Source: an optimization exercise on an open RTL-to-GDS flow (aim: small area). Production flows keep margins and buffers that such runs may drop. In this exercise RTL edits were held to simulation tests only and were not proved equivalent to the original. The series may have gaps, and a smaller design here may also do less where the tests do not look.

## design/flow/run.sh

```bash
#!/bin/bash
# synth_recipe.tcl (not shown) runs the flow's synth.tcl, then flattens the netlist and writes it again
# the make line also repeats each setting of config.mk as NAME=value (left out here)
make -C /OpenROAD-flow-scripts/flow DESIGN_CONFIG=/design/flow/config.mk WORK_HOME=/design/flow/orfs CLKGATE_MAP_FILE= SYNTH_SCRIPT=/design/flow/synth_recipe.tcl finish
```

## design/flow/config.mk

```make
export PLATFORM = sky130hd
export DESIGN_NAME = top
export DESIGN_NICKNAME = top
export VERILOG_FILES = /design/flow/design.v
export SDC_FILE = /design/flow/constraint.sdc
export NUM_CORES = 4
export LEC_CHECK = 0
export CAP_MARGIN = 20
export CORE_MARGIN = 2
export CORE_UTILIZATION = 40
export SLEW_MARGIN = 20
```

## design/flow/constraint.sdc

```tcl
create_clock -name core_clock -period 15.0 [get_ports {clkin}]
set_input_delay 3.0000 -clock core_clock [delete_from_list [all_inputs] [get_ports {clkin}]]
set_output_delay 3.0000 -clock core_clock [all_outputs]
set_load 0.01 [all_outputs]
```

## design/flow/design.v

```verilog
`timescale 1ns / 1ps
module s_div (clkin,rst_n,tick,tick2,tick3);
    input   clkin;
    input   rst_n;
    output  tick,tick2,tick3;
    reg     clkout,clkout2,clkout3;
    integer qout,qout2,qout3;
    assign tick  = (qout==999)  && !clkout;      
    assign tick2 = (qout2==199) && !clkout2;     
    assign tick3 = (qout3==19)  && !clkout3;     
    always@(posedge clkin)
    begin
        if(!rst_n) begin
            qout<=0; qout2<=0; qout3<=0;
            clkout<=0; clkout2<=0; clkout3<=0;
        end
        else begin
            if(qout==999)  
            begin
                qout<=0;
                clkout<=~clkout;
            end
            else    qout<=qout+1;
            if(qout2==199)  
            begin
                qout2<=0;
                clkout2<=~clkout2;
            end
            else    qout2<=qout2+1;
            if(qout3==19)  
            begin
                qout3<=0;
                clkout3<=~clkout3;
            end
            else    qout3<=qout3+1;
        end
    end
endmodule
`timescale 1ns / 1ps
module ajxd(
    input [3:0]btn_in,
    input btn_clk,
    input btn_tick,
    input rst_n,
    output [3:0]btn_out
    );
    reg  [3:0] btn0;
    reg  [3:0] btn1;
    reg  [3:0] btn2;
    always@(posedge btn_clk)
    begin
        if(!rst_n) begin
            btn0<=0;
            btn1<=0;
            btn2<=0;
        end
        else if(btn_tick) begin
            btn0<=btn_in;
            btn1<=btn0;
            btn2<=btn1;
        end
    end
    assign btn_out=(btn2&btn1&btn0)|(~btn2&btn1&btn0);
endmodule
`timescale 1ns / 1ps
module decoder_7seg (
    input [4:0] cnt,     
    input [1:0] floor,   
    input [1:0] sta,     
    output reg [7:0] seg,
    output reg [5:0] dig,
    input clkin,
    input rst_n
    );
    reg clk;
    integer    qout;
    wire tick = (qout==9) && !clk;
    always@(posedge clkin)begin
        if(!rst_n) begin
            qout<=0;
            clk<=0;
        end
        else if(qout==9)  
        begin
            qout<=0;
            clk<=~clk;
        end
        else qout<=qout+1;
    end
    integer state,showdata;
    always@(posedge clkin)begin
        if(!rst_n) begin
            state<=0;
            dig=6'b111111;
            showdata=0;
            seg[0]=0;
        end
        else if(tick) begin
        if(state==0)begin
            state<=1;
            dig=6'b111110;
            showdata=floor;
            seg[0]=0;
        end
        if(state==1)begin
            state<=2;
            dig=6'b111101;
            showdata=10+sta;
            seg[0]=0;
        end
        else if(state==2)begin
            state<=3;
            dig=6'b011111;
            showdata=cnt/10;
            seg[0]=1;    
        end
        else if(state==3)begin
            state<=0;
            dig=6'b101111;
            showdata=cnt%10;
            seg[0]=0;
        end
        end
    end
    always@(showdata)
        case(showdata)
            4'b0000: seg[7:1] = 7'b1111110;
            4'b0001: seg[7:1] = 7'b0110000;
            4'b0010: seg[7:1] = 7'b1101101;
            4'b0011: seg[7:1] = 7'b1111001;
            4'b0100: seg[7:1] = 7'b0110011;
            4'b0101: seg[7:1] = 7'b1011011;
            4'b0110: seg[7:1] = 7'b0011111;
            4'b0111: seg[7:1] = 7'b1110000;
            4'b1000: seg[7:1] = 7'b1111111;
            4'b1001: seg[7:1] = 7'b1110011;
            4'b1010: seg[7:1] = 7'b0000001;  
            4'b1011: seg[7:1] = 7'b1000000;
            4'b1100: seg[7:1] = 7'b0001000;
            default: seg[7:1] = 7'b0000000;
        endcase
endmodule
`timescale 1ns / 1ps
module top(
    input clkin,     
    input rst_n,     
    input power,     
    input reset,     
    input [3:0] col,
    output reg beep,     
    output reg [11:0]led,
    output [7:0] seg,
    output [5:0] dig,
    output [3:0] row
    );
    wire clk_100ms,clk_btn,clk_beep;     
    wire [3:0]key;
    integer floor1,floor2,cnt1,cnt2,EN1,EN2,datashow,rst,state;
    assign row[3:0]=4'b1110;
    s_div clk(
        .clkin(clkin),
        .rst_n(rst_n),
        .tick(clk_100ms),
        .tick2(clk_btn),
        .tick3(clk_beep)
    );
    decoder_7seg dec(
        .cnt(cnt1+cnt2),     
        .floor(datashow),    
        .sta(state),         
        .seg(seg),
        .dig(dig),
        .clkin(clkin),
        .rst_n(rst_n)
    );
    ajxd a(
        .btn_in(col),
        .btn_clk(clkin),
        .btn_tick(clk_btn),
        .rst_n(rst_n),
        .btn_out(key)
    );
    always@(posedge clkin)begin
        if(!rst_n) beep=0;
        else if(clk_beep) begin
            if(cnt1>28||cnt2>28)begin
                beep=~beep;
            end
            else beep=0;
        end
    end
    always@(posedge clkin) begin
        if(!rst_n) begin
            floor1=1;
            floor2=0;
            cnt1=0;
            cnt2=0;
            EN1=0;
            EN2=0;
            datashow=0;
            rst<=0;
            state=0;
            led=0;
        end
        else if(clk_100ms) begin
        rst<=reset;
        if(rst^reset)begin
            if(!floor1)begin     
                EN2=1;
                EN1=0;
                cnt1=0;
                cnt2=0;
            end
        end
        if(!power) begin
            cnt1=0;
            cnt2=0;
            EN1=0;
            EN2=0;
            datashow=0;
        end
        else begin
            if(!floor2&&!key[3])begin
                led[3]=1;
                EN1=1;
                cnt1=0;
            end
            if(!floor1&&!key[2])begin
                led[2]=1;
                EN2=1;
                cnt2=0;
            end
            if(!floor2&&!key[1])begin
                led[1]=1;
                EN1=1;
                cnt1=0;
            end
            if(!floor1&&!key[0])begin
                led[0]=1;
                EN2=1;
                cnt2=0;
            end
        end
        if(!EN1&&!EN2) begin
            state=0;
        end
        if(!EN1) begin
            cnt1=0;
            led[3]=0;
            led[1]=0;
        end
        if(!EN2) begin
            cnt2=0;
            led[2]=0;
            led[0]=0;
        end
        if(EN1&&EN2)begin
            if(cnt1>cnt2)begin
                cnt1=cnt1+1;
                floor1=0;
                state=1;
            end
            else begin
                cnt2=cnt2+1;
                floor2=0;
                state=2;
            end
        end
        else if(EN1)begin
            cnt1=cnt1+1;
            floor1=0;
            state=1;
        end
        else if(EN2)begin
            cnt2=cnt2+1;
            floor2=0;
            state=2;
        end
        if(0<cnt1&&cnt1<20)datashow=1;
        else if(cnt1>=20)datashow=2;
        if(0<cnt2&&cnt2<20)datashow=2;
        else if(cnt2>=20)datashow=1;
        if(cnt1+cnt2<6)led[11:7]=0;
        if(cnt1==6)led[7]=1;
        else if(cnt1==12)led[8]=1;
        else if(cnt1==18)led[9]=1;
        else if(cnt1==24)led[10]=1;
        else if(cnt1==30)led[11]=1;
        if(cnt2==6)led[11]=1;
        else if(cnt2==12)led[10]=1;
        else if(cnt2==18)led[9]=1;
        else if(cnt2==24)led[8]=1;
        else if(cnt2==30)led[7]=1;
        if(cnt1==30)begin
            EN1=0;
            floor2=1;
            cnt1=0;
        end
        if(cnt2==30)begin
            EN2=0;
            floor1=1;
            cnt2=0;
        end
        end
    end
endmodule
```

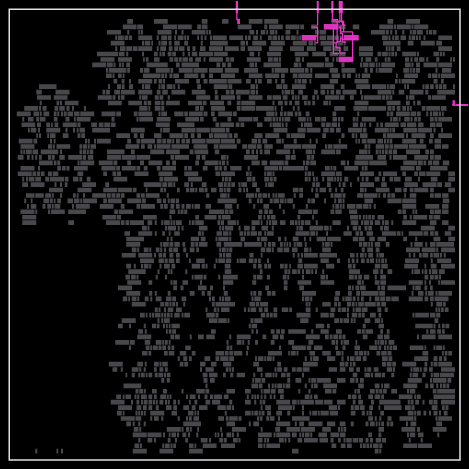
Figure 1: run 1, port wiring.
Drawn at 2 px/um.
legend:
  magenta:
    port: dig
    bits: 6
    direction: output
    edge: 5 top, 1 right
    end_cells: 6
    buffers: 4
    wire: 147 um

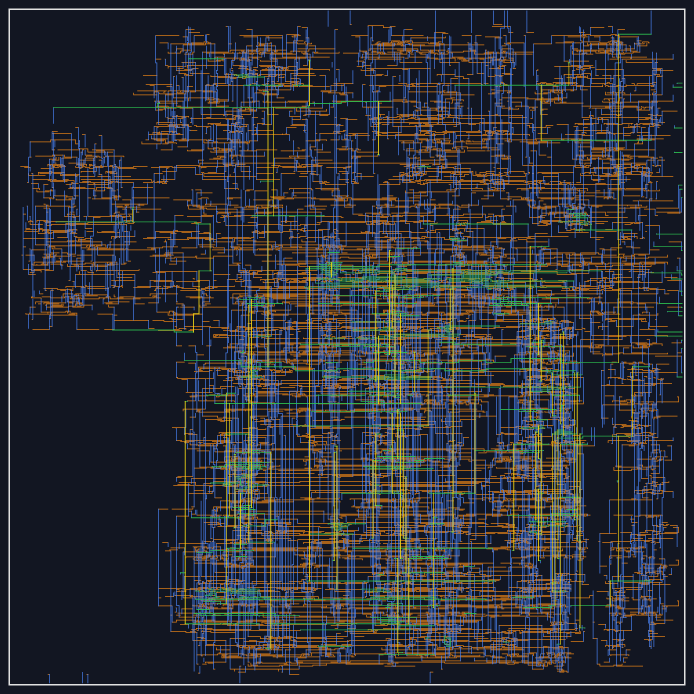
Figure 2: run 1, metal layers overlaid.
Drawn at 3 px/um.
legend:
  yellow:
    layer: metal 4
    wire_length: 2390 um
  blue:
    layer: metal 2
    wire_length: 24.7 mm
  green:
    layer: metal 3
    wire_length: 3560 um
  orange:
    layer: metal 1
    wire_length: 25.9 mm

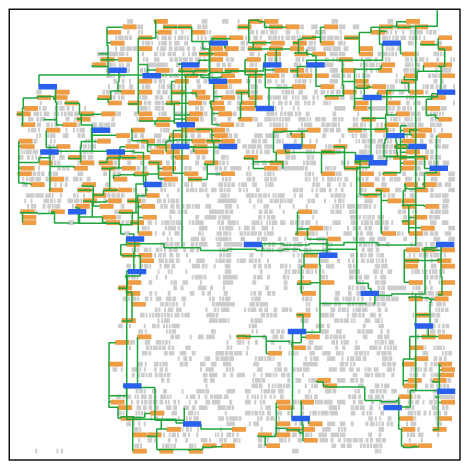
Figure 3: run 1, clock network drawn from the DEF.
Drawn at 2 px/um.
legend:
  green:
    item: clock wires
    length: 4590 um
  blue:
    item: clock drivers
    count: 39
  orange:
    item: flip-flops
    count: 330
flops lie: spread over the die
routed clock nets: 40

==> run 1: path summary, 6_finish.rpt <==
| check | endpoint | slack (ps) |
|---|---|---|
| worst min register to register | clk.qout2[0] | 450 |
| worst max-delay path | led[9] | 2340 |
| worst max register to register | led[9] | 4860 |
| worst min-delay path | clk.qout2[0] | 450 |
==> run 1: per-stage QoR <==
stage	util (%)	setup WS (ps)	hold WS (ps)
2_1_floorplan	-	3622	417.5
3_3_place_gp	42.36	2191	427.2
3_5_place_dp	42.36	2029	440.3
4_1_cts	45.19	2602	449.2
5_1_grt	45.21	1750	473.5
6_report	45.21	2341	445.2
==> run 1: sequential cells by signal, indices dropped and copies added, names as in the netlist, 2 cells and up, named ones only <==
name,flops
a.btn1,4
clk.qout,32
clk.qout3,32
EN2,32
EN1,32
clk.qout2,32
led,9
cnt1,32
a.btn0,4
dec.state,2
datashow,2
dec.showdata,31
dec.qout,32
state,2
dec.dig,4
cnt2,32
==> run 1: cells in the final DEF (no fill, tap or decap), drive strengths merged, types with 8 or more instances in the layout <==
cell / netlist / layout
o311ai: 8 / 8
o21a: 17 / 17
conb: 2 / 9
nor3: 51 / 51
xor2: 90 / 90
mux2i: 20 / 20
nor4: 84 / 84
o21bai: 11 / 11
o2111ai: 9 / 9
o21ai: 88 / 88
a31oi: 15 / 15
nand2b: 16 / 16
nand2: 381 / 381
o22ai: 14 / 14
nor2b: 35 / 35
a21boi: 94 / 94
or2: 9 / 9
and4: 11 / 11
dfxtp: 330 / 330
nand4: 61 / 61
a211oi: 15 / 15
nor2: 240 / 240
clkdlybuf4s50: 0 / 28
a2111oi: 10 / 10
nand3: 106 / 106
inv: 79 / 80
a21oi: 104 / 104
buf: 24 / 26
o211ai: 14 / 14
and3: 43 / 43
or3: 23 / 23
clkbuf: 86 / 51
xnor2: 89 / 89
and2: 99 / 99
a21o: 27 / 27
clkinv: 0 / 12
ha: 87 / 87
==> run 1: routing by layer <==
metal	track usage, %	vias up	share of wire [%]
met3	3.501	139	6.3
met2	34.99	612	44
met4	9.037	0	4.2
li1	-	8710	-
met5	0	-	0
met1	29.78	8285	46
==> metrics.csv, run 1 <==
metric,value,unit
Synth Register Bits,330,
fin crit share,84.40,%
Mapped Cells,2476,
WP buf/inv,4,
most area-consuming cells after synthesis,"dfxtp_1 34%, nand2_1 7.3%, ha_1 5.6%, nor2_1 4.6%, xnor2_1 4.0%",
sequential share of cell area,30.48,%
sum of negative setup slack,0,ps
"antenna viol nets, final",0,
CP Capture Type,flip-flop,
leading area contributor after synthesis,dfxtp_1,
Total Wirelength,56570,um
CP Class,in -> reg,
share of post-route cells with drive strength above 1,5.965,%
die area,50470,sq um
status,no timing/DRC/antenna violations,
worst hold-check path type,reg -> reg,
Area after DPL,20310,sq um
multi-input gate share of total cell area,56.14,%
setup violators final,0,
die height,224.7,um
Inverters,79,
crit-path max FO,32,
clock period minus worst slack,12660,ps
multi-input combinational cell count,1964,
RSZ-0062 raised after global routing,false,
tap cell count,615,
Die X,224.7,um
max-slew violation count,0,
Clock Skew,19.66,ps
CTS sink count,330,
Initial Utilization,40.62,%
Inserted Clock Buffers,39,
number of sequential cells,330,
I/O Buffers,29,
FILL cells,4736,
Synth top area share,33.92,%
HP Start,clk.qout2[0],
kind of start point of the critical path,input pin,
Non-clock buffer share,2.193,%
Max-Cap Viols,0,
hold_buf cts,0,
R2R Path Start,a.btn0[3],
global route overflow,0,
Compound-Gate Fraction of Synth Area,17.43,%
critical path depth in cells,33,
XOR/XNOR Fraction of Synth Area,8.089,%
first-pass GRT wire length,89430,um
"Setup Fix Bufs, Post-CTS",0,
CTS tree,done,
"Slowest-stage cell, CP",o21a_2,
"Clk Latency, worst-skew pair",570,ps
"CP delay by family, top",compound AO/OA/AOI/OAI gates,
routability cong.,0.9400,
Worst-Margin Slew,1009,ps
"Primary FF master, synth",dfxtp_1,
mux cell area share after synthesis,1.279,%
post-synthesis adder-cell area fraction,5.692,%
clock buffers,51,
DR iter-0 viols,1186,
Signal buffers,54,
largest net degree at the start of global routing,80,
vias,17750,
drt pass-1 iters,6,
antenna fix cells,0,
mapped cell area,19470,sq um
CTS max path bufs,3,
initial antenna violation count,0,
register area share after synthesis,33.92,%
## Run 2: files that changed since run 1, shown whole
==> design/flow/design.v <==
`timescale 1ns / 1ps
module s_div (
    input            clkin,
    input            rst_n,
    output reg [3:0] a,
    output reg [7:0] g
    );
    wire a9   = a[3] & a[0];                          
    wire g199 = g[7] & g[6] & ~g[5] & g[2] & g[1] & g[0];
    always @(posedge clkin) begin
        if (!rst_n) begin
            a <= 4'd0;
            g <= 8'hff;
        end else if (a9) begin
            a <= 4'd0;
            g <= g199 ? 8'd0 : g + 8'd1;
        end else
            a <= a + 4'd1;
    end
endmodule
`timescale 1ns / 1ps
module ajxd (
    input            clkin,
    input      [3:0] btn_in,
    input            first,      
    input            second,     
    output reg [3:0] btn_out
    );
    always @(posedge clkin) begin
        if (first)       btn_out <= btn_in;
        else if (second) btn_out <= btn_out & btn_in;
    end
endmodule
`timescale 1ns / 1ps
module decoder_7seg (
    input      [3:0] d,
    output reg [6:0] s
    );
    always @(*)
        case (d)
            4'd0:  s = 7'b1111110;
            4'd1:  s = 7'b0110000;
            4'd2:  s = 7'b1101101;
            4'd3:  s = 7'b1111001;
            4'd4:  s = 7'b0110011;
            4'd5:  s = 7'b1011011;
            4'd6:  s = 7'b0011111;
            4'd7:  s = 7'b1110000;
            4'd8:  s = 7'b1111111;
            4'd9:  s = 7'b1110011;
            4'd10: s = 7'b0000001;
            4'd11: s = 7'b1000000;
            4'd12: s = 7'b0001000;
            default: s = 7'b0000000;
        endcase
endmodule
`timescale 1ns / 1ps
module top(
    input clkin,     
    input rst_n,     
    input power,     
    input reset,     
    input [3:0] col,
    output beep,     
    output [11:0] led,
    output [7:0] seg,
    output [5:0] dig,
    output [3:0] row
    );
    assign row = 4'b1110;
    wire [3:0] a;
    wire [7:0] g;
    s_div tb0(.clkin(clkin), .rst_n(rst_n), .a(a), .g(g));
    wire a9     = a[3] & a[0];
    wire step   = a9 & (g == 8'd98);     
    wire samp1  = a9 & (g == 8'd18);     
    wire samp2  = a9 & (g == 8'd58);
    wire [3:0] key;
    ajxd kb(.clkin(clkin), .btn_in(col), .first(samp1), .second(samp2), .btn_out(key));
    reg [4:0] n;
    reg       dir;
    reg       fl1, fl2;      
    reg [3:0] lr;            
    reg       rs;            
    wire nz  = (n == 5'd0);
    wire n30 = (n == 5'd30);
    wire [4:0] cnt = n30 ? 5'd0 : n;
    wire [4:0] c1 = dir ? 5'd0 : cnt;
    wire [4:0] c2 = dir ? cnt : 5'd0;
    wire e1 = (lr[3] | lr[1]) & ~(n30 & ~dir);
    wire e2 = (~nz & ~n30 & dir) | ((lr[2] | lr[0]) & ~(n30 & dir));
    wire lo = (n < 5'd20);
    wire [1:0] ds = nz ? {dir & fl2, dir & fl1} :
                    ((dir ^ lo) ? 2'd1 : 2'd2);
    reg [4:0] C1, C2;
    reg       E1, E2, F1, F2;
    reg [1:0] DS;
    reg [3:0] L;
    always @(*) begin
        C1 = c1; C2 = c2; E1 = e1; E2 = e2; F1 = fl1; F2 = fl2; DS = ds; L = lr;
        if ((rs ^ reset) && !F1) begin
            E2 = 1'b1; E1 = 1'b0; C1 = 5'd0; C2 = 5'd0;
        end
        if (!power) begin
            C1 = 5'd0; C2 = 5'd0; E1 = 1'b0; E2 = 1'b0; DS = 2'd0;
        end else begin
            if (!F2 && !key[3]) begin L[3] = 1'b1; E1 = 1'b1; C1 = 5'd0; end
            if (!F1 && !key[2]) begin L[2] = 1'b1; E2 = 1'b1; C2 = 5'd0; end
            if (!F2 && !key[1]) begin L[1] = 1'b1; E1 = 1'b1; C1 = 5'd0; end
            if (!F1 && !key[0]) begin L[0] = 1'b1; E2 = 1'b1; C2 = 5'd0; end
        end
        if (!E1) begin C1 = 5'd0; L[3] = 1'b0; L[1] = 1'b0; end
        if (!E2) begin C2 = 5'd0; L[2] = 1'b0; L[0] = 1'b0; end
        if (E1 && E2) begin
            if (C1 > C2) begin C1 = C1 + 5'd1; F1 = 1'b0; end
            else         begin C2 = C2 + 5'd1; F2 = 1'b0; end
        end else if (E1) begin C1 = C1 + 5'd1; F1 = 1'b0; end
        else if (E2)     begin C2 = C2 + 5'd1; F2 = 1'b0; end
        if (C1 != 5'd0) DS = (C1 < 5'd20) ? 2'd1 : 2'd2;
        if (C2 != 5'd0) DS = (C2 < 5'd20) ? 2'd2 : 2'd1;
        if (C1 == 5'd30) F2 = 1'b1;
        if (C2 == 5'd30) F1 = 1'b1;
    end
    always @(posedge clkin) begin
        if (!rst_n) begin
            n <= 5'd0; dir <= 1'b0; fl1 <= 1'b1; fl2 <= 1'b0; lr <= 4'd0; rs <= 1'b0;
        end else if (step) begin
            rs  <= reset;
            n   <= C1 | C2;
            dir <= (C2 != 5'd0) | ((C1 == 5'd0) & (DS != 2'd0));
            fl1 <= F1;
            fl2 <= F2;
            lr  <= L;
        end
    end
    wire [4:0] th = {n30, n >= 5'd24, n >= 5'd18, n >= 5'd12, n >= 5'd6};
    assign led[3:0]  = lr;
    assign led[6:4]  = 3'b000;
    assign led[11:7] = dir ? {th[0], th[1], th[2], th[3], th[4]} : th;
    assign beep = (n == 5'd29) & (g[2] ? (g[1] | g[0]) : ~(g[1] | g[0]));
    wire       v = ~(g[7] & g[6] & g[5]);
    wire [1:0] d = g[2:1];
    wire [1:0] sta = {~nz & dir, ~nz & ~dir};
    reg  [1:0] sd;           
    always @(posedge clkin)
        if (d != 2'd1) sd <= sta;
    reg [3:0] sh;
    always @(*) begin
        if (!v)              sh = 4'd0;
        else case (d)
            2'd0: sh = {2'b00, ds};
            2'd1: sh = {2'b10, sd} + 4'd2;
            2'd2: sh = cnt / 5'd10;
            default: sh = cnt % 5'd10;
        endcase
    end
    decoder_7seg dec(.d(sh), .s(seg[7:1]));
    assign seg[0] = v & (d == 2'd2);
    assign dig = {~(v & (d == 2'd2)), ~(v & (d == 2'd3)), 2'b11, ~(v & (d == 2'd1)), ~(v & (d == 2'd0))};
endmodule
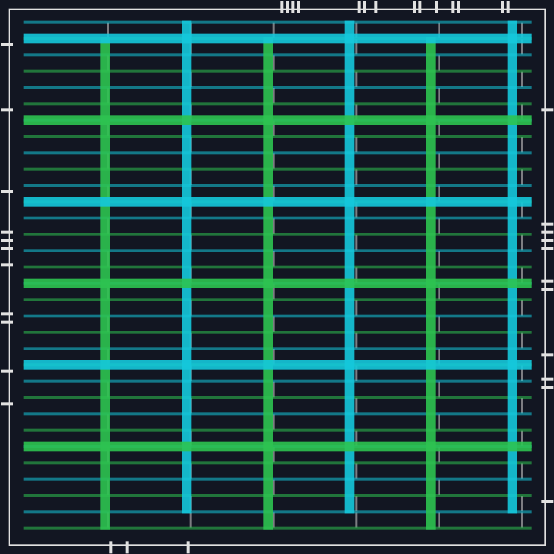
Figure 4: run 2, supply network.
Drawn at 6 px/um. Pins as bars on the die edge. Tap cells in gray.
legend:
  green:
    net: VSS
  cyan:
    net: VDD
tap cells: 99
met1 rails: 32
met4 straps: 6
met5 straps: 6

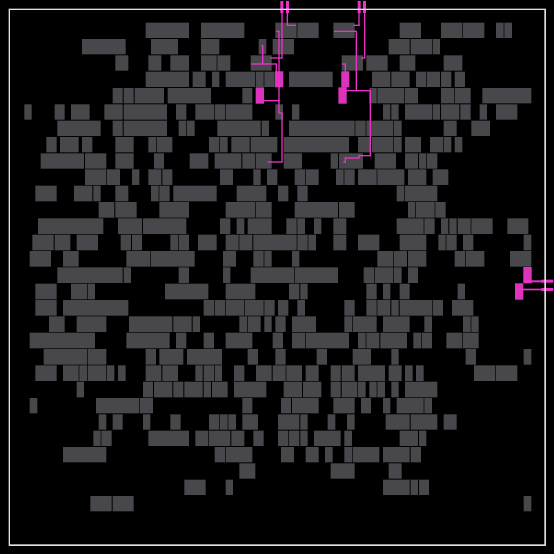
Figure 5: run 2, port wiring.
Drawn at 6 px/um.
legend:
  magenta:
    port: dig
    bits: 6
    direction: output
    edge: 4 top, 2 right
    end_cells: 6
    buffers: 4
    wire: 107 um
I/O Pins: 39
I/O Buffers: 29

==> run 2 against run 1 <==
Worst setup slack improved by 5100 ps. Via count decreased by 84%. Core utilization increased by 0.97 points.
==> metrics.csv, run 2 <==
metric,value,unit
status,no timing/DRC/antenna violations,
"Primary FF master, synth",dfxtp_1,
hold_buf cts,0,
drt wl/cell,15.27,um
"commonest non-fill, non-tap cell in the layout",nand2_1,
Inserted Clock Buffers,5,
max reg flops,8,
DP HPWL,5730,um
CP Data Required Time,12000,ps
"Design Area, Final",3296,sq um
max incr delay on CP,690,ps
hold slack,509.8,ps
Largest regs,"tb0.g x8, n x5",
asr flop ratio synth,0,%
final core occ,46.18,%
drt pass-1 iters,5,
worst hold-check path type,reg -> reg,
Clock transition at path regs,70,ps
crit-path max FO,18,
die area,7934,sq um
RSZ-0062 raised after global routing,false,
Synth Register Bits,31,
Total GRT Usage,19.41,%
Setup crit end,seg[3],
Mapped Cells,377,
"Slowest-stage cell, CP",dfxtp_1,
routability cong.,0.9527,
kind of start point of the critical path,flip-flop,
register area share after synthesis,23.51,%
"antenna viol nets, final",0,
Max-Cap Viols,0,
vias in the first global route,2462,
FF-to-FF path depth,13,
mapped cell area,2895,sq um
Initial Utilization,40.57,%
fin crit share,50.07,%
synth unique cells,77,
largest net degree at the start of global routing,26,
global route overflow,0,
register name with the most flops,tb0.g,
R2R Path End,dir,
DR iter-0 viols,234,
R2R Setup Slk,11140,ps
leading area contributor after synthesis,dfxtp_1,
Setup WS post-layout,7489,ps
Peak Freq,133.1,MHz
CTS max path bufs,2,
Synth top area share,17.29,%
initial antenna violation count,0,
R2R Path Start,n[4],
CTS H-tree lvls,2,
DRC Markers,0,
die height,89.08,um
most common library cells after synthesis,"40 x nand2_1, 25 x dfxtp_1, 25 x nor2_1, 23 x inv_1, 23 x o21ai_0",
post-cts resize count,0,
CP Class,reg -> out,
post-place setup slack,7837,ps
Area after DPL,3196,sq um
Total Wirelength,7526,um
Rel. slew slack,43.47,%
clock period minus worst slack,7511,ps
sum of negative setup slack,0,ps
first-pass GRT wire length,12270,um
"Arr. time, crit path",4510,ps
most frequent cells in the layout,"40 x nand2_1, 29 x clkdlybuf4s50_1, 25 x nor2_1, 25 x dfxtp_1",
# rows,31,
Final nets,420,
"number of placed instances, taps included",485,
syn_area_per_cell,7.680,sq um
setup violators final,0,
antenna fix cells,0,
P&R area growth vs syn,13.83,%
most area-consuming cells after synthesis,"dfxtp_1 17%, ha_1 8.2%, edfxtp_1 6.2%, nand2_1 5.2%, o21ai_0 4.0%",
CTS sink count,31,
share of post-route cells with drive strength above 1,8.376,%
Yosys warning total,4,
final hold vios,0,
vias,2800,
Die X,89.08,um
CP Capture Type,output pin,
vias per inst,5.680,
most frequent cell after synthesis,nand2_1,
CTS tree,done,
core area,7137,sq um
max-slew violation count,0,
"Setup Fix Bufs, Post-CTS",0,
Worst-Margin Slew,845.3,ps
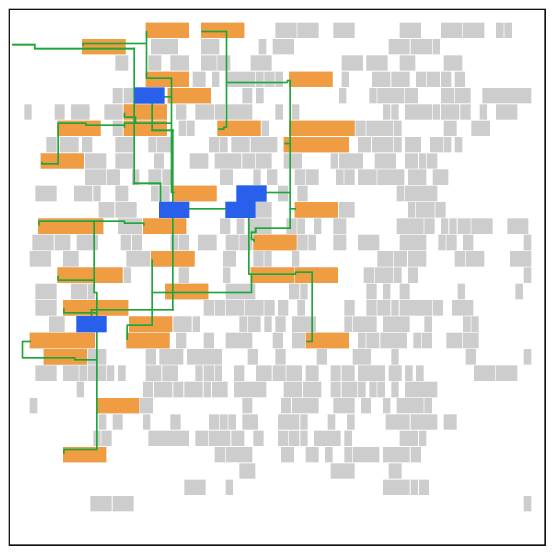
Figure 6: run 2, clock network drawn from the DEF.
Drawn at 6 px/um.
legend:
  blue:
    item: clock drivers
    count: 5
  green:
    item: clock wires
    length: 440 um
  orange:
    item: flip-flops
    count: 31
routed clock nets: 6
Clk Latency, worst-skew pair: 280 ps
Clock Skew: 3.915 ps

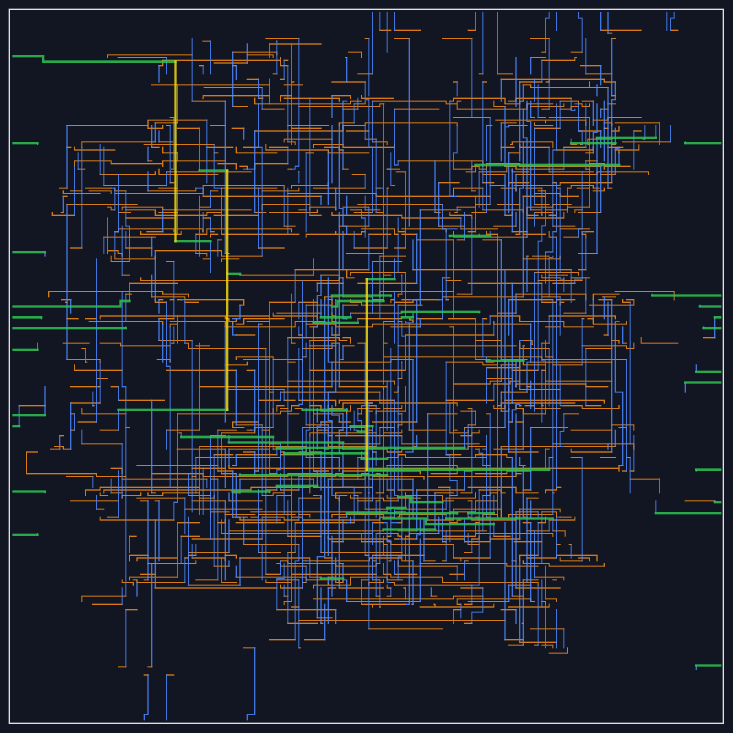
Figure 7: run 2, metal layers overlaid.
Drawn at 8 px/um.
legend:
  orange:
    layer: metal 1
    wire_length: 3660 um
  blue:
    layer: metal 2
    wire_length: 3390 um
  green:
    layer: metal 3
    wire_length: 402 um
  yellow:
    layer: metal 4
    wire_length: 76.2 um

==> run 2: cells by family after synthesis <==
family,after synthesis,synth area share (%)
AOI/OAI and AO/OA,110,27.74
adders and majority gates,19,8.211
buffers and inverters,54,8.470
DFF,31,23.51
other,2,0.2594
xor gates and xnor gates,15,4.537
muxes,5,2.377
and+or+nand+nor,141,24.89
==> run 2: worst min-delay path by stage <==
stage | startpoint | slack (ps) | depth (start not counted) | end
CTS | rs | 510 | 2 | rs
global placement | rs | 500 | 2 | rs
finish | rs | 510 | 2 | rs
detailed placement | rs | 500 | 2 | rs
floorplan | tb0.a[0] | 470 | 1 | tb0.a[0]
global route | rs | 540 | 2 | rs
==> run 2: per-layer routing <==
metal  vias up  GRT usage [%]  routed length, um
li1       1382              -                  -
met3         8          3.324                402
met2        90          29.99               3386
met4         0          4.749                 76
met5         -              0                  0
met1      1320          28.19               3662
==> run 2: area by class of cell <==
| type | instances | area [sq um] |
|---|---|---|
| sequential | 31 | 680.7 |
| inverter | 26 | 97.59 |
| clock buffer | 8 | 100.1 |
| tap | 99 | 123.9 |
| fill | 746 | 3841 |
| timing repair buffer | 30 | 297.8 |
| multi-input combinational | 299 | 1996 |
==> run 2: worst max-delay path: cells and delay by family (launching register included) <==
family	cells	cell delay, ps
AO/OA/AOI/OAI	7	1260
XOR/XNOR	2	460
adder cells (fa/ha/maj)	3	600
buffers and inverters	2	620
flip-flops	1	690
AND/OR/NAND/NOR	4	610
--- run 3 (changed files replaced; the others as in run 2) ---
==> design/flow/design.v <==
`timescale 1ns / 1ps
module s_div (
    input            clkin,
    input            rst_n,
    output           a9,         
    output reg [7:0] g
    );
    reg       tg;
    reg [2:0] m;
    assign a9 = tg & m[2] & ~m[1];
    wire wrap = g[7] & g[6] & (g[5] | (g[2] & g[1] & g[0]));    
    always @(posedge clkin) begin
        if (!rst_n) begin
            tg <= 1'b0;
            m  <= 3'b000;
            g  <= 8'd224;
        end else begin
            tg <= ~tg;
            m  <= {m[1], m[0], ~m[2] & ~m[1]};
            if (a9) g <= wrap ? 8'd0 : g + 8'd1;
        end
    end
endmodule
`timescale 1ns / 1ps
module ajxd (
    input            clkin,
    input      [3:0] btn_in,
    input            first,      
    input            second,     
    output reg [3:0] btn_out
    );
    always @(posedge clkin) begin
        if (first)       btn_out <= btn_in;
        else if (second) btn_out <= btn_out & btn_in;
    end
endmodule
`timescale 1ns / 1ps
module decoder_7seg (
    input      [3:0] d,
    output reg [6:0] s
    );
    always @(*)
        case (d)
            4'd0:  s = 7'b1111110;
            4'd1:  s = 7'b0110000;
            4'd2:  s = 7'b1101101;
            4'd3:  s = 7'b1111001;
            4'd4:  s = 7'b0110011;
            4'd5:  s = 7'b1011011;
            4'd6:  s = 7'b0011111;
            4'd7:  s = 7'b1110000;
            4'd8:  s = 7'b1111111;
            4'd9:  s = 7'b1110011;
            4'd10: s = 7'b0000001;
            4'd11: s = 7'b1000000;
            4'd12: s = 7'b0001000;
            default: s = 7'b0000000;
        endcase
endmodule
`timescale 1ns / 1ps
module top(
    input clkin,     
    input rst_n,     
    input power,     
    input reset,     
    input [3:0] col,
    output beep,     
    output [11:0] led,
    output [7:0] seg,
    output [5:0] dig,
    output [3:0] row
    );
    assign row = 4'b1110;
    wire       a9;
    wire [7:0] g;
    s_div tb0(.clkin(clkin), .rst_n(rst_n), .a9(a9), .g(g));
    wire step   = a9 & (g == 8'd98);     
    wire samp1  = a9 & (g == 8'd18);     
    wire samp2  = a9 & (g == 8'd58);
    wire [3:0] key;
    ajxd kb(.clkin(clkin), .btn_in(col), .first(samp1), .second(samp2), .btn_out(key));
    wire [3:0] k = ~key;     
    reg [1:0] t;
    reg [3:0] o;
    reg       dir;
    reg       fl1, fl2;      
    reg [3:0] lr;            
    reg       rs;            
    wire id  = (t == 2'd0) & (o == 4'd0);    
    wire ar  = t[1] & t[0];                  
    wire mv  = ~id & ~ar;                    
    wire o9  = o[3] & o[0];
    wire n29 = t[1] & ~t[0] & o9;
    wire arU = ar & ~dir;
    wire arD = ar & dir;
    wire p   = power;
    wire pu  = p & ~fl2 & (k[3] | k[1]);     
    wire pd  = p & ~fl1 & (k[2] | k[0]);     
    wire R   = (rs ^ reset) & ~fl1;          
    wire E1  = p & (pu | ((lr[3] | lr[1]) & ~arU & ~R));
    wire E2  = p & (pd | R | (mv & dir) | ((lr[2] | lr[0]) & ~arD));
    wire cont  = mv & p & ~R & (dir ? ~pd : ~pu);    
    wire start = ~cont & (E1 | E2);                  
    wire idn   = ~cont & ~start;
    always @(posedge clkin) begin
        if (!rst_n) begin
            t <= 2'd0; o <= 4'd0; dir <= 1'b0; fl1 <= 1'b1; fl2 <= 1'b0; lr <= 4'd0; rs <= 1'b0;
        end else if (step) begin
            rs    <= reset;
            t     <= cont ? (o9 ? t + 2'd1 : t) : 2'd0;
            o     <= cont ? (o9 ? 4'd0 : o + 4'd1) : {3'd0, start};
            dir   <= cont ? dir : (start ? E2 : (p & (~id | dir)));
            fl1   <= idn ? fl1 : (cont & n29 & dir);
            fl2   <= idn ? fl2 : (cont & n29 & ~dir);
            lr[3] <= p & ((~fl2 & k[3]) | (lr[3] & ~arU & (pu | ~R)));
            lr[1] <= p & ((~fl2 & k[1]) | (lr[1] & ~arU & (pu | ~R)));
            lr[2] <= p & ((~fl1 & k[2]) | (lr[2] & ~arD));
            lr[0] <= p & ((~fl1 & k[0]) | (lr[0] & ~arD));
        end
    end
    wire [4:0] th;
    assign th[0] = t[1] | t[0] | o[3] | (o[2] & o[1]);       
    assign th[1] = t[1] | (t[0] & (o[3] | o[2] | o[1]));     
    assign th[2] = t[1] | (t[0] & o[3]);                     
    assign th[3] = t[1] & (t[0] | o[3] | o[2]);              
    assign th[4] = ar;                                       
    assign led[3:0]  = lr;
    assign led[6:4]  = 3'b000;
    assign led[11:7] = dir ? {th[0], th[1], th[2], th[3], th[4]} : th;
    assign beep = n29 & (g[2] ? (g[1] | g[0]) : ~(g[1] | g[0]));
    wire       v = ~(g[7] & g[6] & g[5]);
    wire [1:0] d = g[2:1];
    wire [1:0] sta = {~id & dir, ~id & ~dir};
    wire [1:0] ds  = id ? {dir & fl2, dir & fl1} : ((dir ^ ~t[1]) ? 2'd1 : 2'd2);
    reg  [1:0] sd;           
    always @(posedge clkin)
        if (d != 2'd1) sd <= sta;
    reg [3:0] sh;
    always @(*) begin
        case (d)
            2'd0: sh = {2'b00, ds};
            2'd1: sh = {1'b1, sd[1], ~sd[1], sd[0]};
            2'd2: sh = {2'b00, t[1] & ~t[0], t[0] & ~t[1]};
            default: sh = o;
        endcase
    end
    decoder_7seg dec(.d(sh), .s(seg[7:1]));
    assign seg[0] = d == 2'd2;
    assign dig = {~(v & (d == 2'd2)), ~(v & (d == 2'd3)), 2'b11, ~(v & (d == 2'd1)), ~(v & (d == 2'd0))};
endmodule
==> design/flow/config.mk <==
export PLATFORM = sky130hd
export DESIGN_NAME = top
export DESIGN_NICKNAME = top
export VERILOG_FILES = /design/flow/design.v
export SDC_FILE = /design/flow/constraint.sdc
export NUM_CORES = 4
export LEC_CHECK = 0
export ABC_AREA = 1
export CAP_MARGIN = 20
export CORE_MARGIN = 2
export CORE_UTILIZATION = 40
export CTS_BUF_LIST = sky130_fd_sc_hd__clkbuf_4
export SLEW_MARGIN = 20
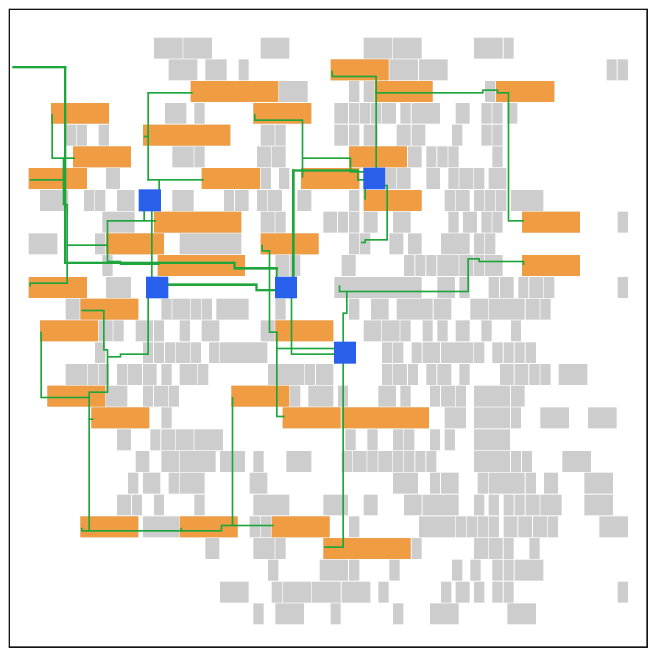
Figure 8: run 3, clock network drawn from the DEF.
Drawn at 8 px/um.
legend:
  blue:
    item: clock drivers
    count: 5
  orange:
    item: flip-flops
    count: 32
  green:
    item: clock wires
    length: 507 um
routed clock nets: 6

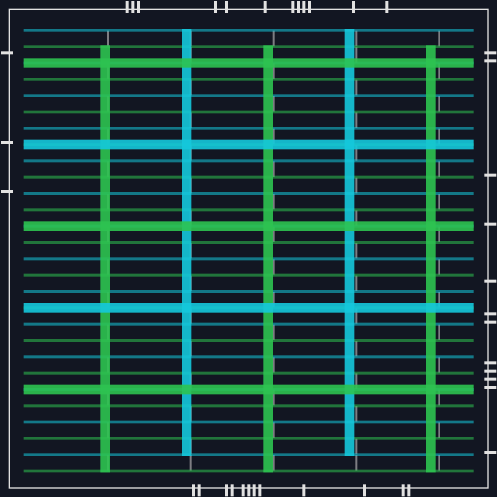
Figure 9: run 3, supply network.
Drawn at 6 px/um. Pins as bars on the die edge. Tap cells in gray.
legend:
  green:
    net: VSS
  cyan:
    net: VDD
met1 rails: 28
rows: 27
tap cells: 72
met5 straps: 5
die height: 79.56 um
core area: 5507 sq um

==> run 3 against run 2 <==
Clock skew rose by 4.3 ps. Highest routed layer unchanged. Still clean. Critical path type unchanged. Via count down 25%. Critical endpoint is now seg[4]. Count of clock-buffer cells in the layout fell by 3. Global-route usage is 2.0 points lower. Non-clock buffer count decreased by 1. Wire length is 31% lower. Synthesized area fell by 21%. Cell count fell by 12%. Final area shrank 20%.
==> metrics.csv, run 3 <==
metric,value,unit
status,no timing/DRC/antenna violations,
asr flop ratio synth,0,%
Max-Cap Viols,0,
DRC Markers,0,
CTS tree,done,
CTS H-tree lvls,2,
CTS max path bufs,2,
share of post-route cells with drive strength above 1,10.00,%
WP buf/inv,4,
R2R Path Start,t[1],
Initial Utilization,41.47,%
"commonest non-fill, non-tap cell in the layout",nand2_1,
I/O Buffers,29,
I/O Pins,39,
register name with the most flops,tb0.g,
R2R Setup Slk,13130,ps
FILL cells,541,
largest family of logic cells by synthesized area,simple AND/OR/NAND/NOR gates,
die area,6329,sq um
post-place setup slack,9505,ps
"CP delay by family, top",buffers and inverters,
worst hold-check path type,reg -> reg,
Mapped Cells,331,
post-cts resize count,0,
R2R Path End,o[2],
final hold vios,0,
drt pass-1 iters,6,
mapped cell area,2283,sq um
fin crit share,39.22,%
Clock transition at path regs,110,ps
Synth top area share,22.79,%
sum of negative setup slack,0,ps
RSZ-0062 raised after global routing,false,
"antenna viol nets, final",0,
final core occ,47.97,%
DR iter-0 viols,134,
Worst-Margin Slew,591.9,ps
vias in the first global route,1942,
most area-consuming cells after synthesis,"dfxtp_1 23%, nand2_1 14%, edfxtp_1 7.9%, ha_1 7.1%, inv_1 6.2%",
"Primary FF master, synth",dfxtp_1,
"Setup Fix Bufs, Post-CTS",0,
"Arr. time, crit path",2880,ps
setup violators final,0,
CP Data Required Time,12000,ps
CP Class,reg -> out,
post-synthesis adder-cell area fraction,7.123,%
Yosys warning total,4,
kind of start point of the critical path,flip-flop,
routability cong.,0.8713,
hold slack,424.1,ps
most frequent cells in the layout,"86 x nand2_1, 38 x inv_1, 29 x clkdlybuf4s50_1",
# rows,27,
synth unique cells,41,
Setup crit end,seg[4],
Inserted Clock Buffers,5,
clock period minus worst slack,5883,ps
critical path depth in cells,17,
initial antenna violation count,0,
"Slowest-stage cell, CP",clkdlybuf4s50_1,
hold_buf cts,0,
largest net degree at the start of global routing,13,
first-pass GRT wire length,8763,um
Clock Skew,8.227,ps
Die X,79.56,um
syn_area_per_cell,6.899,sq um
P&R area growth vs syn,15.67,%
crit-path max FO,6,
Peak Freq,170.0,MHz
Rel. slew slack,60.12,%
XOR/XNOR Fraction of Synth Area,1.534,%
antenna fix cells,0,
leading area contributor after synthesis,dfxtp_1,
register area share after synthesis,30.68,%
FF-to-FF path depth,13,
max incr delay on CP,520,ps
most frequent cell after synthesis,nand2_1,
global route overflow,0,
mux cell area share after synthesis,0,%
Setup WS post-layout,9117,ps
CTS sink count,32,
max-slew violation count,0,
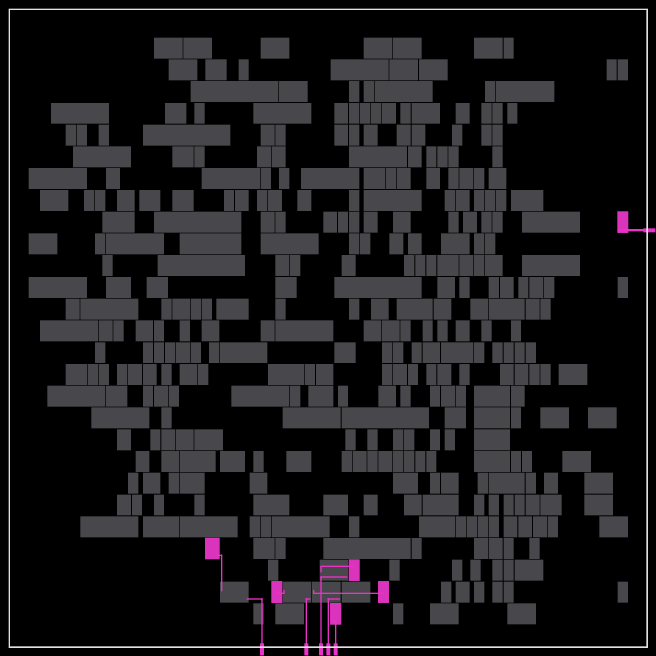
Figure 10: run 3, port wiring.
Drawn at 8 px/um.
legend:
  magenta:
    port: dig
    bits: 6
    direction: output
    edge: 5 bottom, 1 right
    end_cells: 6
    buffers: 4
    wire: 58.6 um

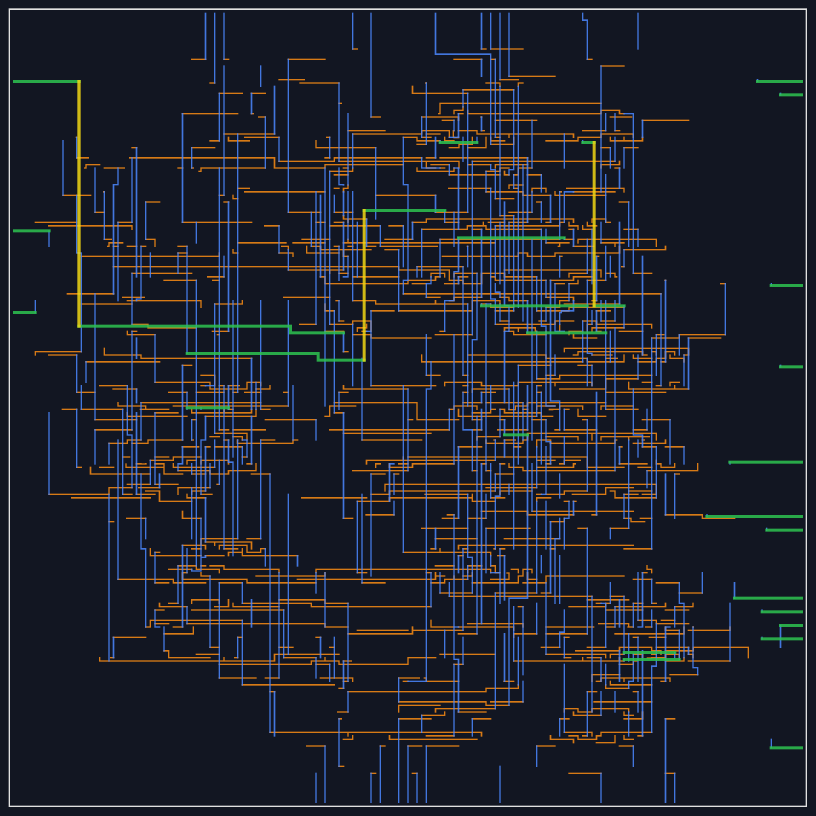
Figure 11: run 3, metal layers overlaid.
Drawn at 10 px/um.
legend:
  orange:
    layer: metal 1
    wire_length: 2510 um
  yellow:
    layer: metal 4
    wire_length: 55.8 um
  blue:
    layer: metal 2
    wire_length: 2420 um
  green:
    layer: metal 3
    wire_length: 171 um
Total Wirelength: 5160 um
Total GRT Usage: 17.38%
drt wl/cell: 11.94 um
vias: 2114

==> run 3: worst min-delay path by stage <==
stage                   from  depth (start not counted)  slack [ps]        to
floorplan           tb0.m[0]                          2         390  tb0.m[1]
global placement    tb0.m[0]                          2         390  tb0.m[1]
detailed placement  tb0.m[0]                          2         410  tb0.m[1]
CTS                 tb0.m[0]                          2         430  tb0.m[1]
global route        tb0.m[0]                          2         460  tb0.m[1]
finish              tb0.m[0]                          2         420  tb0.m[1]
==> run 3: cell type report <==
| class | count | area (sq um) | area share [%] |
|---|---|---|---|
| Multi-Input combinational cell | 241 | 1290 | 48.84 |
| Sequential cell | 32 | 700.7 | 26.53 |
| Timing Repair Buffer | 29 | 290.3 | 10.99 |
| Inverter | 50 | 195.2 | 7.390 |
| Tap cell | 72 | 90.09 | 3.411 |
| Clock buffer | 5 | 37.54 | 1.421 |
| Clock inverter | 3 | 37.54 | 1.421 |
==> run 3: metal layers <==
| metal | vias to the layer above | routed length [um] | track usage [%] | share of wire [%] |
|---|---|---|---|---|
| met5 | - | 0 | 0 | 0 |
| met4 | 0 | 55 | 6.207 | 1.1 |
| met3 | 6 | 170 | 2.941 | 3.3 |
| met2 | 38 | 2422 | 27.73 | 47 |
| met1 | 961 | 2511 | 23.58 | 49 |
| li1 | 1109 | - | - | - |
==> run 3: metrics by stage <==
stage | std cells | cell area (sq um)
final | 432 | 2641
after global routing | 432 | 2641
after CTS | 432 | 2641
after detailed placement | 424 | 2566
after global placement | 424 | 2566
after floorplan | 338 | 2310
==> run 3: worst min-delay path: stages (launching register included) <==
cell     delay [ps]
dfxtp_1         310
nand2_1          50
inv_1            30
==> run 3: kinds of logic after synthesis <==
logic type,after synthesis
AND/OR/NAND/NOR,168
buffers and inverters,65
AO/OA/AOI/OAI,47
flip-flops,32
adder cells (fa/ha/maj),13
XOR/XNOR,4
other,2
==> inputs of run 4 (changes only) <==
--- a/design/flow/config.mk
+++ b/design/flow/config.mk
@@ -10,4 +10,4 @@
 export CORE_MARGIN = 2
 export CORE_UTILIZATION = 40
-export CTS_BUF_LIST = sky130_fd_sc_hd__clkbuf_4
+export CTS_BUF_LIST = sky130_fd_sc_hd__clkbuf_4 sky130_fd_sc_hd__clkbuf_8
 export SLEW_MARGIN = 20
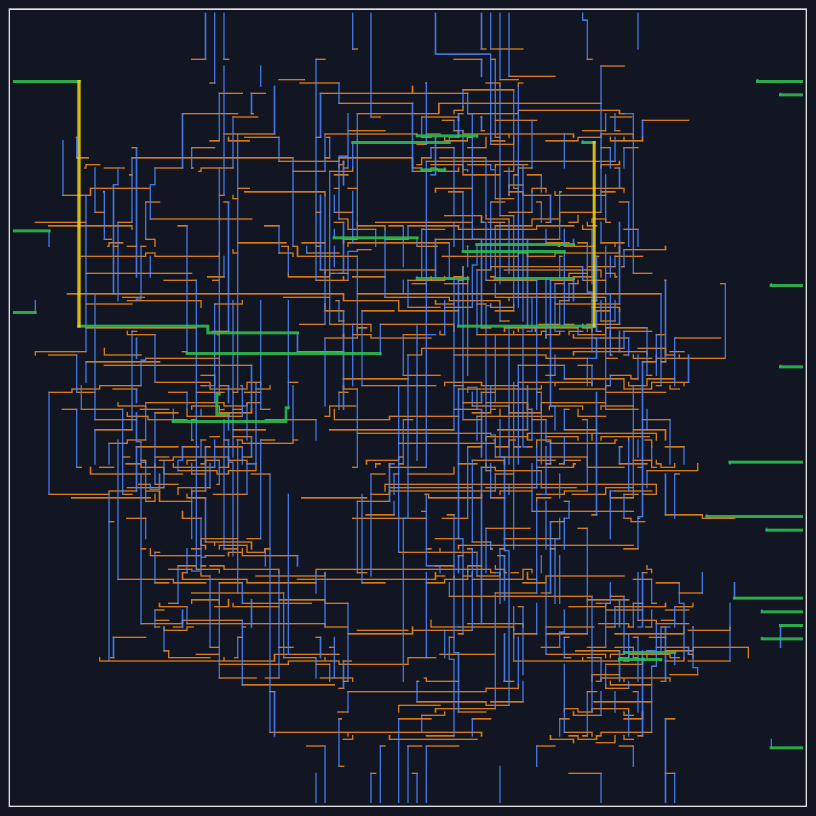
Figure 12: run 4, metal layers overlaid.
Drawn at 10 px/um.
legend:
  green:
    layer: metal 3
    wire_length: 204 um
  blue:
    layer: metal 2
    wire_length: 2400 um
  yellow:
    layer: metal 4
    wire_length: 42.8 um
  orange:
    layer: metal 1
    wire_length: 2470 um

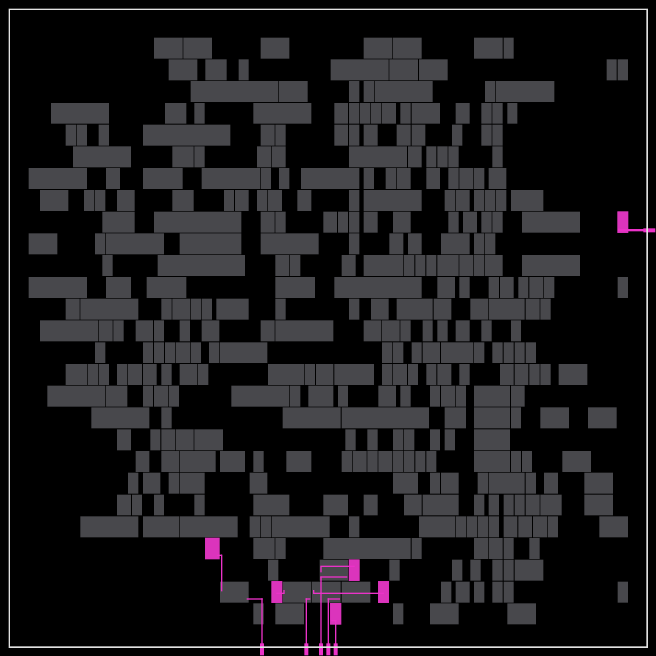
Figure 13: run 4, port wiring.
Drawn at 8 px/um.
legend:
  magenta:
    port: dig
    bits: 6
    direction: output
    edge: 5 bottom, 1 right
    end_cells: 6
    buffers: 4
    wire: 58.6 um

==> run 4 against run 3 <==
Final area is 1.2% higher. Clock skew shrank 3.5 ps. Highest routed layer unchanged. Still clean. Synthesized area unchanged.
==> metrics.csv, run 4 <==
metric,value,unit
vias,2115,
Total GRT Usage,17.31,%
vias per inst,4.896,
asr flop ratio synth,0,%
"Setup Fix Bufs, Post-CTS",0,
first-pass GRT wire length,8749,um
CTS H-tree lvls,2,
DRT met1 WL,2471,um
crit-path max FO,6,
most common library cells after synthesis,"86 x nand2_1, 38 x inv_1, 26 x dfxtp_1, 26 x nor2_1, 20 x nand3_1",
synth unique cells,41,
Die X,79.56,um
worst hold-check path type,reg -> reg,
Total Wirelength,5121,um
post-route insts no fill,432,
DRC Markers,0,
hold slack,418.1,ps
routability cong.,0.8713,
register name with the most flops,tb0.g,
most frequent cell after synthesis,nand2_1,
fin crit share,38.76,%
FF+latch area,700.7,sq um
core area,5507,sq um
R2R Setup Slk,13140,ps
antenna fix cells,0,
syn_area_per_cell,6.899,sq um
drt pass-1 iters,7,
"Design Area, Final",2673,sq um
"number of placed instances, taps included",424,
setup violators final,0,
DR iter-0 viols,144,
"commonest non-fill, non-tap cell in the layout",nand2_1,
"Primary FF master, synth",dfxtp_1,
largest net degree at the start of global routing,13,
met3 WL post-DR,204,um
Initial Utilization,41.47,%
status,no timing/DRC/antenna violations,
R2R Path Start,t[1],
Clock transition at path regs,70,ps
max-slew violation count,0,
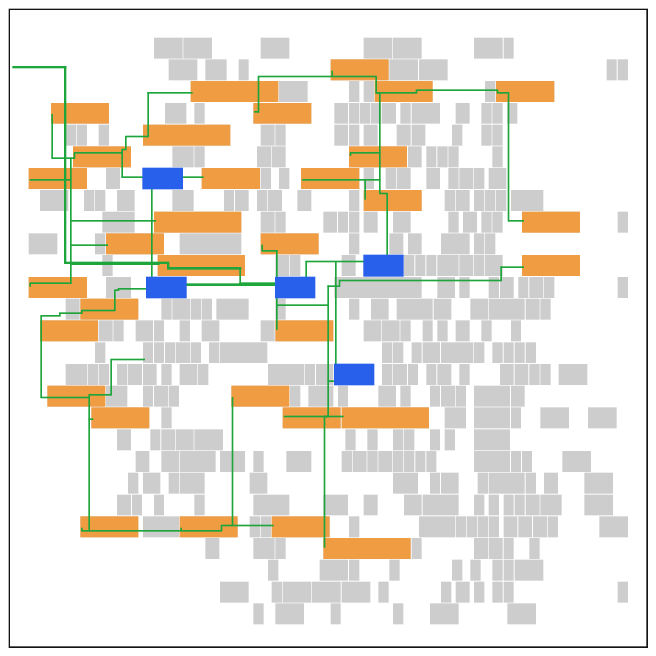
Figure 14: run 4, clock network drawn from the DEF.
Drawn at 8 px/um.
legend:
  blue:
    item: clock drivers
    count: 5
  green:
    item: clock wires
    length: 510 um
  orange:
    item: flip-flops
    count: 32
routed clock nets: 6

## run 4: cell types whose count changed in the layout (fill, tap and decap cells not counted)
cell / before / now
clkbuf_8: 0 / 5
clkbuf_4: 5 / 0
## run 4: final cells by class
cell class,instances,area share [%]
inverter,50,7.303
multi-input combinational,241,48.27
clock inverter,3,1.404
clock buffer,5,2.575
sequential,32,26.22
tap,72,3.371
timing repair buffer,29,10.86
## run 4: per-layer routing
layer / global-route usage (%) / up-vias
met5: 0 / -
met2: 27.65 / 46
met3: 2.941 / 4
met4: 5.690 / 0
met1: 23.65 / 959
li1: - / 1106
## run 4: worst paths after layout
kind | end | depth (start not counted)
max | seg[4] | 17
min | tb0.m[1] | 2
max reg2reg | o[3] | 13
min reg2reg | tb0.m[1] | 2
## run 4: cell families (layout without fill, tap and decap cells)
group | Yosys count | after routing
AO/OA/AOI/OAI | 47 | 47
adder cells (fa/ha/maj) | 13 | 13
AND/OR/NAND/NOR | 168 | 168
flip-flops | 32 | 32
XOR/XNOR | 4 | 4
other | 2 | 9
buffers and inverters | 65 | 87
## run 4: critical path: cells and delay by family, from the launching register on
kind,cells,cell delay (ps)
adder cells (fa/ha/maj),2,510
buffers and inverters,4,850
flip-flops,1,360
AND/OR/NAND/NOR,11,810
==> inputs of run 5 (changes only) <==
--- a/design/flow/design.v
+++ b/design/flow/design.v
@@ -3,21 +3,18 @@
     input            clkin,
     input            rst_n,
-    output           a9,         
+    output reg [3:0] a,
     output reg [7:0] g
     );
-    reg       tg;
-    reg [2:0] m;
-    assign a9 = tg & m[2] & ~m[1];
-    wire wrap = g[7] & g[6] & (g[5] | (g[2] & g[1] & g[0]));    
+    wire a9   = a[3] & a[0];                          
+    wire g199 = g[7] & g[6] & ~g[5] & g[2] & g[1] & g[0];
     always @(posedge clkin) begin
         if (!rst_n) begin
-            tg <= 1'b0;
-            m  <= 3'b000;
-            g  <= 8'd224;
-        end else begin
-            tg <= ~tg;
-            m  <= {m[1], m[0], ~m[2] & ~m[1]};
-            if (a9) g <= wrap ? 8'd0 : g + 8'd1;
-        end
+            a <= 4'd0;
+            g <= 8'hff;
+        end else if (a9) begin
+            a <= 4'd0;
+            g <= g199 ? 8'd0 : g + 8'd1;
+        end else
+            a <= a + 4'd1;
     end
 endmodule
@@ -72,7 +69,8 @@
     );
     assign row = 4'b1110;
-    wire       a9;
+    wire [3:0] a;
     wire [7:0] g;
-    s_div tb0(.clkin(clkin), .rst_n(rst_n), .a9(a9), .g(g));
+    s_div tb0(.clkin(clkin), .rst_n(rst_n), .a(a), .g(g));
+    wire a9     = a[3] & a[0];
     wire step   = a9 & (g == 8'd98);     
     wire samp1  = a9 & (g == 8'd18);     
@@ -90,16 +88,19 @@
     wire ar  = t[1] & t[0];                  
     wire mv  = ~id & ~ar;                    
-    wire o9  = o[3] & o[0];
-    wire n29 = t[1] & ~t[0] & o9;
-    wire arU = ar & ~dir;
-    wire arD = ar & dir;
+    wire n29 = t[1] & ~t[0] & o[3] & o[0];
     wire p   = power;
     wire pu  = p & ~fl2 & (k[3] | k[1]);     
     wire pd  = p & ~fl1 & (k[2] | k[0]);     
     wire R   = (rs ^ reset) & ~fl1;          
-    wire E1  = p & (pu | ((lr[3] | lr[1]) & ~arU & ~R));
-    wire E2  = p & (pd | R | (mv & dir) | ((lr[2] | lr[0]) & ~arD));
+    wire e1  = (lr[3] | lr[1]) & ~(ar & ~dir);
+    wire e2  = (mv & dir) | ((lr[2] | lr[0]) & ~(ar & dir));
+    wire E1  = p & (pu | (e1 & ~R));
+    wire E2  = p & (pd | e2 | R);
     wire cont  = mv & p & ~R & (dir ? ~pd : ~pu);    
     wire start = ~cont & (E1 | E2);                  
+    wire [1:0] tn = cont ? (o[3] & o[0] ? t + 2'd1 : t) : 2'd0;
+    wire [3:0] on = cont ? (o[3] & o[0] ? 4'd0 : o + 4'd1) : {3'd0, start};
+    wire dirn  = cont ? dir : (start ? E2 : (p & (~id | dir)));
+    wire arrn  = cont & n29;
     wire idn   = ~cont & ~start;
     always @(posedge clkin) begin
@@ -108,13 +109,13 @@
         end else if (step) begin
             rs    <= reset;
-            t     <= cont ? (o9 ? t + 2'd1 : t) : 2'd0;
-            o     <= cont ? (o9 ? 4'd0 : o + 4'd1) : {3'd0, start};
-            dir   <= cont ? dir : (start ? E2 : (p & (~id | dir)));
-            fl1   <= idn ? fl1 : (cont & n29 & dir);
-            fl2   <= idn ? fl2 : (cont & n29 & ~dir);
-            lr[3] <= p & ((~fl2 & k[3]) | (lr[3] & ~arU & (pu | ~R)));
-            lr[1] <= p & ((~fl2 & k[1]) | (lr[1] & ~arU & (pu | ~R)));
-            lr[2] <= p & ((~fl1 & k[2]) | (lr[2] & ~arD));
-            lr[0] <= p & ((~fl1 & k[0]) | (lr[0] & ~arD));
+            t     <= tn;
+            o     <= on;
+            dir   <= dirn;
+            fl1   <= idn ? fl1 : (arrn & dir);
+            fl2   <= idn ? fl2 : (arrn & ~dir);
+            lr[3] <= E1 & (lr[3] | (p & ~fl2 & k[3]));
+            lr[1] <= E1 & (lr[1] | (p & ~fl2 & k[1]));
+            lr[2] <= E2 & (lr[2] | (p & ~fl1 & k[2]));
+            lr[0] <= E2 & (lr[0] | (p & ~fl1 & k[0]));
         end
     end
@@ -138,5 +139,6 @@
     reg [3:0] sh;
     always @(*) begin
-        case (d)
+        if (!v)              sh = 4'd0;
+        else case (d)
             2'd0: sh = {2'b00, ds};
             2'd1: sh = {1'b1, sd[1], ~sd[1], sd[0]};
@@ -146,5 +148,5 @@
     end
     decoder_7seg dec(.d(sh), .s(seg[7:1]));
-    assign seg[0] = d == 2'd2;
+    assign seg[0] = v & (d == 2'd2);
     assign dig = {~(v & (d == 2'd2)), ~(v & (d == 2'd3)), 2'b11, ~(v & (d == 2'd1)), ~(v & (d == 2'd0))};
 endmodule
==> design/flow/config.mk (replaced) <==
export PLATFORM = sky130hd
export DESIGN_NAME = top
export DESIGN_NICKNAME = top
export VERILOG_FILES = /design/flow/design.v
export SDC_FILE = /design/flow/constraint.sdc
export NUM_CORES = 4
export LEC_CHECK = 0
export CAP_MARGIN = 20
export CORE_MARGIN = 2
export CORE_UTILIZATION = 40
export SLEW_MARGIN = 20
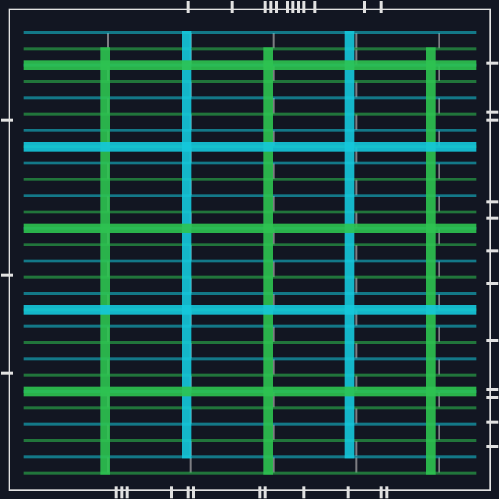
Figure 15: run 5, supply network.
Drawn at 6 px/um. Pins as bars on the die edge. Tap cells in gray.
legend:
  cyan:
    net: VDD
  green:
    net: VSS
tap cells: 72
signal pins: 39
met4 straps: 5
met5 straps: 5
Die X: 79.91 um
core area: 5540 sq um
die height: 79.91 um

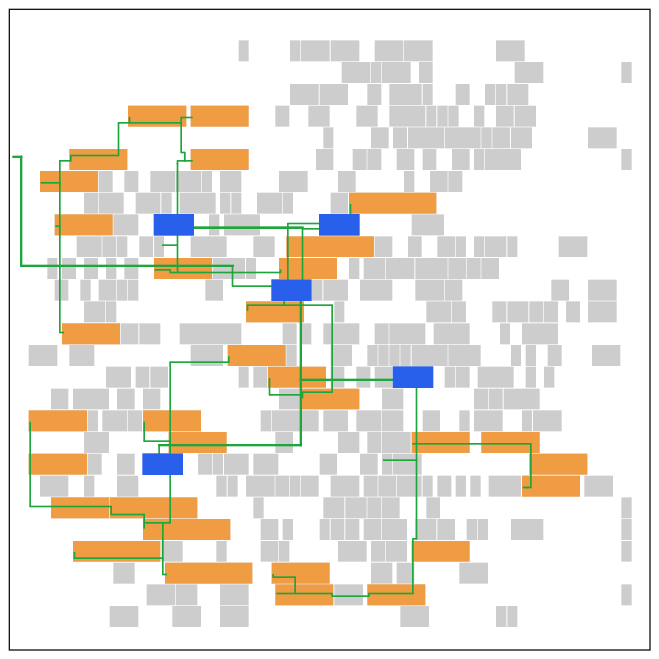
Figure 16: run 5, clock network drawn from the DEF.
Drawn at 8 px/um.
legend:
  blue:
    item: clock drivers
    count: 5
  orange:
    item: flip-flops
    count: 32
  green:
    item: clock wires
    length: 434 um
routed clock nets: 6

==> run 5 against run 4 <==
Still clean. Clock skew up 1.7 ps. Final area decreased by 0.70%. Non-clock buffer count unchanged. Hold slack better by 70 ps. Die area increased by 0.88%. Register-to-register slack worse by 650 ps. Global-route usage is 1.0 points lower. Critical path type unchanged. Critical endpoint is now seg[7]. Largest cell class unchanged. Highest routed layer unchanged.
==> metrics.csv, run 5 <==
metric,value,unit
CP Class,reg -> out,
Area after DPL,2570,sq um
mapped cell area,2305,sq um
largest net degree at the start of global routing,24,
R2R Path Start,tb0.g[1],
DRC Markers,0,
DP HPWL,3705,um
drt pass-1 iters,4,
Initial Utilization,41.60,%
"commonest non-fill, non-tap cell in the layout",nand2_1,
CTS sink count,32,
vias per inst,5.309,
CTS H-tree lvls,2,
Synth top area share,22.58,%
most frequent cell after synthesis,nand2_1,
final hold vios,0,
"Clk Latency, worst-skew pair",280,ps
fin crit share,42.98,%
antenna fix cells,0,
CTS tree,done,
"antenna viol nets, final",0,
asr flop ratio synth,0,%
FF-to-FF path depth,6,
kind of start point of the critical path,flip-flop,
status,no timing/DRC/antenna violations,
Rel. slew slack,42.93,%
Clock transition at path regs,70,ps
max-slew violation count,0,
vias in the first global route,1818,
P&R area growth vs syn,15.15,%
Clock Skew,6.397,ps
routability cong.,0.8409,
post-route insts no fill,375,
"Primary FF master, synth",dfxtp_1,
Yosys warning total,4,
Inserted Clock Buffers,5,
setup violators final,0,
Worst-Margin Slew,834.5,ps
post-cts resize count,0,
register area share after synthesis,30.40,%
Peak Freq,155.1,MHz
Final nets,324,
max reg flops,8,
CP Capture Type,output pin,
Setup crit end,seg[7],
global route overflow,0,
"Arr. time, crit path",3450,ps
hold_buf cts,0,
top sig layer,met4,
met3 WL post-DR,217,um
"number of placed instances, taps included",367,
Synth Register Bits,32,
DRT met1 WL,2506,um
R2R Setup Slk,12490,ps
most common library cells after synthesis,"32 x nand2_1, 26 x dfxtp_1, 19 x nor2_1, 14 x a21oi_1, 14 x ha_1",
CTS max path bufs,2,
Mapped Cells,283,
worst hold-check path type,reg -> reg,
R2R Path End,o[3],
leading area contributor after synthesis,dfxtp_1,
sum of negative setup slack,0,ps
I/O Buffers,29,
# rows,27,
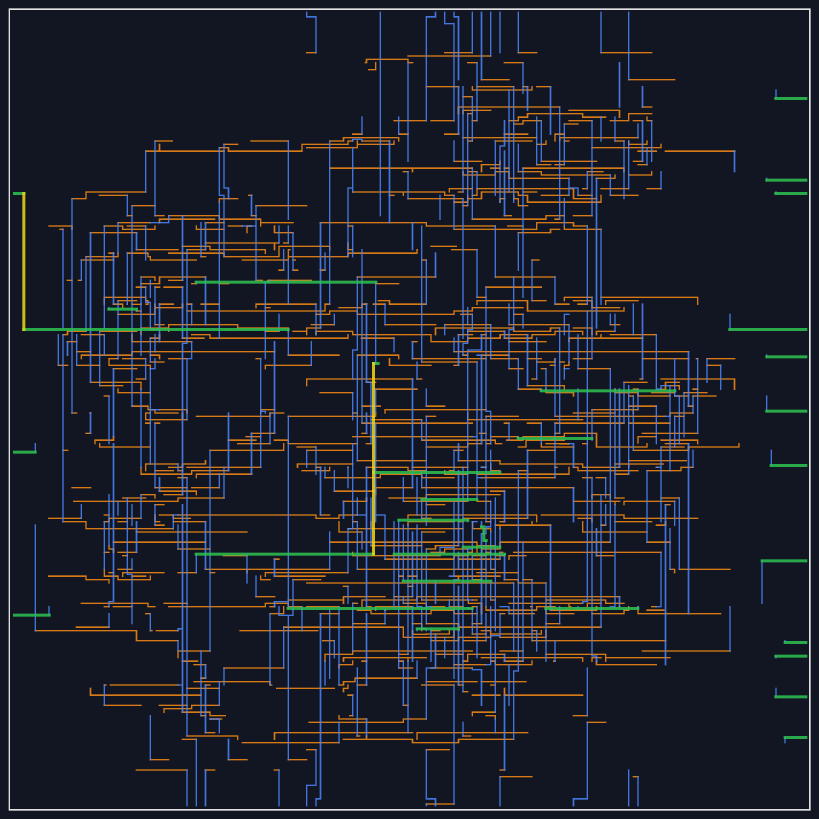
Figure 17: run 5, metal layers overlaid.
Drawn at 10 px/um.
legend:
  yellow:
    layer: metal 4
    wire_length: 32.6 um
  orange:
    layer: metal 1
    wire_length: 2510 um
  green:
    layer: metal 3
    wire_length: 218 um
  blue:
    layer: metal 2
    wire_length: 2240 um
drt wl/cell: 13.31 um
vias: 1991

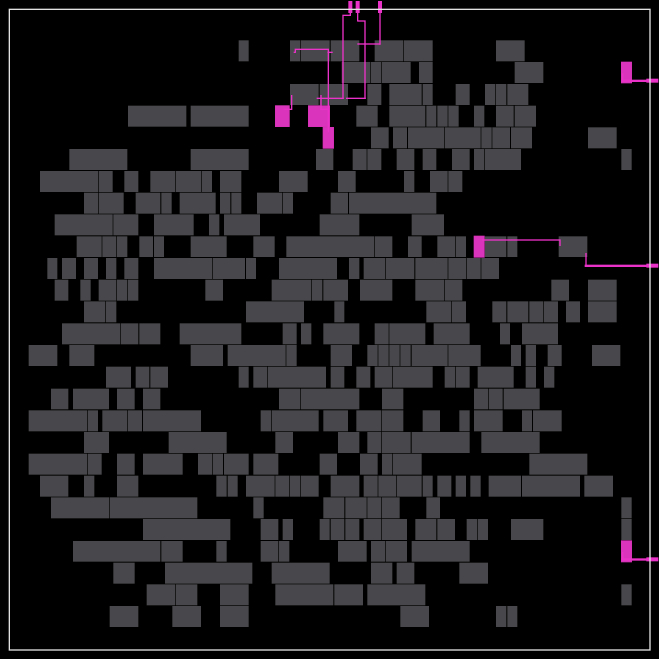
Figure 18: run 5, port wiring.
Drawn at 8 px/um.
legend:
  magenta:
    port: dig
    bits: 6
    direction: output
    edge: 3 right, 3 top
    end_cells: 6
    buffers: 4
    wire: 83.4 um

run 5: kinds of logic after synthesis:
logic type,count (synthesis),share of synthesized area (%)
multiplexers,7,3.311
adder cells (fa/ha/maj),14,7.601
AND/OR/NAND/NOR,117,27.69
flip-flops,32,30.40
AO/OA/AOI/OAI,63,18.46
XOR/XNOR,10,3.800
other,2,0.3259
buffers and inverters,38,8.415
run 5: routing by layer:
metal  vias up  track usage, %
met5         -               0
met3         5           3.846
li1       1020               -
met1       918           22.08
met4         0           3.559
met2        48           26.25
run 5: through the flow:
step / worst slack [ps] / hold WS (ps)
after floorplan: 9468 / 443.9
after global placement: 8972 / 463.8
after detailed placement: 8862 / 477.0
after CTS: 8535 / 493.0
after global routing: 8249 / 514.0
final: 8553 / 488.1
run 5: cell type report:
class	instances	area, sq um	area share [%]
flip-flops and latches	32	700.7	26.40
clock buffers	6	72.57	2.735
clock inverters	2	11.26	0.4243
repair buffers	29	290.3	10.94
well taps	72	90.09	3.395
inverters	14	52.55	1.980
multi-input cells	220	1436	54.13
run 5: how the worst min path moves through the flow:
stage                        start  endpoint  slack, ps  cells past startpoint
after global routing            rs        rs        510                      2
after detailed placement  tb0.a[0]  tb0.a[0]        480                      1
after global placement    tb0.a[0]  tb0.a[0]        460                      1
final                     tb0.a[0]  tb0.a[0]        490                      1
after floorplan           tb0.a[0]  tb0.a[0]        440                      1
after CTS                 tb0.a[0]  tb0.a[0]        490                      1
run 5: critical path: stages (launching register included):
cell             delay [ps]
dfxtp_1                 520
inv_1                   160
ha_1                    240
and4bb_1                280
mux2_2                  290
o21ai_1                 400
inv_1                   100
ha_1                    220
mux2_2                  260
o21ai_0                 150
clkdlybuf4s50_1         550
## Run 6: files that changed since run 5, shown whole
removed: design/flow/run.sh
==> design/flow/design.v <==
`timescale 1ns / 1ps
module s_div (
    input            clkin,
    input            rst_n,
    output           a9,         
    output reg [7:0] g
    );
    reg       tg;
    reg [2:0] m;
    assign a9 = tg & m[2] & ~m[1];
    wire wrap = g[7] & g[6] & (g[5] | (g[2] & g[1] & g[0]));    
    always @(posedge clkin) begin
        if (!rst_n) begin
            tg <= 1'b0;
            m  <= 3'b000;
            g  <= 8'd224;
        end else begin
            tg <= ~tg;
            m  <= {m[1], m[0], ~m[2] & ~m[1]};
            if (a9) g <= wrap ? 8'd0 : g + 8'd1;
        end
    end
endmodule
`timescale 1ns / 1ps
module ajxd (
    input            clkin,
    input      [3:0] btn_in,
    input            first,      
    input            second,     
    output reg [3:0] btn_out
    );
    always @(posedge clkin) begin
        if (first)       btn_out <= btn_in;
        else if (second) btn_out <= btn_out & btn_in;
    end
endmodule
`timescale 1ns / 1ps
module decoder_7seg (
    input      [3:0] d,
    output reg [6:0] s
    );
    always @(*)
        case (d)
            4'd0:  s = 7'b1111110;
            4'd1:  s = 7'b0110000;
            4'd2:  s = 7'b1101101;
            4'd3:  s = 7'b1111001;
            4'd4:  s = 7'b0110011;
            4'd5:  s = 7'b1011011;
            4'd6:  s = 7'b0011111;
            4'd7:  s = 7'b1110000;
            4'd8:  s = 7'b1111111;
            4'd9:  s = 7'b1110011;
            4'd10: s = 7'b0000001;
            4'd11: s = 7'b1000000;
            4'd12: s = 7'b0001000;
            default: s = 7'b0000000;
        endcase
endmodule
`timescale 1ns / 1ps
module top(
    input clkin,     
    input rst_n,     
    input power,     
    input reset,     
    input [3:0] col,
    output beep,     
    output [11:0] led,
    output [7:0] seg,
    output [5:0] dig,
    output [3:0] row
    );
    assign row = 4'b1110;
    wire       a9;
    wire [7:0] g;
    s_div tb0(.clkin(clkin), .rst_n(rst_n), .a9(a9), .g(g));
    wire step   = a9 & (g == 8'd98);     
    wire samp1  = a9 & (g == 8'd18);     
    wire samp2  = a9 & (g == 8'd58);
    wire [3:0] key;
    ajxd kb(.clkin(clkin), .btn_in(col), .first(samp1), .second(samp2), .btn_out(key));
    wire [3:0] k = ~key;     
    reg [1:0] t;
    reg [3:0] o;
    reg       dir;
    reg       h;
    reg [3:0] lr;            
    reg       rs;            
    wire id  = (t == 2'd0) & (o == 4'd0);    
    wire t3  = t[1] & t[0];
    wire ar  = t3 & ~h;                      
    wire idm = t3 & h;                       
    wire mv  = ~id & ~t3;                    
    wire fl1 = (id & ~h) | (ar & dir);       
    wire fl2 = (id & h) | (ar & ~dir);       
    wire o9  = o[3] & o[0];
    wire n29 = t[1] & ~t[0] & o9;
    wire arU = ar & ~dir;
    wire arD = ar & dir;
    wire p   = power;
    wire pu  = p & ~fl2 & (k[3] | k[1]);     
    wire pd  = p & ~fl1 & (k[2] | k[0]);     
    wire R   = (rs ^ reset) & ~fl1;          
    wire E1  = p & (pu | ((lr[3] | lr[1]) & ~arU & ~R));
    wire E2  = p & (pd | R | (mv & dir) | ((lr[2] | lr[0]) & ~arD));
    wire cont  = mv & p & ~R & (dir ? ~pd : ~pu);    
    wire start = ~cont & (E1 | E2);                  
    wire atf   = fl1 | fl2;
    always @(posedge clkin) begin
        if (!rst_n) begin
            t <= 2'd0; o <= 4'd0; dir <= 1'b0; h <= 1'b0; lr <= 4'd0; rs <= 1'b0;
        end else if (step) begin
            rs    <= reset;
            if (cont) begin
                t <= o9 ? t + 2'd1 : t;
                o <= o9 ? 4'd0 : o + 4'd1;
            end else if (start) begin
                t   <= 2'd0;
                o   <= 4'd1;
                dir <= E2;
                h   <= 1'b0;
            end else begin
                t   <= atf ? 2'd0 : 2'd3;
                o   <= 4'd0;
                dir <= p & (mv | ar | (id & dir));
                h   <= atf ? fl2 : 1'b1;
            end
            lr[3] <= p & ((~fl2 & k[3]) | (lr[3] & ~arU & (pu | ~R)));
            lr[1] <= p & ((~fl2 & k[1]) | (lr[1] & ~arU & (pu | ~R)));
            lr[2] <= p & ((~fl1 & k[2]) | (lr[2] & ~arD));
            lr[0] <= p & ((~fl1 & k[0]) | (lr[0] & ~arD));
        end
    end
    wire [4:0] th;
    assign th[0] = ~idm & (t[1] | t[0] | o[3] | (o[2] & o[1]));      
    assign th[1] = ~idm & (t[1] | (t[0] & (o[3] | o[2] | o[1])));    
    assign th[2] = ~idm & (t[1] | (t[0] & o[3]));                    
    assign th[3] = ~idm & (t[1] & (t[0] | o[3] | o[2]));             
    assign th[4] = ar;                                       
    assign led[3:0]  = lr;
    assign led[6:4]  = 3'b000;
    assign led[11:7] = dir ? {th[0], th[1], th[2], th[3], th[4]} : th;
    assign beep = n29 & (g[2] ? (g[1] | g[0]) : ~(g[1] | g[0]));
    wire       v = ~(g[7] & g[6] & g[5]);
    wire [1:0] d = g[2:1];
    wire       run = mv | ar;
    wire [1:0] sta = {run & dir, run & ~dir};
    wire [1:0] ds  = run ? ((dir ^ ~t[1]) ? 2'd1 : 2'd2) : {id & dir & h, id & dir & ~h};
    reg  [1:0] sd;           
    always @(posedge clkin)
        if (d != 2'd1) sd <= sta;
    reg [3:0] sh;
    always @(*) begin
        case (d)
            2'd0: sh = {2'b00, ds};
            2'd1: sh = {1'b1, sd[1], ~sd[1], sd[0]};
            2'd2: sh = {2'b00, t[1] & ~t[0], t[0] & ~t[1]};
            default: sh = o;
        endcase
    end
    decoder_7seg dec(.d(sh), .s(seg[7:1]));
    assign seg[0] = d == 2'd2;
    assign dig = {~(v & (d == 2'd2)), ~(v & (d == 2'd3)), 2'b11, ~(v & (d == 2'd1)), ~(v & (d == 2'd0))};
endmodule
==> design/flow/flow/run.sh <==
#!/bin/bash
# Own layout flow: the standard synthesis, then the combinational cells of
# its netlist mapped again by ABC for area (every flip-flop instance is kept,
# with its name and cell type), then the standard layout with the port
# buffers made of sky130_fd_sc_hd__buf_1. Each tool's output goes to a log file
# in the work folder.
set -euo pipefail
W=$PWD
F=$W/flow
R=$W/orfs/results/$FLOW_PLATFORM/top/base
LIB=$FLOW_HOME/platforms/$FLOW_PLATFORM/lib/sky130_fd_sc_hd__tt_025C_1v80.lib

# 1. standard synthesis
bash standard.sh synth > $W/flow_synth.log 2>&1

# 2. map the combinational logic again
cp $R/1_2_yosys.v $W/std_synth.v
python3 $F/cellmodels.py $LIB $W/std_synth.v $W/cell_models.v > $W/cellmodels.log 2>&1
DONT_USE=$(python3 - "$LIB" <<'PY'
import re, sys
names = re.findall(r'\n\s*cell\s*\(\s*"?(\w+)"?\s*\)', open(sys.argv[1]).read())
print(' '.join('-dont_use ' + n for n in names
               if re.search(r'lpflow|probe|ebuf|einv|dlygate|dlymetal|clkdlybuf', n)))
PY
)
printf 'set_driving_cell sky130_fd_sc_hd__buf_1\nset_load 5\n' > $W/abc.constr
cat > $W/remap.ys <<YS
read_verilog $W/cell_models.v
read_verilog $W/std_synth.v
hierarchy -top $FLOW_TOP
proc
flatten
techmap
opt -fast -purge
abc -script $F/remap.abc -liberty $LIB $DONT_USE -constr $W/abc.constr -D 15000
opt_clean -purge
hilomap -singleton -hicell sky130_fd_sc_hd__conb_1 HI -locell sky130_fd_sc_hd__conb_1 LO
insbuf -buf sky130_fd_sc_hd__buf_1 A X
splitnets
opt_clean -purge
write_verilog -noattr -noexpr -nohex -nodec $W/remapped.v
YS
yosys -l $W/remap.log -q -s $W/remap.ys > /dev/null 2>&1
cp $W/remapped.v $R/1_2_yosys.v
rm -f $R/1_synth.odb

# 3. standard layout, small port buffers
export BUFFER_PORTS_ARGS="-buffer_cell sky130_fd_sc_hd__buf_1"
bash standard.sh finish > $W/flow_layout.log 2>&1
==> design/flow/flow/cellmodels.py <==
#!/usr/bin/env python3
"""Write Verilog models of the liberty cells a netlist uses: combinational cells as
assign statements (so they can be flattened and mapped again), every other cell
(flip-flops, ties) as a blackbox with its pin directions.
usage: cellmodels.py LIB NETLIST OUT"""
import re, sys
lib, netlist, out = sys.argv[1:4]
used = set(re.findall(r'^\s*(sky130_fd_sc_hd__\w+)\s', open(netlist).read(), re.M))
text = open(lib).read()
cells = {}
for m in re.finditer(r'\n\s*cell\s*\(\s*"?(\w+)"?\s*\)\s*\{', text):
    cells[m.group(1)] = m.end()
def block(start):
    depth, i = 1, start
    while depth:
        c = text[i]
        if c == '{': depth += 1
        elif c == '}': depth -= 1
        i += 1
    return text[start:i]
res = []
for name in sorted(used):
    body = block(cells[name])
    pins = []
    for pm in re.finditer(r'\n\s*pin\s*\(\s*"?(\w+)"?\s*\)\s*\{', body):
        pb = body[pm.end():]
        # the pin's own attributes, up to its first nested group or closing brace
        d = re.search(r'direction\s*:\s*"?(\w+)"?', pb[:pb.find('}')] if 'timing' not in pb[:200] else pb)
        depth, i = 1, 0
        while depth:
            c = pb[i]
            if c == '{': depth += 1
            elif c == '}': depth -= 1
            i += 1
        own = pb[:i]
        d = re.search(r'direction\s*:\s*"?(\w+)"?\s*;', own)
        f = re.search(r'\bfunction\s*:\s*"([^"]*)"', own)
        pins.append((pm.group(1), d.group(1), f.group(1) if f else None))
    tie = 'conb' in name
    comb = tie or (not re.search(r'\b(ff|latch|statetable)\s*\(', body) and all(
        d != 'output' or f for _, d, f in pins))
    ports = ', '.join(p for p, _, _ in pins)
    lines = []
    if not comb:
        lines.append('(* blackbox *)')
    lines.append(f'module {name}({ports});')
    for p, d, f in pins:
        lines.append(f'  {d} {p};')
    if comb:
        for p, d, f in pins:
            if d == 'output':
                if tie:
                    lines.append(f"  assign {p} = 1'b{1 if p == 'HI' else 0};")
                    continue
                e = f.replace('!', '~').replace('+', '|').replace('*', '&')
                lines.append(f'  assign {p} = {e};')
    lines.append('endmodule')
    res.append('\n'.join(lines))
open(out, 'w').write('\n\n'.join(res) + '\n')
==> design/flow/flow/remap.abc <==
strash
dc2
dch -f
map -a
mfs
strash
dc2
dch -f
map -a
topo
==> design/flow/standard.sh <==
#!/bin/bash
# synth_recipe.tcl (not shown) runs the flow's synth.tcl, then flattens the netlist and writes it again
# the make line also repeats each setting of config.mk as NAME=value (left out here)
make -C /OpenROAD-flow-scripts/flow DESIGN_CONFIG=/design/flow/config.mk WORK_HOME=/design/flow/orfs CLKGATE_MAP_FILE= SYNTH_SCRIPT=/design/flow/synth_recipe.tcl "${@:-finish}"
==> design/flow/config.mk <==
export PLATFORM = sky130hd
export DESIGN_NAME = top
export DESIGN_NICKNAME = top
export VERILOG_FILES = /design/flow/design.v
export SDC_FILE = /design/flow/constraint.sdc
export NUM_CORES = 4
export LEC_CHECK = 0
export ABC_AREA = 1
export CAP_MARGIN = 20
export CORE_MARGIN = 2
export CORE_UTILIZATION = 40
export CTS_BUF_LIST = sky130_fd_sc_hd__clkbuf_4
export SLEW_MARGIN = 20
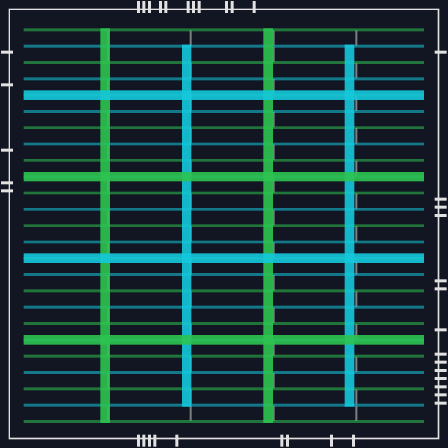
Figure 19: run 6, supply network.
Drawn at 6 px/um. Pins as bars on the die edge. Tap cells in gray.
legend:
  green:
    net: VSS
  cyan:
    net: VDD
met5 straps: 4
signal pins: 39
tap cells: 52
met4 straps: 4
Die X: 71.30 um
die height: 71.30 um
core area: 4354 sq um

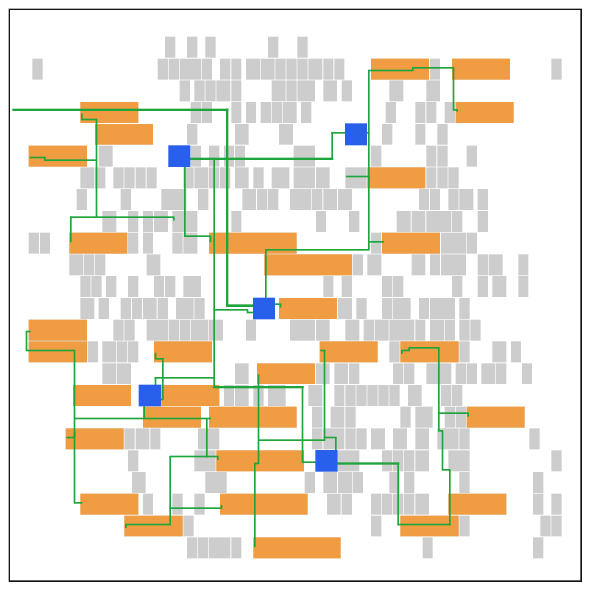
Figure 20: run 6, clock network drawn from the DEF.
Drawn at 8 px/um.
legend:
  green:
    item: clock wires
    length: 459 um
  orange:
    item: flip-flops
    count: 31
  blue:
    item: clock drivers
    count: 5
flops lie: spread over the die
Clock Skew: 15.43 ps
Clk Latency, worst-skew pair: 350 ps

==> run 6 against run 5 <==
Synthesized cell count is 0.35% higher. Hold slack lost 79 ps. Critical endpoint is now seg[4]. Final area is 24% lower. Sequential share of layout area increased by 7.2 points. Via count shrank 7.2%. Register-to-register slack got worse by 720 ps. Global-route usage rose by 2.3 points. Die area fell by 20%. Clock skew up 9.0 ps.
==> metrics.csv, run 6 <==
metric,value,unit
status,no timing/DRC/antenna violations,
DRC Markers,0,
Final nets,322,
kind of start point of the critical path,flip-flop,
largest net degree at the start of global routing,13,
Worst-Margin Slew,558.5,ps
vias per inst,5.035,
Max-Cap Viols,0,
worst path cell trace,clkinv_1 -> nor2_1 -> clkinv_1 -> nor2_1 -> nor2_1 -> nor2_1 -> nor3_1 -> a21oi_1 -> a21boi_0 -> o22ai_1 -> clkinv_1 -> nor2_1 -> clkinv_1 -> a22oi_1 -> buf_1,
RSZ-0062 raised after global routing,false,
P&R area growth vs syn,11.74,%
vias,1848,
setup violators final,0,
critical path depth in cells,15,
CP Class,reg -> out,
antenna fix cells,0,
drt pass-1 iters,4,
"CP delay by family, top",simple AND/OR/NAND/NOR gates,
"Slowest-stage cell, CP",dfxtp_1,
Worst Hold End,tb0.m[1],
CP Capture Type,output pin,
register name with the most flops,tb0.g,
FILL cells,461,
I/O Buffers,29,
clock period minus worst slack,6270,ps
share of post-route cells with drive strength above 1,2.857,%
Initial Utilization,41.61,%
Inserted Clock Buffers,5,
DP HPWL,3463,um
DR iter-0 viols,134,
"antenna viol nets, final",0,
max reg flops,8,
sum of negative setup slack,0,ps
Root Buffer Master,clkbuf_4,
routability cong.,0.9667,
Rel. slew slack,62.38,%
"Arr. time, crit path",3270,ps
CP Data Required Time,12000,ps
worst hold-check path type,reg -> reg,
most frequent cells in the layout,"61 x nor2_1, 51 x clkinv_1, 37 x nand2_1",
Yosys warning total,4,
CTS tree,done,
R2R Path End,t[0],
CP dominant cell by count,nor2_1,
max-slew violation count,0,
drt wl/cell,11.66,um
fin crit share,41.80,%
initial antenna violation count,0,
CTS max path bufs,2,
I/O Pins,39,
Clock transition at path regs,110,ps
"commonest non-fill, non-tap cell in the layout",nor2_1,
final hold vios,0,
R2R Path Start,t[1],
# rows,24,
CTS sink count,31,
global route overflow,0,
post-cts resize count,0,
CTS H-tree lvls,2,
first-pass GRT wire length,7410,um
FF-to-FF path depth,14,
syn_area_per_cell,6.379,sq um
Hold Crit Depth,2,
vias in the first global route,1691,
hold slack,408.9,ps
max incr delay on CP,400,ps
WP buf/inv,5,
R2R Setup Slk,11770,ps
die area,5084,sq um
Peak Freq,159.5,MHz
HP Start,tb0.m[0],
"Setup Fix Bufs, Post-CTS",0,
hold_buf cts,0,
Mapped Cells,284,
mapped cell area,1812,sq um
crit-path max FO,6,
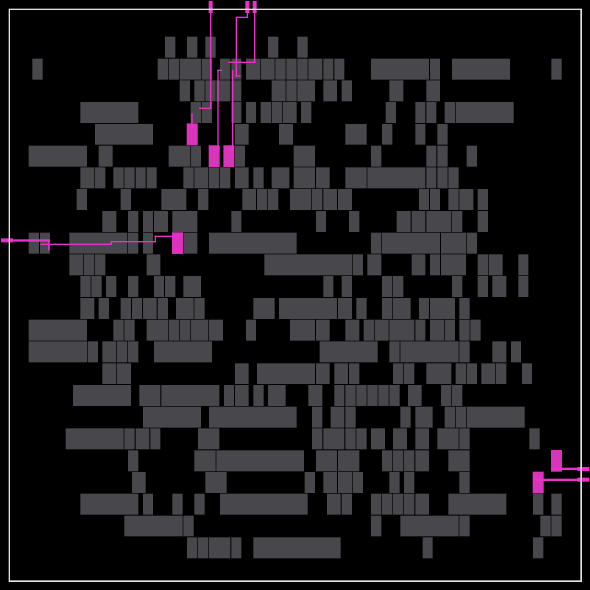
Figure 21: run 6, port wiring.
Drawn at 8 px/um.
legend:
  magenta:
    port: dig
    bits: 6
    direction: output
    edge: 3 top, 2 right, 1 left
    end_cells: 6
    buffers: 4
    wire: 87.9 um

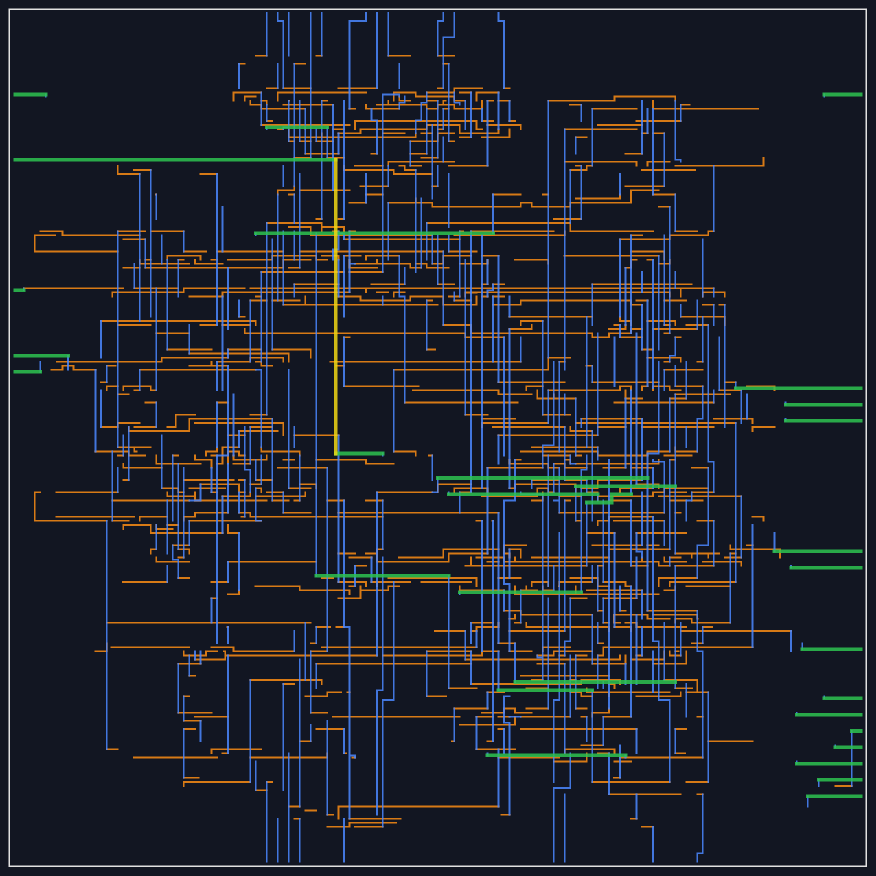
Figure 22: run 6, metal layers overlaid.
Drawn at 12 px/um.
legend:
  blue:
    layer: metal 2
    wire_length: 1960 um
  yellow:
    layer: metal 4
    wire_length: 24.5 um
  green:
    layer: metal 3
    wire_length: 230 um
  orange:
    layer: metal 1
    wire_length: 2060 um
Total GRT Usage: 18.63%
Total Wirelength: 4279 um

[run 6: per-layer routing]
layer,vias up,wire (um),global-route usage [%]
met5,-,0,0
met4,0,24,7.128
met3,2,229,6.048
met1,822,2061,24.69
li1,981,-,-
met2,43,1963,28.29
[run 6: worst max-delay path by stage]
stage          start  endpoint  slack [ps]
6_report        t[1]    seg[4]        8730
4_1_cts         t[1]    seg[4]        8740
5_1_grt         t[1]    seg[6]        8280
3_3_place_gp    t[1]    seg[4]        9230
2_1_floorplan   t[1]    seg[4]        9600
3_5_place_dp    t[1]    seg[4]        9140
[run 6: through the flow]
step                util, %  cells  setup slack (ps)  cell area (sq um)
global route          46.49    367              8276               2024
CTS                   46.49    367              8740               2024
finish                46.49    367              8730               2024
global placement      45.09    359              9226               1963
detailed placement    45.09    359              9138               1963
floorplan                 -    291              9598               1838
[run 6: layout make-up]
| type | instances | area (sq um) | share of cell area, % |
|---|---|---|---|
| timing repair buffer | 29 | 108.9 | 5.377 |
| multi-input combinational | 196 | 917.1 | 45.30 |
| clock buffer | 5 | 37.54 | 1.854 |
| sequential | 31 | 680.7 | 33.62 |
| clock inverter | 3 | 23.77 | 1.174 |
| inverter | 51 | 191.4 | 9.456 |
| tap | 52 | 65.06 | 3.214 |
[run 6: worst register-to-register path, stage by stage, from the launching register on]
cell,delay (ps)
dfxtp_1,400
clkinv_1,170
nor2_1,260
clkinv_1,120
nor2_1,270
clkinv_1,180
nor2_1,210
nor2_1,90
clkinv_1,80
a21oi_1,60
nor4_1,290
nand2_1,170
o21ai_0,420
a41oi_1,120
a221oi_1,290
==> inputs of run 7 (changes only) <==
--- a/design/flow/flow/run.sh
+++ b/design/flow/flow/run.sh
@@ -35,8 +35,10 @@
 abc -script $F/remap.abc -liberty $LIB $DONT_USE -constr $W/abc.constr -D 15000
 opt_clean -purge
-hilomap -singleton -hicell sky130_fd_sc_hd__conb_1 HI -locell sky130_fd_sc_hd__conb_1 LO
-insbuf -buf sky130_fd_sc_hd__buf_1 A X
+hilomap -hicell sky130_fd_sc_hd__conb_1 HI -locell sky130_fd_sc_hd__conb_1 LO
 splitnets
 opt_clean -purge
+insbuf -buf sky130_fd_sc_hd__buf_1 A X
+opt_clean -purge
+rename -hide w:*.*
 write_verilog -noattr -noexpr -nohex -nodec $W/remapped.v
 YS
--- a/design/flow/config.mk
+++ b/design/flow/config.mk
@@ -9,5 +9,5 @@
 export CAP_MARGIN = 20
 export CORE_MARGIN = 2
-export CORE_UTILIZATION = 40
+export CORE_UTILIZATION = 60
 export CTS_BUF_LIST = sky130_fd_sc_hd__clkbuf_4
 export SLEW_MARGIN = 20
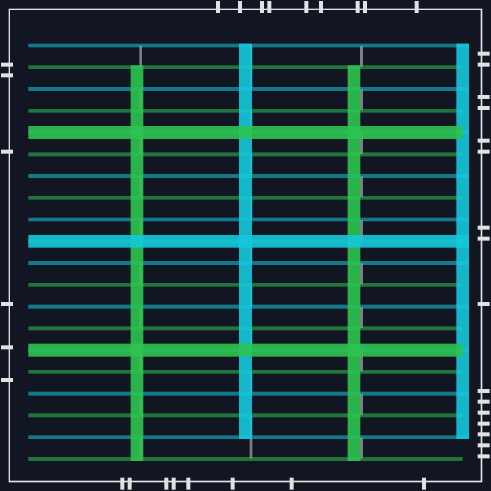
Figure 23: run 7, supply network.
Drawn at 8 px/um. Pins as bars on the die edge. Tap cells in gray.
legend:
  green:
    net: VSS
  cyan:
    net: VDD
rows: 19
tap cells: 31
met4 straps: 4
signal pins: 39
met5 straps: 3

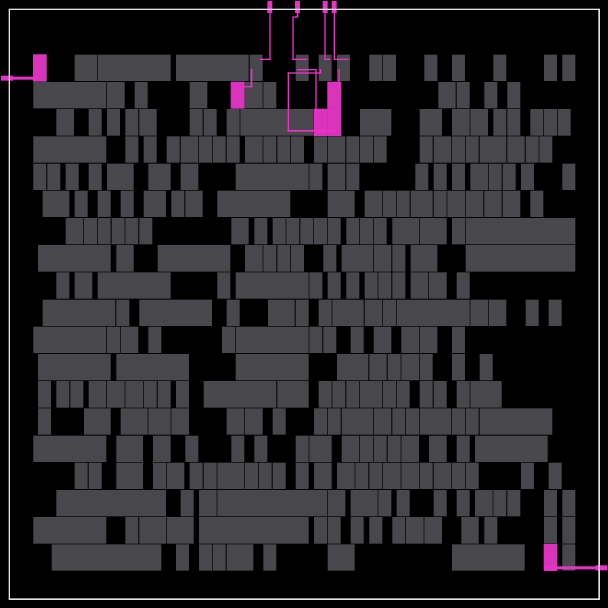
Figure 24: run 7, port wiring.
Drawn at 10 px/um.
legend:
  magenta:
    port: dig
    bits: 6
    direction: output
    edge: 4 top, 1 left, 1 right
    end_cells: 6
    buffers: 4
    wire: 56.0 um

==> run 7 against run 6 <==
Largest cell class unchanged. Via count grew 3.1%. Critical endpoint unchanged. First-iteration DRC count grew 37%. Global-route usage grew 6.8 points. Highest routed layer unchanged. Fmax grew 0.29%. Hold slack lost 1.4 ps.
==> metrics.csv, run 7 <==
metric,value,unit
CTS max path bufs,2,
Root Buffer Master,clkbuf_4,
"Design Area, Final",1991,sq um
DR iter-0 viols,183,
post-route insts no fill,346,
Final nets,322,
Inserted Clock Buffers,5,
DP HPWL,3127,um
most frequent cells in the layout,"61 x nor2_1, 52 x clkinv_1, 37 x nand2_1",
routability cong.,0.9328,
CTS H-tree lvls,2,
setup violators final,0,
sum of negative setup slack,0,ps
syn_area_per_cell,6.398,sq um
vias per inst,5.509,
"CP delay by family, top",simple AND/OR/NAND/NOR gates,
drt pass-1 iters,15,
global route overflow,0,
Yosys warning total,4,
CP Class,reg -> out,
share of post-route cells with drive strength above 1,2.540,%
"Arr. time, crit path",3250,ps
Worst-Margin Slew,651.9,ps
Initial Utilization,64.32,%
kind of start point of the critical path,flip-flop,
worst path cell trace,clkinv_1 -> nor2_1 -> clkinv_1 -> nor2_1 -> nor2_1 -> nor2_1 -> nor3_1 -> a21oi_1 -> nand3_1 -> a22oi_1 -> clkinv_1 -> a21oi_1 -> clkinv_1 -> a21oi_1 -> a22oi_1 -> buf_1,
Rel. slew slack,56.08,%
FILL cells,255,
CP Data Required Time,12000,ps
"Slowest-stage cell, CP",dfxtp_1,
Clock transition at path regs,100,ps
Max-Cap Viols,0,
"Clk Latency, worst-skew pair",340,ps
final core occ,70.96,%
hold_buf cts,0,
final hold vios,0,
P&R area growth vs syn,10.33,%
clock period minus worst slack,6252,ps
die area,3462,sq um
max incr delay on CP,390,ps
antenna fix cells,0,
# rows,19,
"commonest non-fill, non-tap cell in the layout",nor2_1,
WP buf/inv,5,
FF+latch area,680.7,sq um
Total Wirelength,4051,um
max-slew violation count,0,
post-place setup slack,9168,ps
"number of placed instances, taps included",338,
Mapped Cells,282,
Peak Freq,159.9,MHz
Multi-input gate area,917.1,sq um
die height,58.84,um
core area,2805,sq um
first-pass GRT wire length,6644,um
Area after DPL,1937,sq um
crit-path max FO,6,
status,no timing/DRC/antenna violations,
largest net degree at the start of global routing,13,
mapped cell area,1804,sq um
CTS sink count,31,
RSZ-0062 raised after global routing,false,
post-cts resize count,0,
"Setup Fix Bufs, Post-CTS",0,
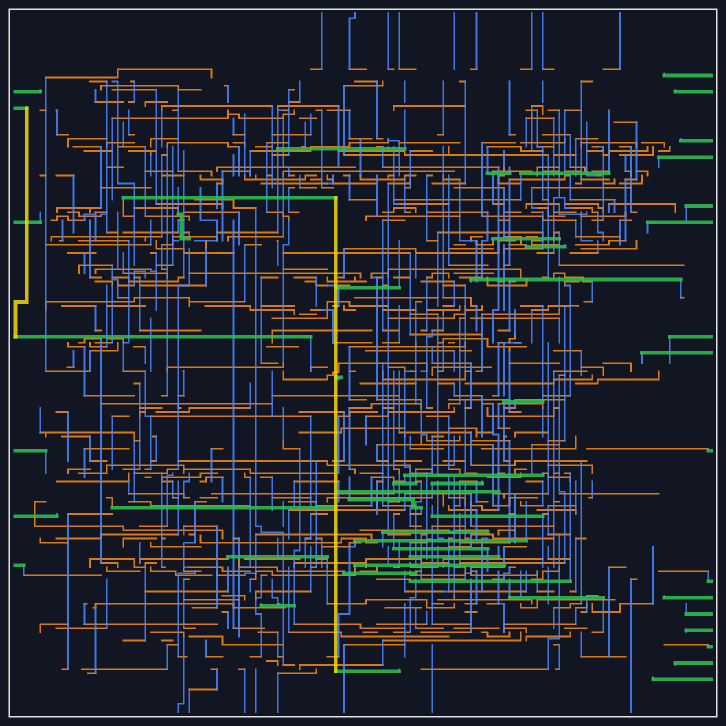
Figure 25: run 7, metal layers overlaid.
Drawn at 12 px/um.
legend:
  yellow:
    layer: metal 4
    wire_length: 59.4 um
  orange:
    layer: metal 1
    wire_length: 1970 um
  green:
    layer: metal 3
    wire_length: 318 um
  blue:
    layer: metal 2
    wire_length: 1710 um
vias: 1906
drt wl/cell: 11.71 um
Total GRT Usage: 25.39%

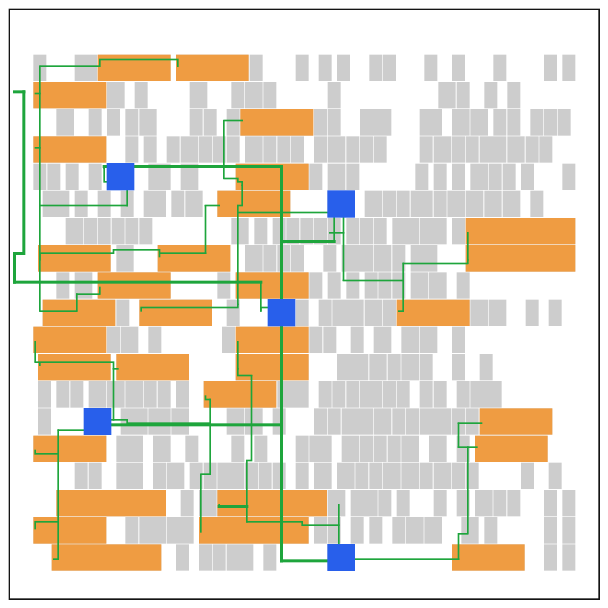
Figure 26: run 7, clock network drawn from the DEF.
Drawn at 10 px/um.
legend:
  blue:
    item: clock drivers
    count: 5
  green:
    item: clock wires
    length: 432 um
  orange:
    item: flip-flops
    count: 31
routed clock nets: 6

## run 7: cell count changes in the layout (fill, tap and decap cells not counted)
cell        before  now
clkinv_2         0    1
clkinvlp_4       2    0
clkinv_1        51   52
clkbuf_4         5    6
inv_6            1    0
## run 7: path summary, 6_finish.rpt
check	from	to	slack, ps	cells after the start
worst min register to register	tb0.m[0]	tb0.m[1]	410	2
worst max-delay path	t[1]	seg[4]	8750	16
worst min-delay path	tb0.m[0]	tb0.m[1]	410	2
worst max register to register	t[1]	t[0]	11790	14
## run 7: area by class of cell
type / count / area share (%)
inverters: 51 / 9.617
clock buffers: 6 / 2.263
flip-flops and latches: 31 / 34.19
multi-input cells: 196 / 46.07
clock inverters: 2 / 0.4400
well taps: 31 / 1.948
repair buffers: 29 / 5.468
## run 7: tightest hold or removal path, cell delays in order (launching register included)
cell and delay [ps]:
dfxtp_1 310, clkinv_1 40, nor2_1 30
## run 7: layer usage
layer | wire length [um] | vias up | track usage (%)
met1 | 1968 | 829 | 37.33
li1 | - | 991 | -
met5 | 0 | - | 0
met2 | 1705 | 79 | 36.03
met4 | 59 | 0 | 9.091
met3 | 318 | 7 | 6.374
## run 7: per-stage QoR
step	hold WS (ps)
2_1_floorplan	383.3
3_3_place_gp	393.7
3_5_place_dp	397.6
4_1_cts	412.2
5_1_grt	438.1
6_report	407.5
==> inputs of run 8 (changes only) <==
--- a/design/flow/config.mk
+++ b/design/flow/config.mk
@@ -9,5 +9,5 @@
 export CAP_MARGIN = 20
 export CORE_MARGIN = 2
-export CORE_UTILIZATION = 60
-export CTS_BUF_LIST = sky130_fd_sc_hd__clkbuf_4
+export CORE_UTILIZATION = 40
+export CTS_BUF_LIST = sky130_fd_sc_hd__clkbuf_4 sky130_fd_sc_hd__clkbuf_8
 export SLEW_MARGIN = 20
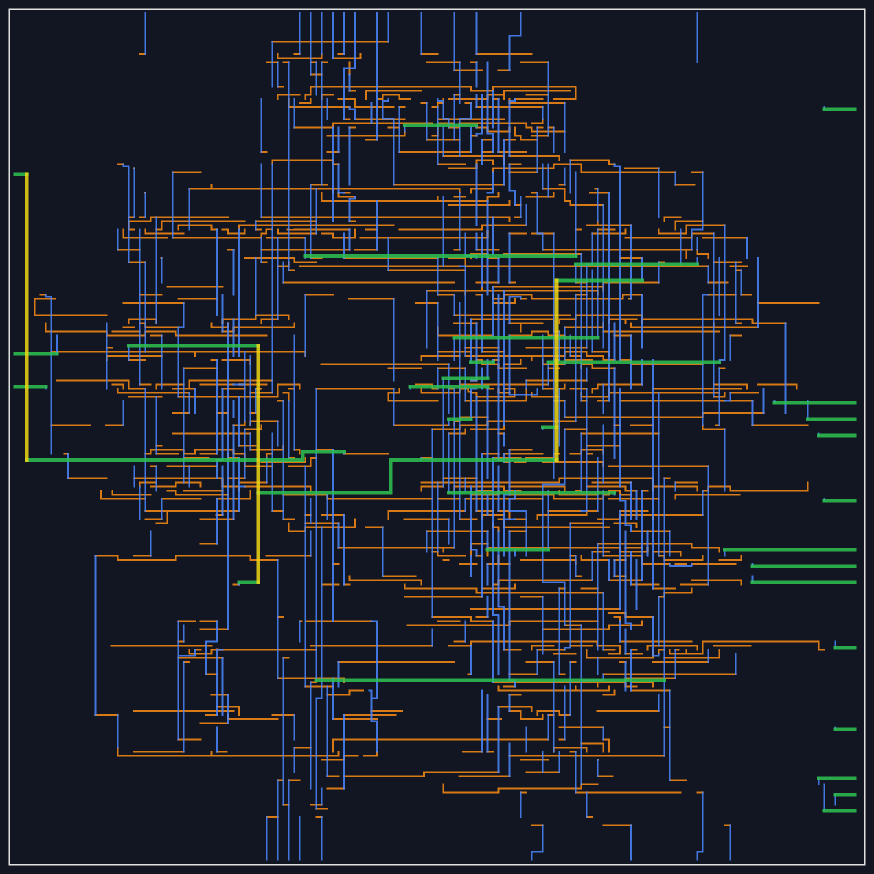
Figure 27: run 8, metal layers overlaid.
Drawn at 12 px/um.
legend:
  yellow:
    layer: metal 4
    wire_length: 58.5 um
  green:
    layer: metal 3
    wire_length: 266 um
  orange:
    layer: metal 1
    wire_length: 2110 um
  blue:
    layer: metal 2
    wire_length: 1820 um
vias: 1835
Total GRT Usage: 17.42%
drt wl/cell: 11.59 um
Total Wirelength: 4252 um

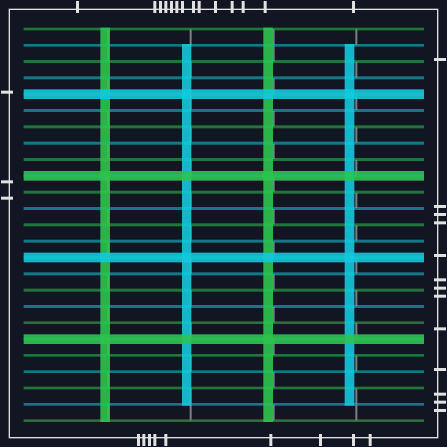
Figure 28: run 8, supply network.
Drawn at 6 px/um. Pins as bars on the die edge. Tap cells in gray.
legend:
  cyan:
    net: VDD
  green:
    net: VSS
rows: 24
met5 straps: 4
met1 rails: 25
signal pins: 39

==> run 8 against run 7 <==
Critical path type unchanged. Core utilization fell by 24 points. Cell count rose by 6.1%. First-iteration DRC count down 23%. Final area grew 3.1%. Worst setup slack improved by 130 ps. Wire length rose by 5.0%. Critical path depth unchanged. Synthesized area is the same. Die area is 46% higher. Clock skew decreased by 0.53 ps. Largest cell class unchanged.
==> metrics.csv, run 8 <==
metric,value,unit
setup violators final,0,
I/O Buffers,29,
status,no timing/DRC/antenna violations,
Clock Skew,5.218,ps
global route overflow,0,
CTS H-tree lvls,2,
Die X,71.16,um
"Setup Fix Bufs, Post-CTS",0,
"commonest non-fill, non-tap cell in the layout",nor2_1,
Clock transition at path regs,70,ps
antenna fix cells,0,
clock period minus worst slack,6120,ps
"Slowest-stage cell, CP",dfxtp_1,
Worst-Margin Slew,560.4,ps
syn_area_per_cell,6.398,sq um
Setup WS post-layout,8880,ps
Max-Cap Viols,0,
"Arr. time, crit path",3120,ps
worst hold-check path type,reg -> reg,
routing usage on met2,25.72,%
first-pass GRT wire length,7044,um
CTS max path bufs,2,
I/O Pins,39,
max-slew violation count,0,
vias in the first global route,1603,
"CP delay by family, top",simple AND/OR/NAND/NOR gates,
RSZ-0062 raised after global routing,false,
"number of placed instances, taps included",359,
most frequent cells in the layout,"61 x nor2_1, 51 x clkinv_1, 37 x nand2_1",
most used routing layer,met2,
share of post-route cells with drive strength above 1,2.857,%
kind of start point of the critical path,flip-flop,
post-place setup slack,9229,ps
GR Util met1,24.40,%
DRC Markers,0,
Initial Utilization,41.44,%
Yosys warning total,4,
initial antenna violation count,0,
Peak Freq,163.4,MHz
CP Capture Type,output pin,
final hold vios,0,
Inserted Clock Buffers,5,
Final nets,322,
worst path cell trace,clkinv_1 -> nor2_1 -> clkinv_1 -> nor2_1 -> nor2_1 -> nor2_1 -> nor3_1 -> a21oi_1 -> nand3_1 -> a22oi_1 -> clkinv_1 -> nor2_1 -> nor2_1 -> o21ai_0 -> nand2_1 -> buf_1,
Root Buffer Master,clkbuf_8,
P&R area growth vs syn,13.73,%
routability cong.,0.9334,
vias per inst,5.000,
WP buf/inv,4,
CTS tree,done,
die area,5064,sq um
CP Data Required Time,12000,ps
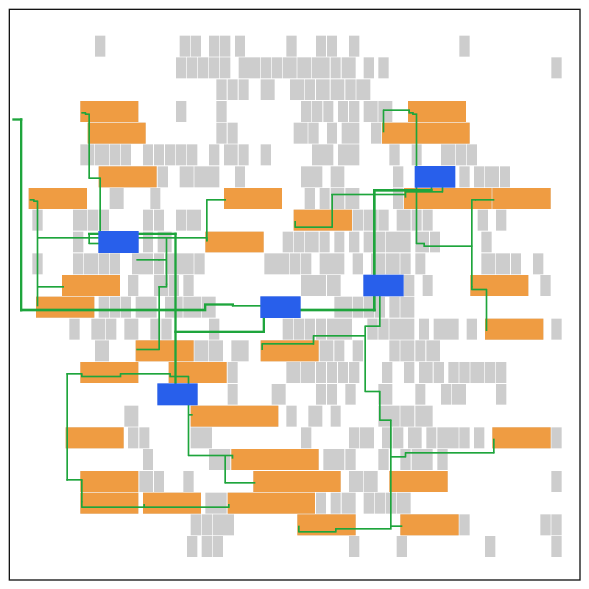
Figure 29: run 8, clock network drawn from the DEF.
Drawn at 8 px/um.
legend:
  orange:
    item: flip-flops
    count: 31
  green:
    item: clock wires
    length: 468 um
  blue:
    item: clock drivers
    count: 5
flops lie: spread over the die
routed clock nets: 6
Clk Latency, worst-skew pair: 290 ps

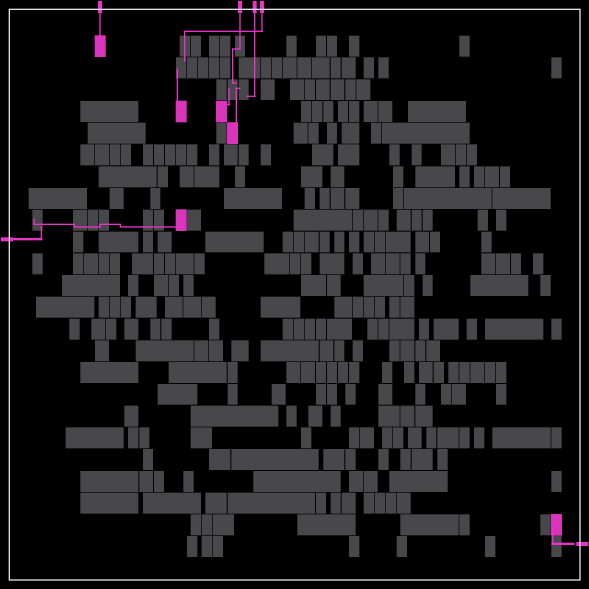
Figure 30: run 8, port wiring.
Drawn at 8 px/um.
legend:
  magenta:
    port: dig
    bits: 6
    direction: output
    edge: 4 top, 1 left, 1 right
    end_cells: 6
    buffers: 4
    wire: 84.3 um

## run 8: cell types whose count changed in the layout (fill, tap and decap cells not counted)
cell        change
clkbuf_4        -5
clkinv_1        -1
clkbuf_8        +5
clkinvlp_4      +1
## run 8: layout make-up
cell class / count / area, sq um
fill: 451 / 2302
multi-input combinational: 196 / 917.1
timing repair buffer: 29 / 108.9
clock inverter: 2 / 12.51
sequential: 31 / 680.7
tap: 52 / 65.06
clock buffer: 6 / 76.32
inverter: 51 / 191.4
## run 8: routing by layer
layer	up-vias	wire length, um
met5	-	0
met4	0	58
met3	8	265
met2	47	1818
met1	792	2109
li1	988	-
## run 8: worst paths after layout
path	from	end	slack [ps]	depth (start not counted)
worst max register to register	t[0]	t[1]	11900	14
worst min-delay path	tb0.m[0]	tb0.m[1]	400	2
worst max-delay path	t[0]	seg[2]	8880	16
worst min register to register	tb0.m[0]	tb0.m[1]	400	2
## run 8: worst min-delay path, delay by kind of cell, from the launching register on
kind                   cells  cell delay [ps]
flip-flops                 1              300
buffers and inverters      1               40
AND/OR/NAND/NOR            1               30
## run 8: metrics by stage
step	instance area [sq um]	utilization, %	hold slack (ps)
6_report	2052	47.13	404.2
5_1_grt	2052	47.13	422.9
4_1_cts	2052	47.13	409.3
3_5_place_dp	1963	45.09	398.4
3_3_place_gp	1963	45.09	395.7
2_1_floorplan	1804	-	383.3
## Run 9: large edit since run 8, in outline
design/flow/design.v: 164 -> 150 lines; modules unchanged: 2
  decoder_7seg: edited, 22 -> 13 lines
  top: edited, 104 -> 99 lines
==> module decoder_7seg as of run 9 <==
module decoder_7seg (
    input  [3:0] d,
    output [6:0] s
    );
    wire D = d[3], C = d[2], B = d[1], A = d[0];
    assign s[6] = ~((~D & ~C & ~B & A) | (C & ~A));                  
    assign s[5] = ~(C & (A ^ B));                                    
    assign s[4] = C | ~B | A;                                        
    assign s[3] = ~((~C & ~B & A) | (C & ~B & ~A) | (C & B & A));    
    assign s[2] = ~A & (~C | B);                                     
    assign s[1] = D | (~B & ~A) | (C & ~B) | (C & ~A);               
    assign s[0] = D | (B & ~C) | (C & ~B) | (C & ~A);                
endmodule
==> design/flow/flow/remap.abc (replaced) <==
strash
&get -n
&deepsyn -T 60
&put
dch -f
map -a
mfs
strash
dch -f
amap
topo
--- a/design/flow/config.mk
+++ b/design/flow/config.mk
@@ -8,6 +8,8 @@
 export ABC_AREA = 1
 export CAP_MARGIN = 20
-export CORE_MARGIN = 2
-export CORE_UTILIZATION = 40
-export CTS_BUF_LIST = sky130_fd_sc_hd__clkbuf_4 sky130_fd_sc_hd__clkbuf_8
+export CORE_AREA = 2 2 62 62
+export CTS_BUF_LIST = sky130_fd_sc_hd__clkbuf_8
+export CTS_CLUSTER_DIAMETER = 100
+export CTS_CLUSTER_SIZE = 32
+export DIE_AREA = 0 0 64 64
 export SLEW_MARGIN = 20
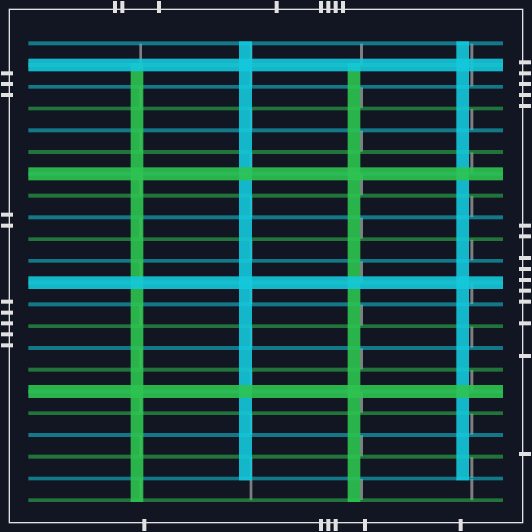
Figure 31: run 9, supply network.
Drawn at 8 px/um. Pins as bars on the die edge. Tap cells in gray.
legend:
  green:
    net: VSS
  cyan:
    net: VDD
signal pins: 39
met1 rails: 22
core area: 3390 sq um

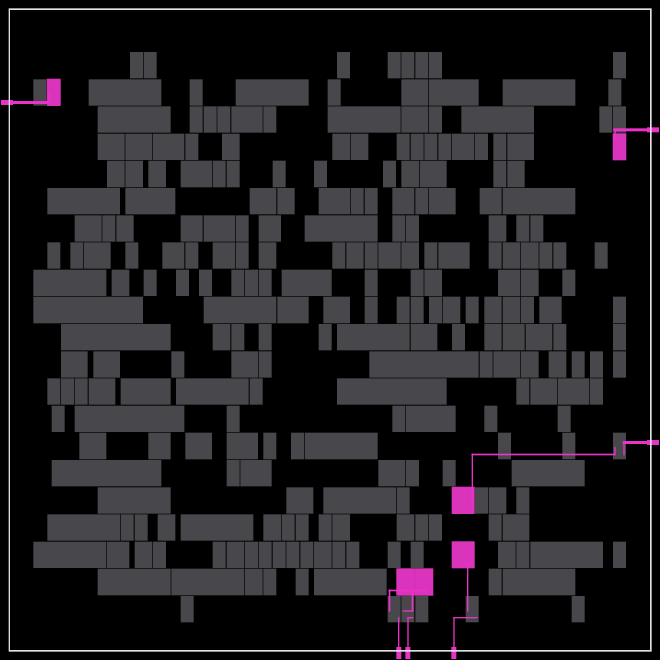
Figure 32: run 9, port wiring.
Drawn at 10 px/um.
legend:
  magenta:
    port: dig
    bits: 6
    direction: output
    edge: 3 bottom, 2 right, 1 left
    end_cells: 6
    buffers: 4
    wire: 56.9 um

==> run 9 against run 8 <==
Still clean on timing, DRC and antenna. Non-clock buffer count grew 1. Synthesized cell count shrank 21%. Critical path depth shrank 4. Wire length shrank 13%. Cell count shrank 17%. Global-route usage grew 2.2 points. Critical endpoint is now seg[4].
==> metrics.csv, run 9 <==
metric,value,unit
status,no timing/DRC/antenna violations,
Peak Freq,161.6,MHz
global route overflow,0,
post-cts resize count,0,
"Clk Latency, worst-skew pair",280,ps
Hold Crit Depth,1,
max-slew violation count,0,
"CP delay by family, top",compound AO/OA/AOI/OAI gates,
Max-Cap Viols,0,
# rows,21,
routability cong.,0.8506,
antenna fix cells,0,
mapped cell area,1625,sq um
vias per inst,5.293,
Yosys warning total,3,
fin crit share,41.26,%
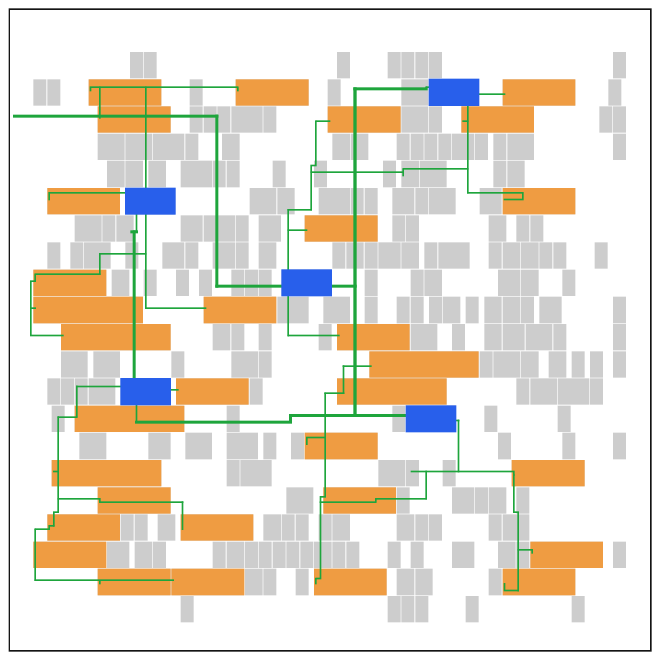
Figure 33: run 9, clock network drawn from the DEF.
Drawn at 10 px/um.
legend:
  green:
    item: clock wires
    length: 441 um
  orange:
    item: flip-flops
    count: 31
  blue:
    item: clock drivers
    count: 5
routed clock nets: 6

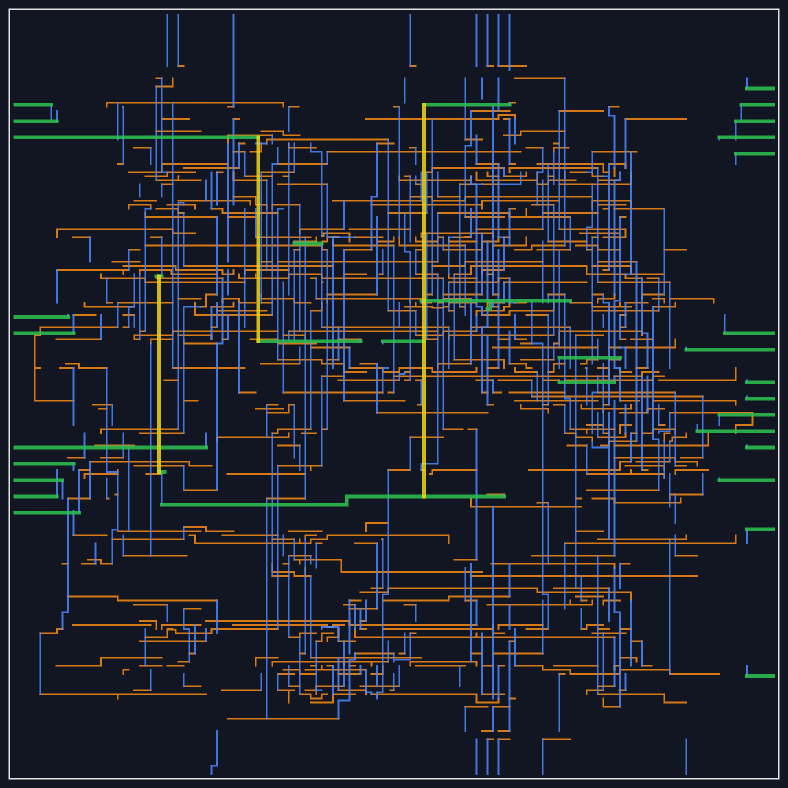
Figure 34: run 9, metal layers overlaid.
Drawn at 12 px/um.
legend:
  yellow:
    layer: metal 4
    wire_length: 66.0 um
  orange:
    layer: metal 1
    wire_length: 1820 um
  green:
    layer: metal 3
    wire_length: 196 um
  blue:
    layer: metal 2
    wire_length: 1630 um
drt wl/cell: 12.20 um
vias: 1609

run 9: worst min path at each step:
| stage | startpoint | endpoint | slack, ps |
|---|---|---|---|
| 2_1_floorplan | tb0.tg | tb0.tg | 390 |
| 3_3_place_gp | tb0.tg | tb0.tg | 410 |
| 3_5_place_dp | tb0.tg | tb0.tg | 400 |
| 4_1_cts | tb0.tg | tb0.tg | 420 |
| 5_1_grt | tb0.tg | tb0.tg | 440 |
| 6_report | tb0.tg | tb0.tg | 420 |
run 9: final cells by class:
type	count	share of cell area [%]
clock buffers	5	3.689
clock inverters	3	0.6707
inverters	26	5.231
multi-input cells	163	44.60
flip-flops and latches	31	36.49
well taps	46	3.085
repair buffers	30	6.237
run 9: routing by layer:
metal | part of all wire, % | GRT usage (%) | up-vias
met3 | 5.3 | 5.106 | 7
met4 | 1.8 | 8.152 | 0
met2 | 44 | 30.21 | 40
li1 | - | - | 835
met1 | 49 | 25.94 | 727
met5 | 0 | 0 | -

==> port drivers added, routing unchanged <==
No port has a modelled driver above. Below, the same layouts with a new extraction and two added sets of constraints. Step 1 (the two cells are an assumption about what drives the block):
set clk [get_ports {clkin}]
set_driving_cell -lib_cell sky130_fd_sc_hd__clkbuf_16 $clk
set_driving_cell -lib_cell sky130_fd_sc_hd__buf_2 [delete_from_list [all_inputs] $clk]
Step 2 times the ports against the registers' clock, not the clock port: input delays grow and output delays shrink by t, the midpoint of the rising clock arrivals with the driver on. Three values: ideal, step 1, step 2; two values: the first two.
run	shift t [ns]	setup slack, ns	worst setup path after step 2	clock arrival spread, ns
run 1	0.614	2.341 / 2.377 / 1.763	input to register	0.020 / 0.020
run 2	0.300	7.489 / 7.464 / 7.764	register to output	0.004 / 0.004
run 3	0.348	9.117 / 9.093 / 9.441	register to output	0.008 / 0.008
run 4	0.300	9.186 / 9.160 / 9.460	register to output	0.004 / 0.004
run 5	0.303	8.553 / 8.529 / 8.833	register to output	0.006 / 0.007
run 6	0.364	8.730 / 8.707 / 9.071	register to output	0.015 / 0.015
run 7	0.355	8.748 / 8.726 / 9.081	register to output	0.005 / 0.005
run 8	0.311	8.880 / 8.855 / 9.166	register to output	0.006 / 0.006
run 9	0.306	8.811 / 8.785 / 9.091	register to output	0.005 / 0.006
After both steps every run listed still meets setup and hold. The setup slack of run 1, which loses most, moves by +0.036 ns with the drivers and by -0.578 ns with both steps.
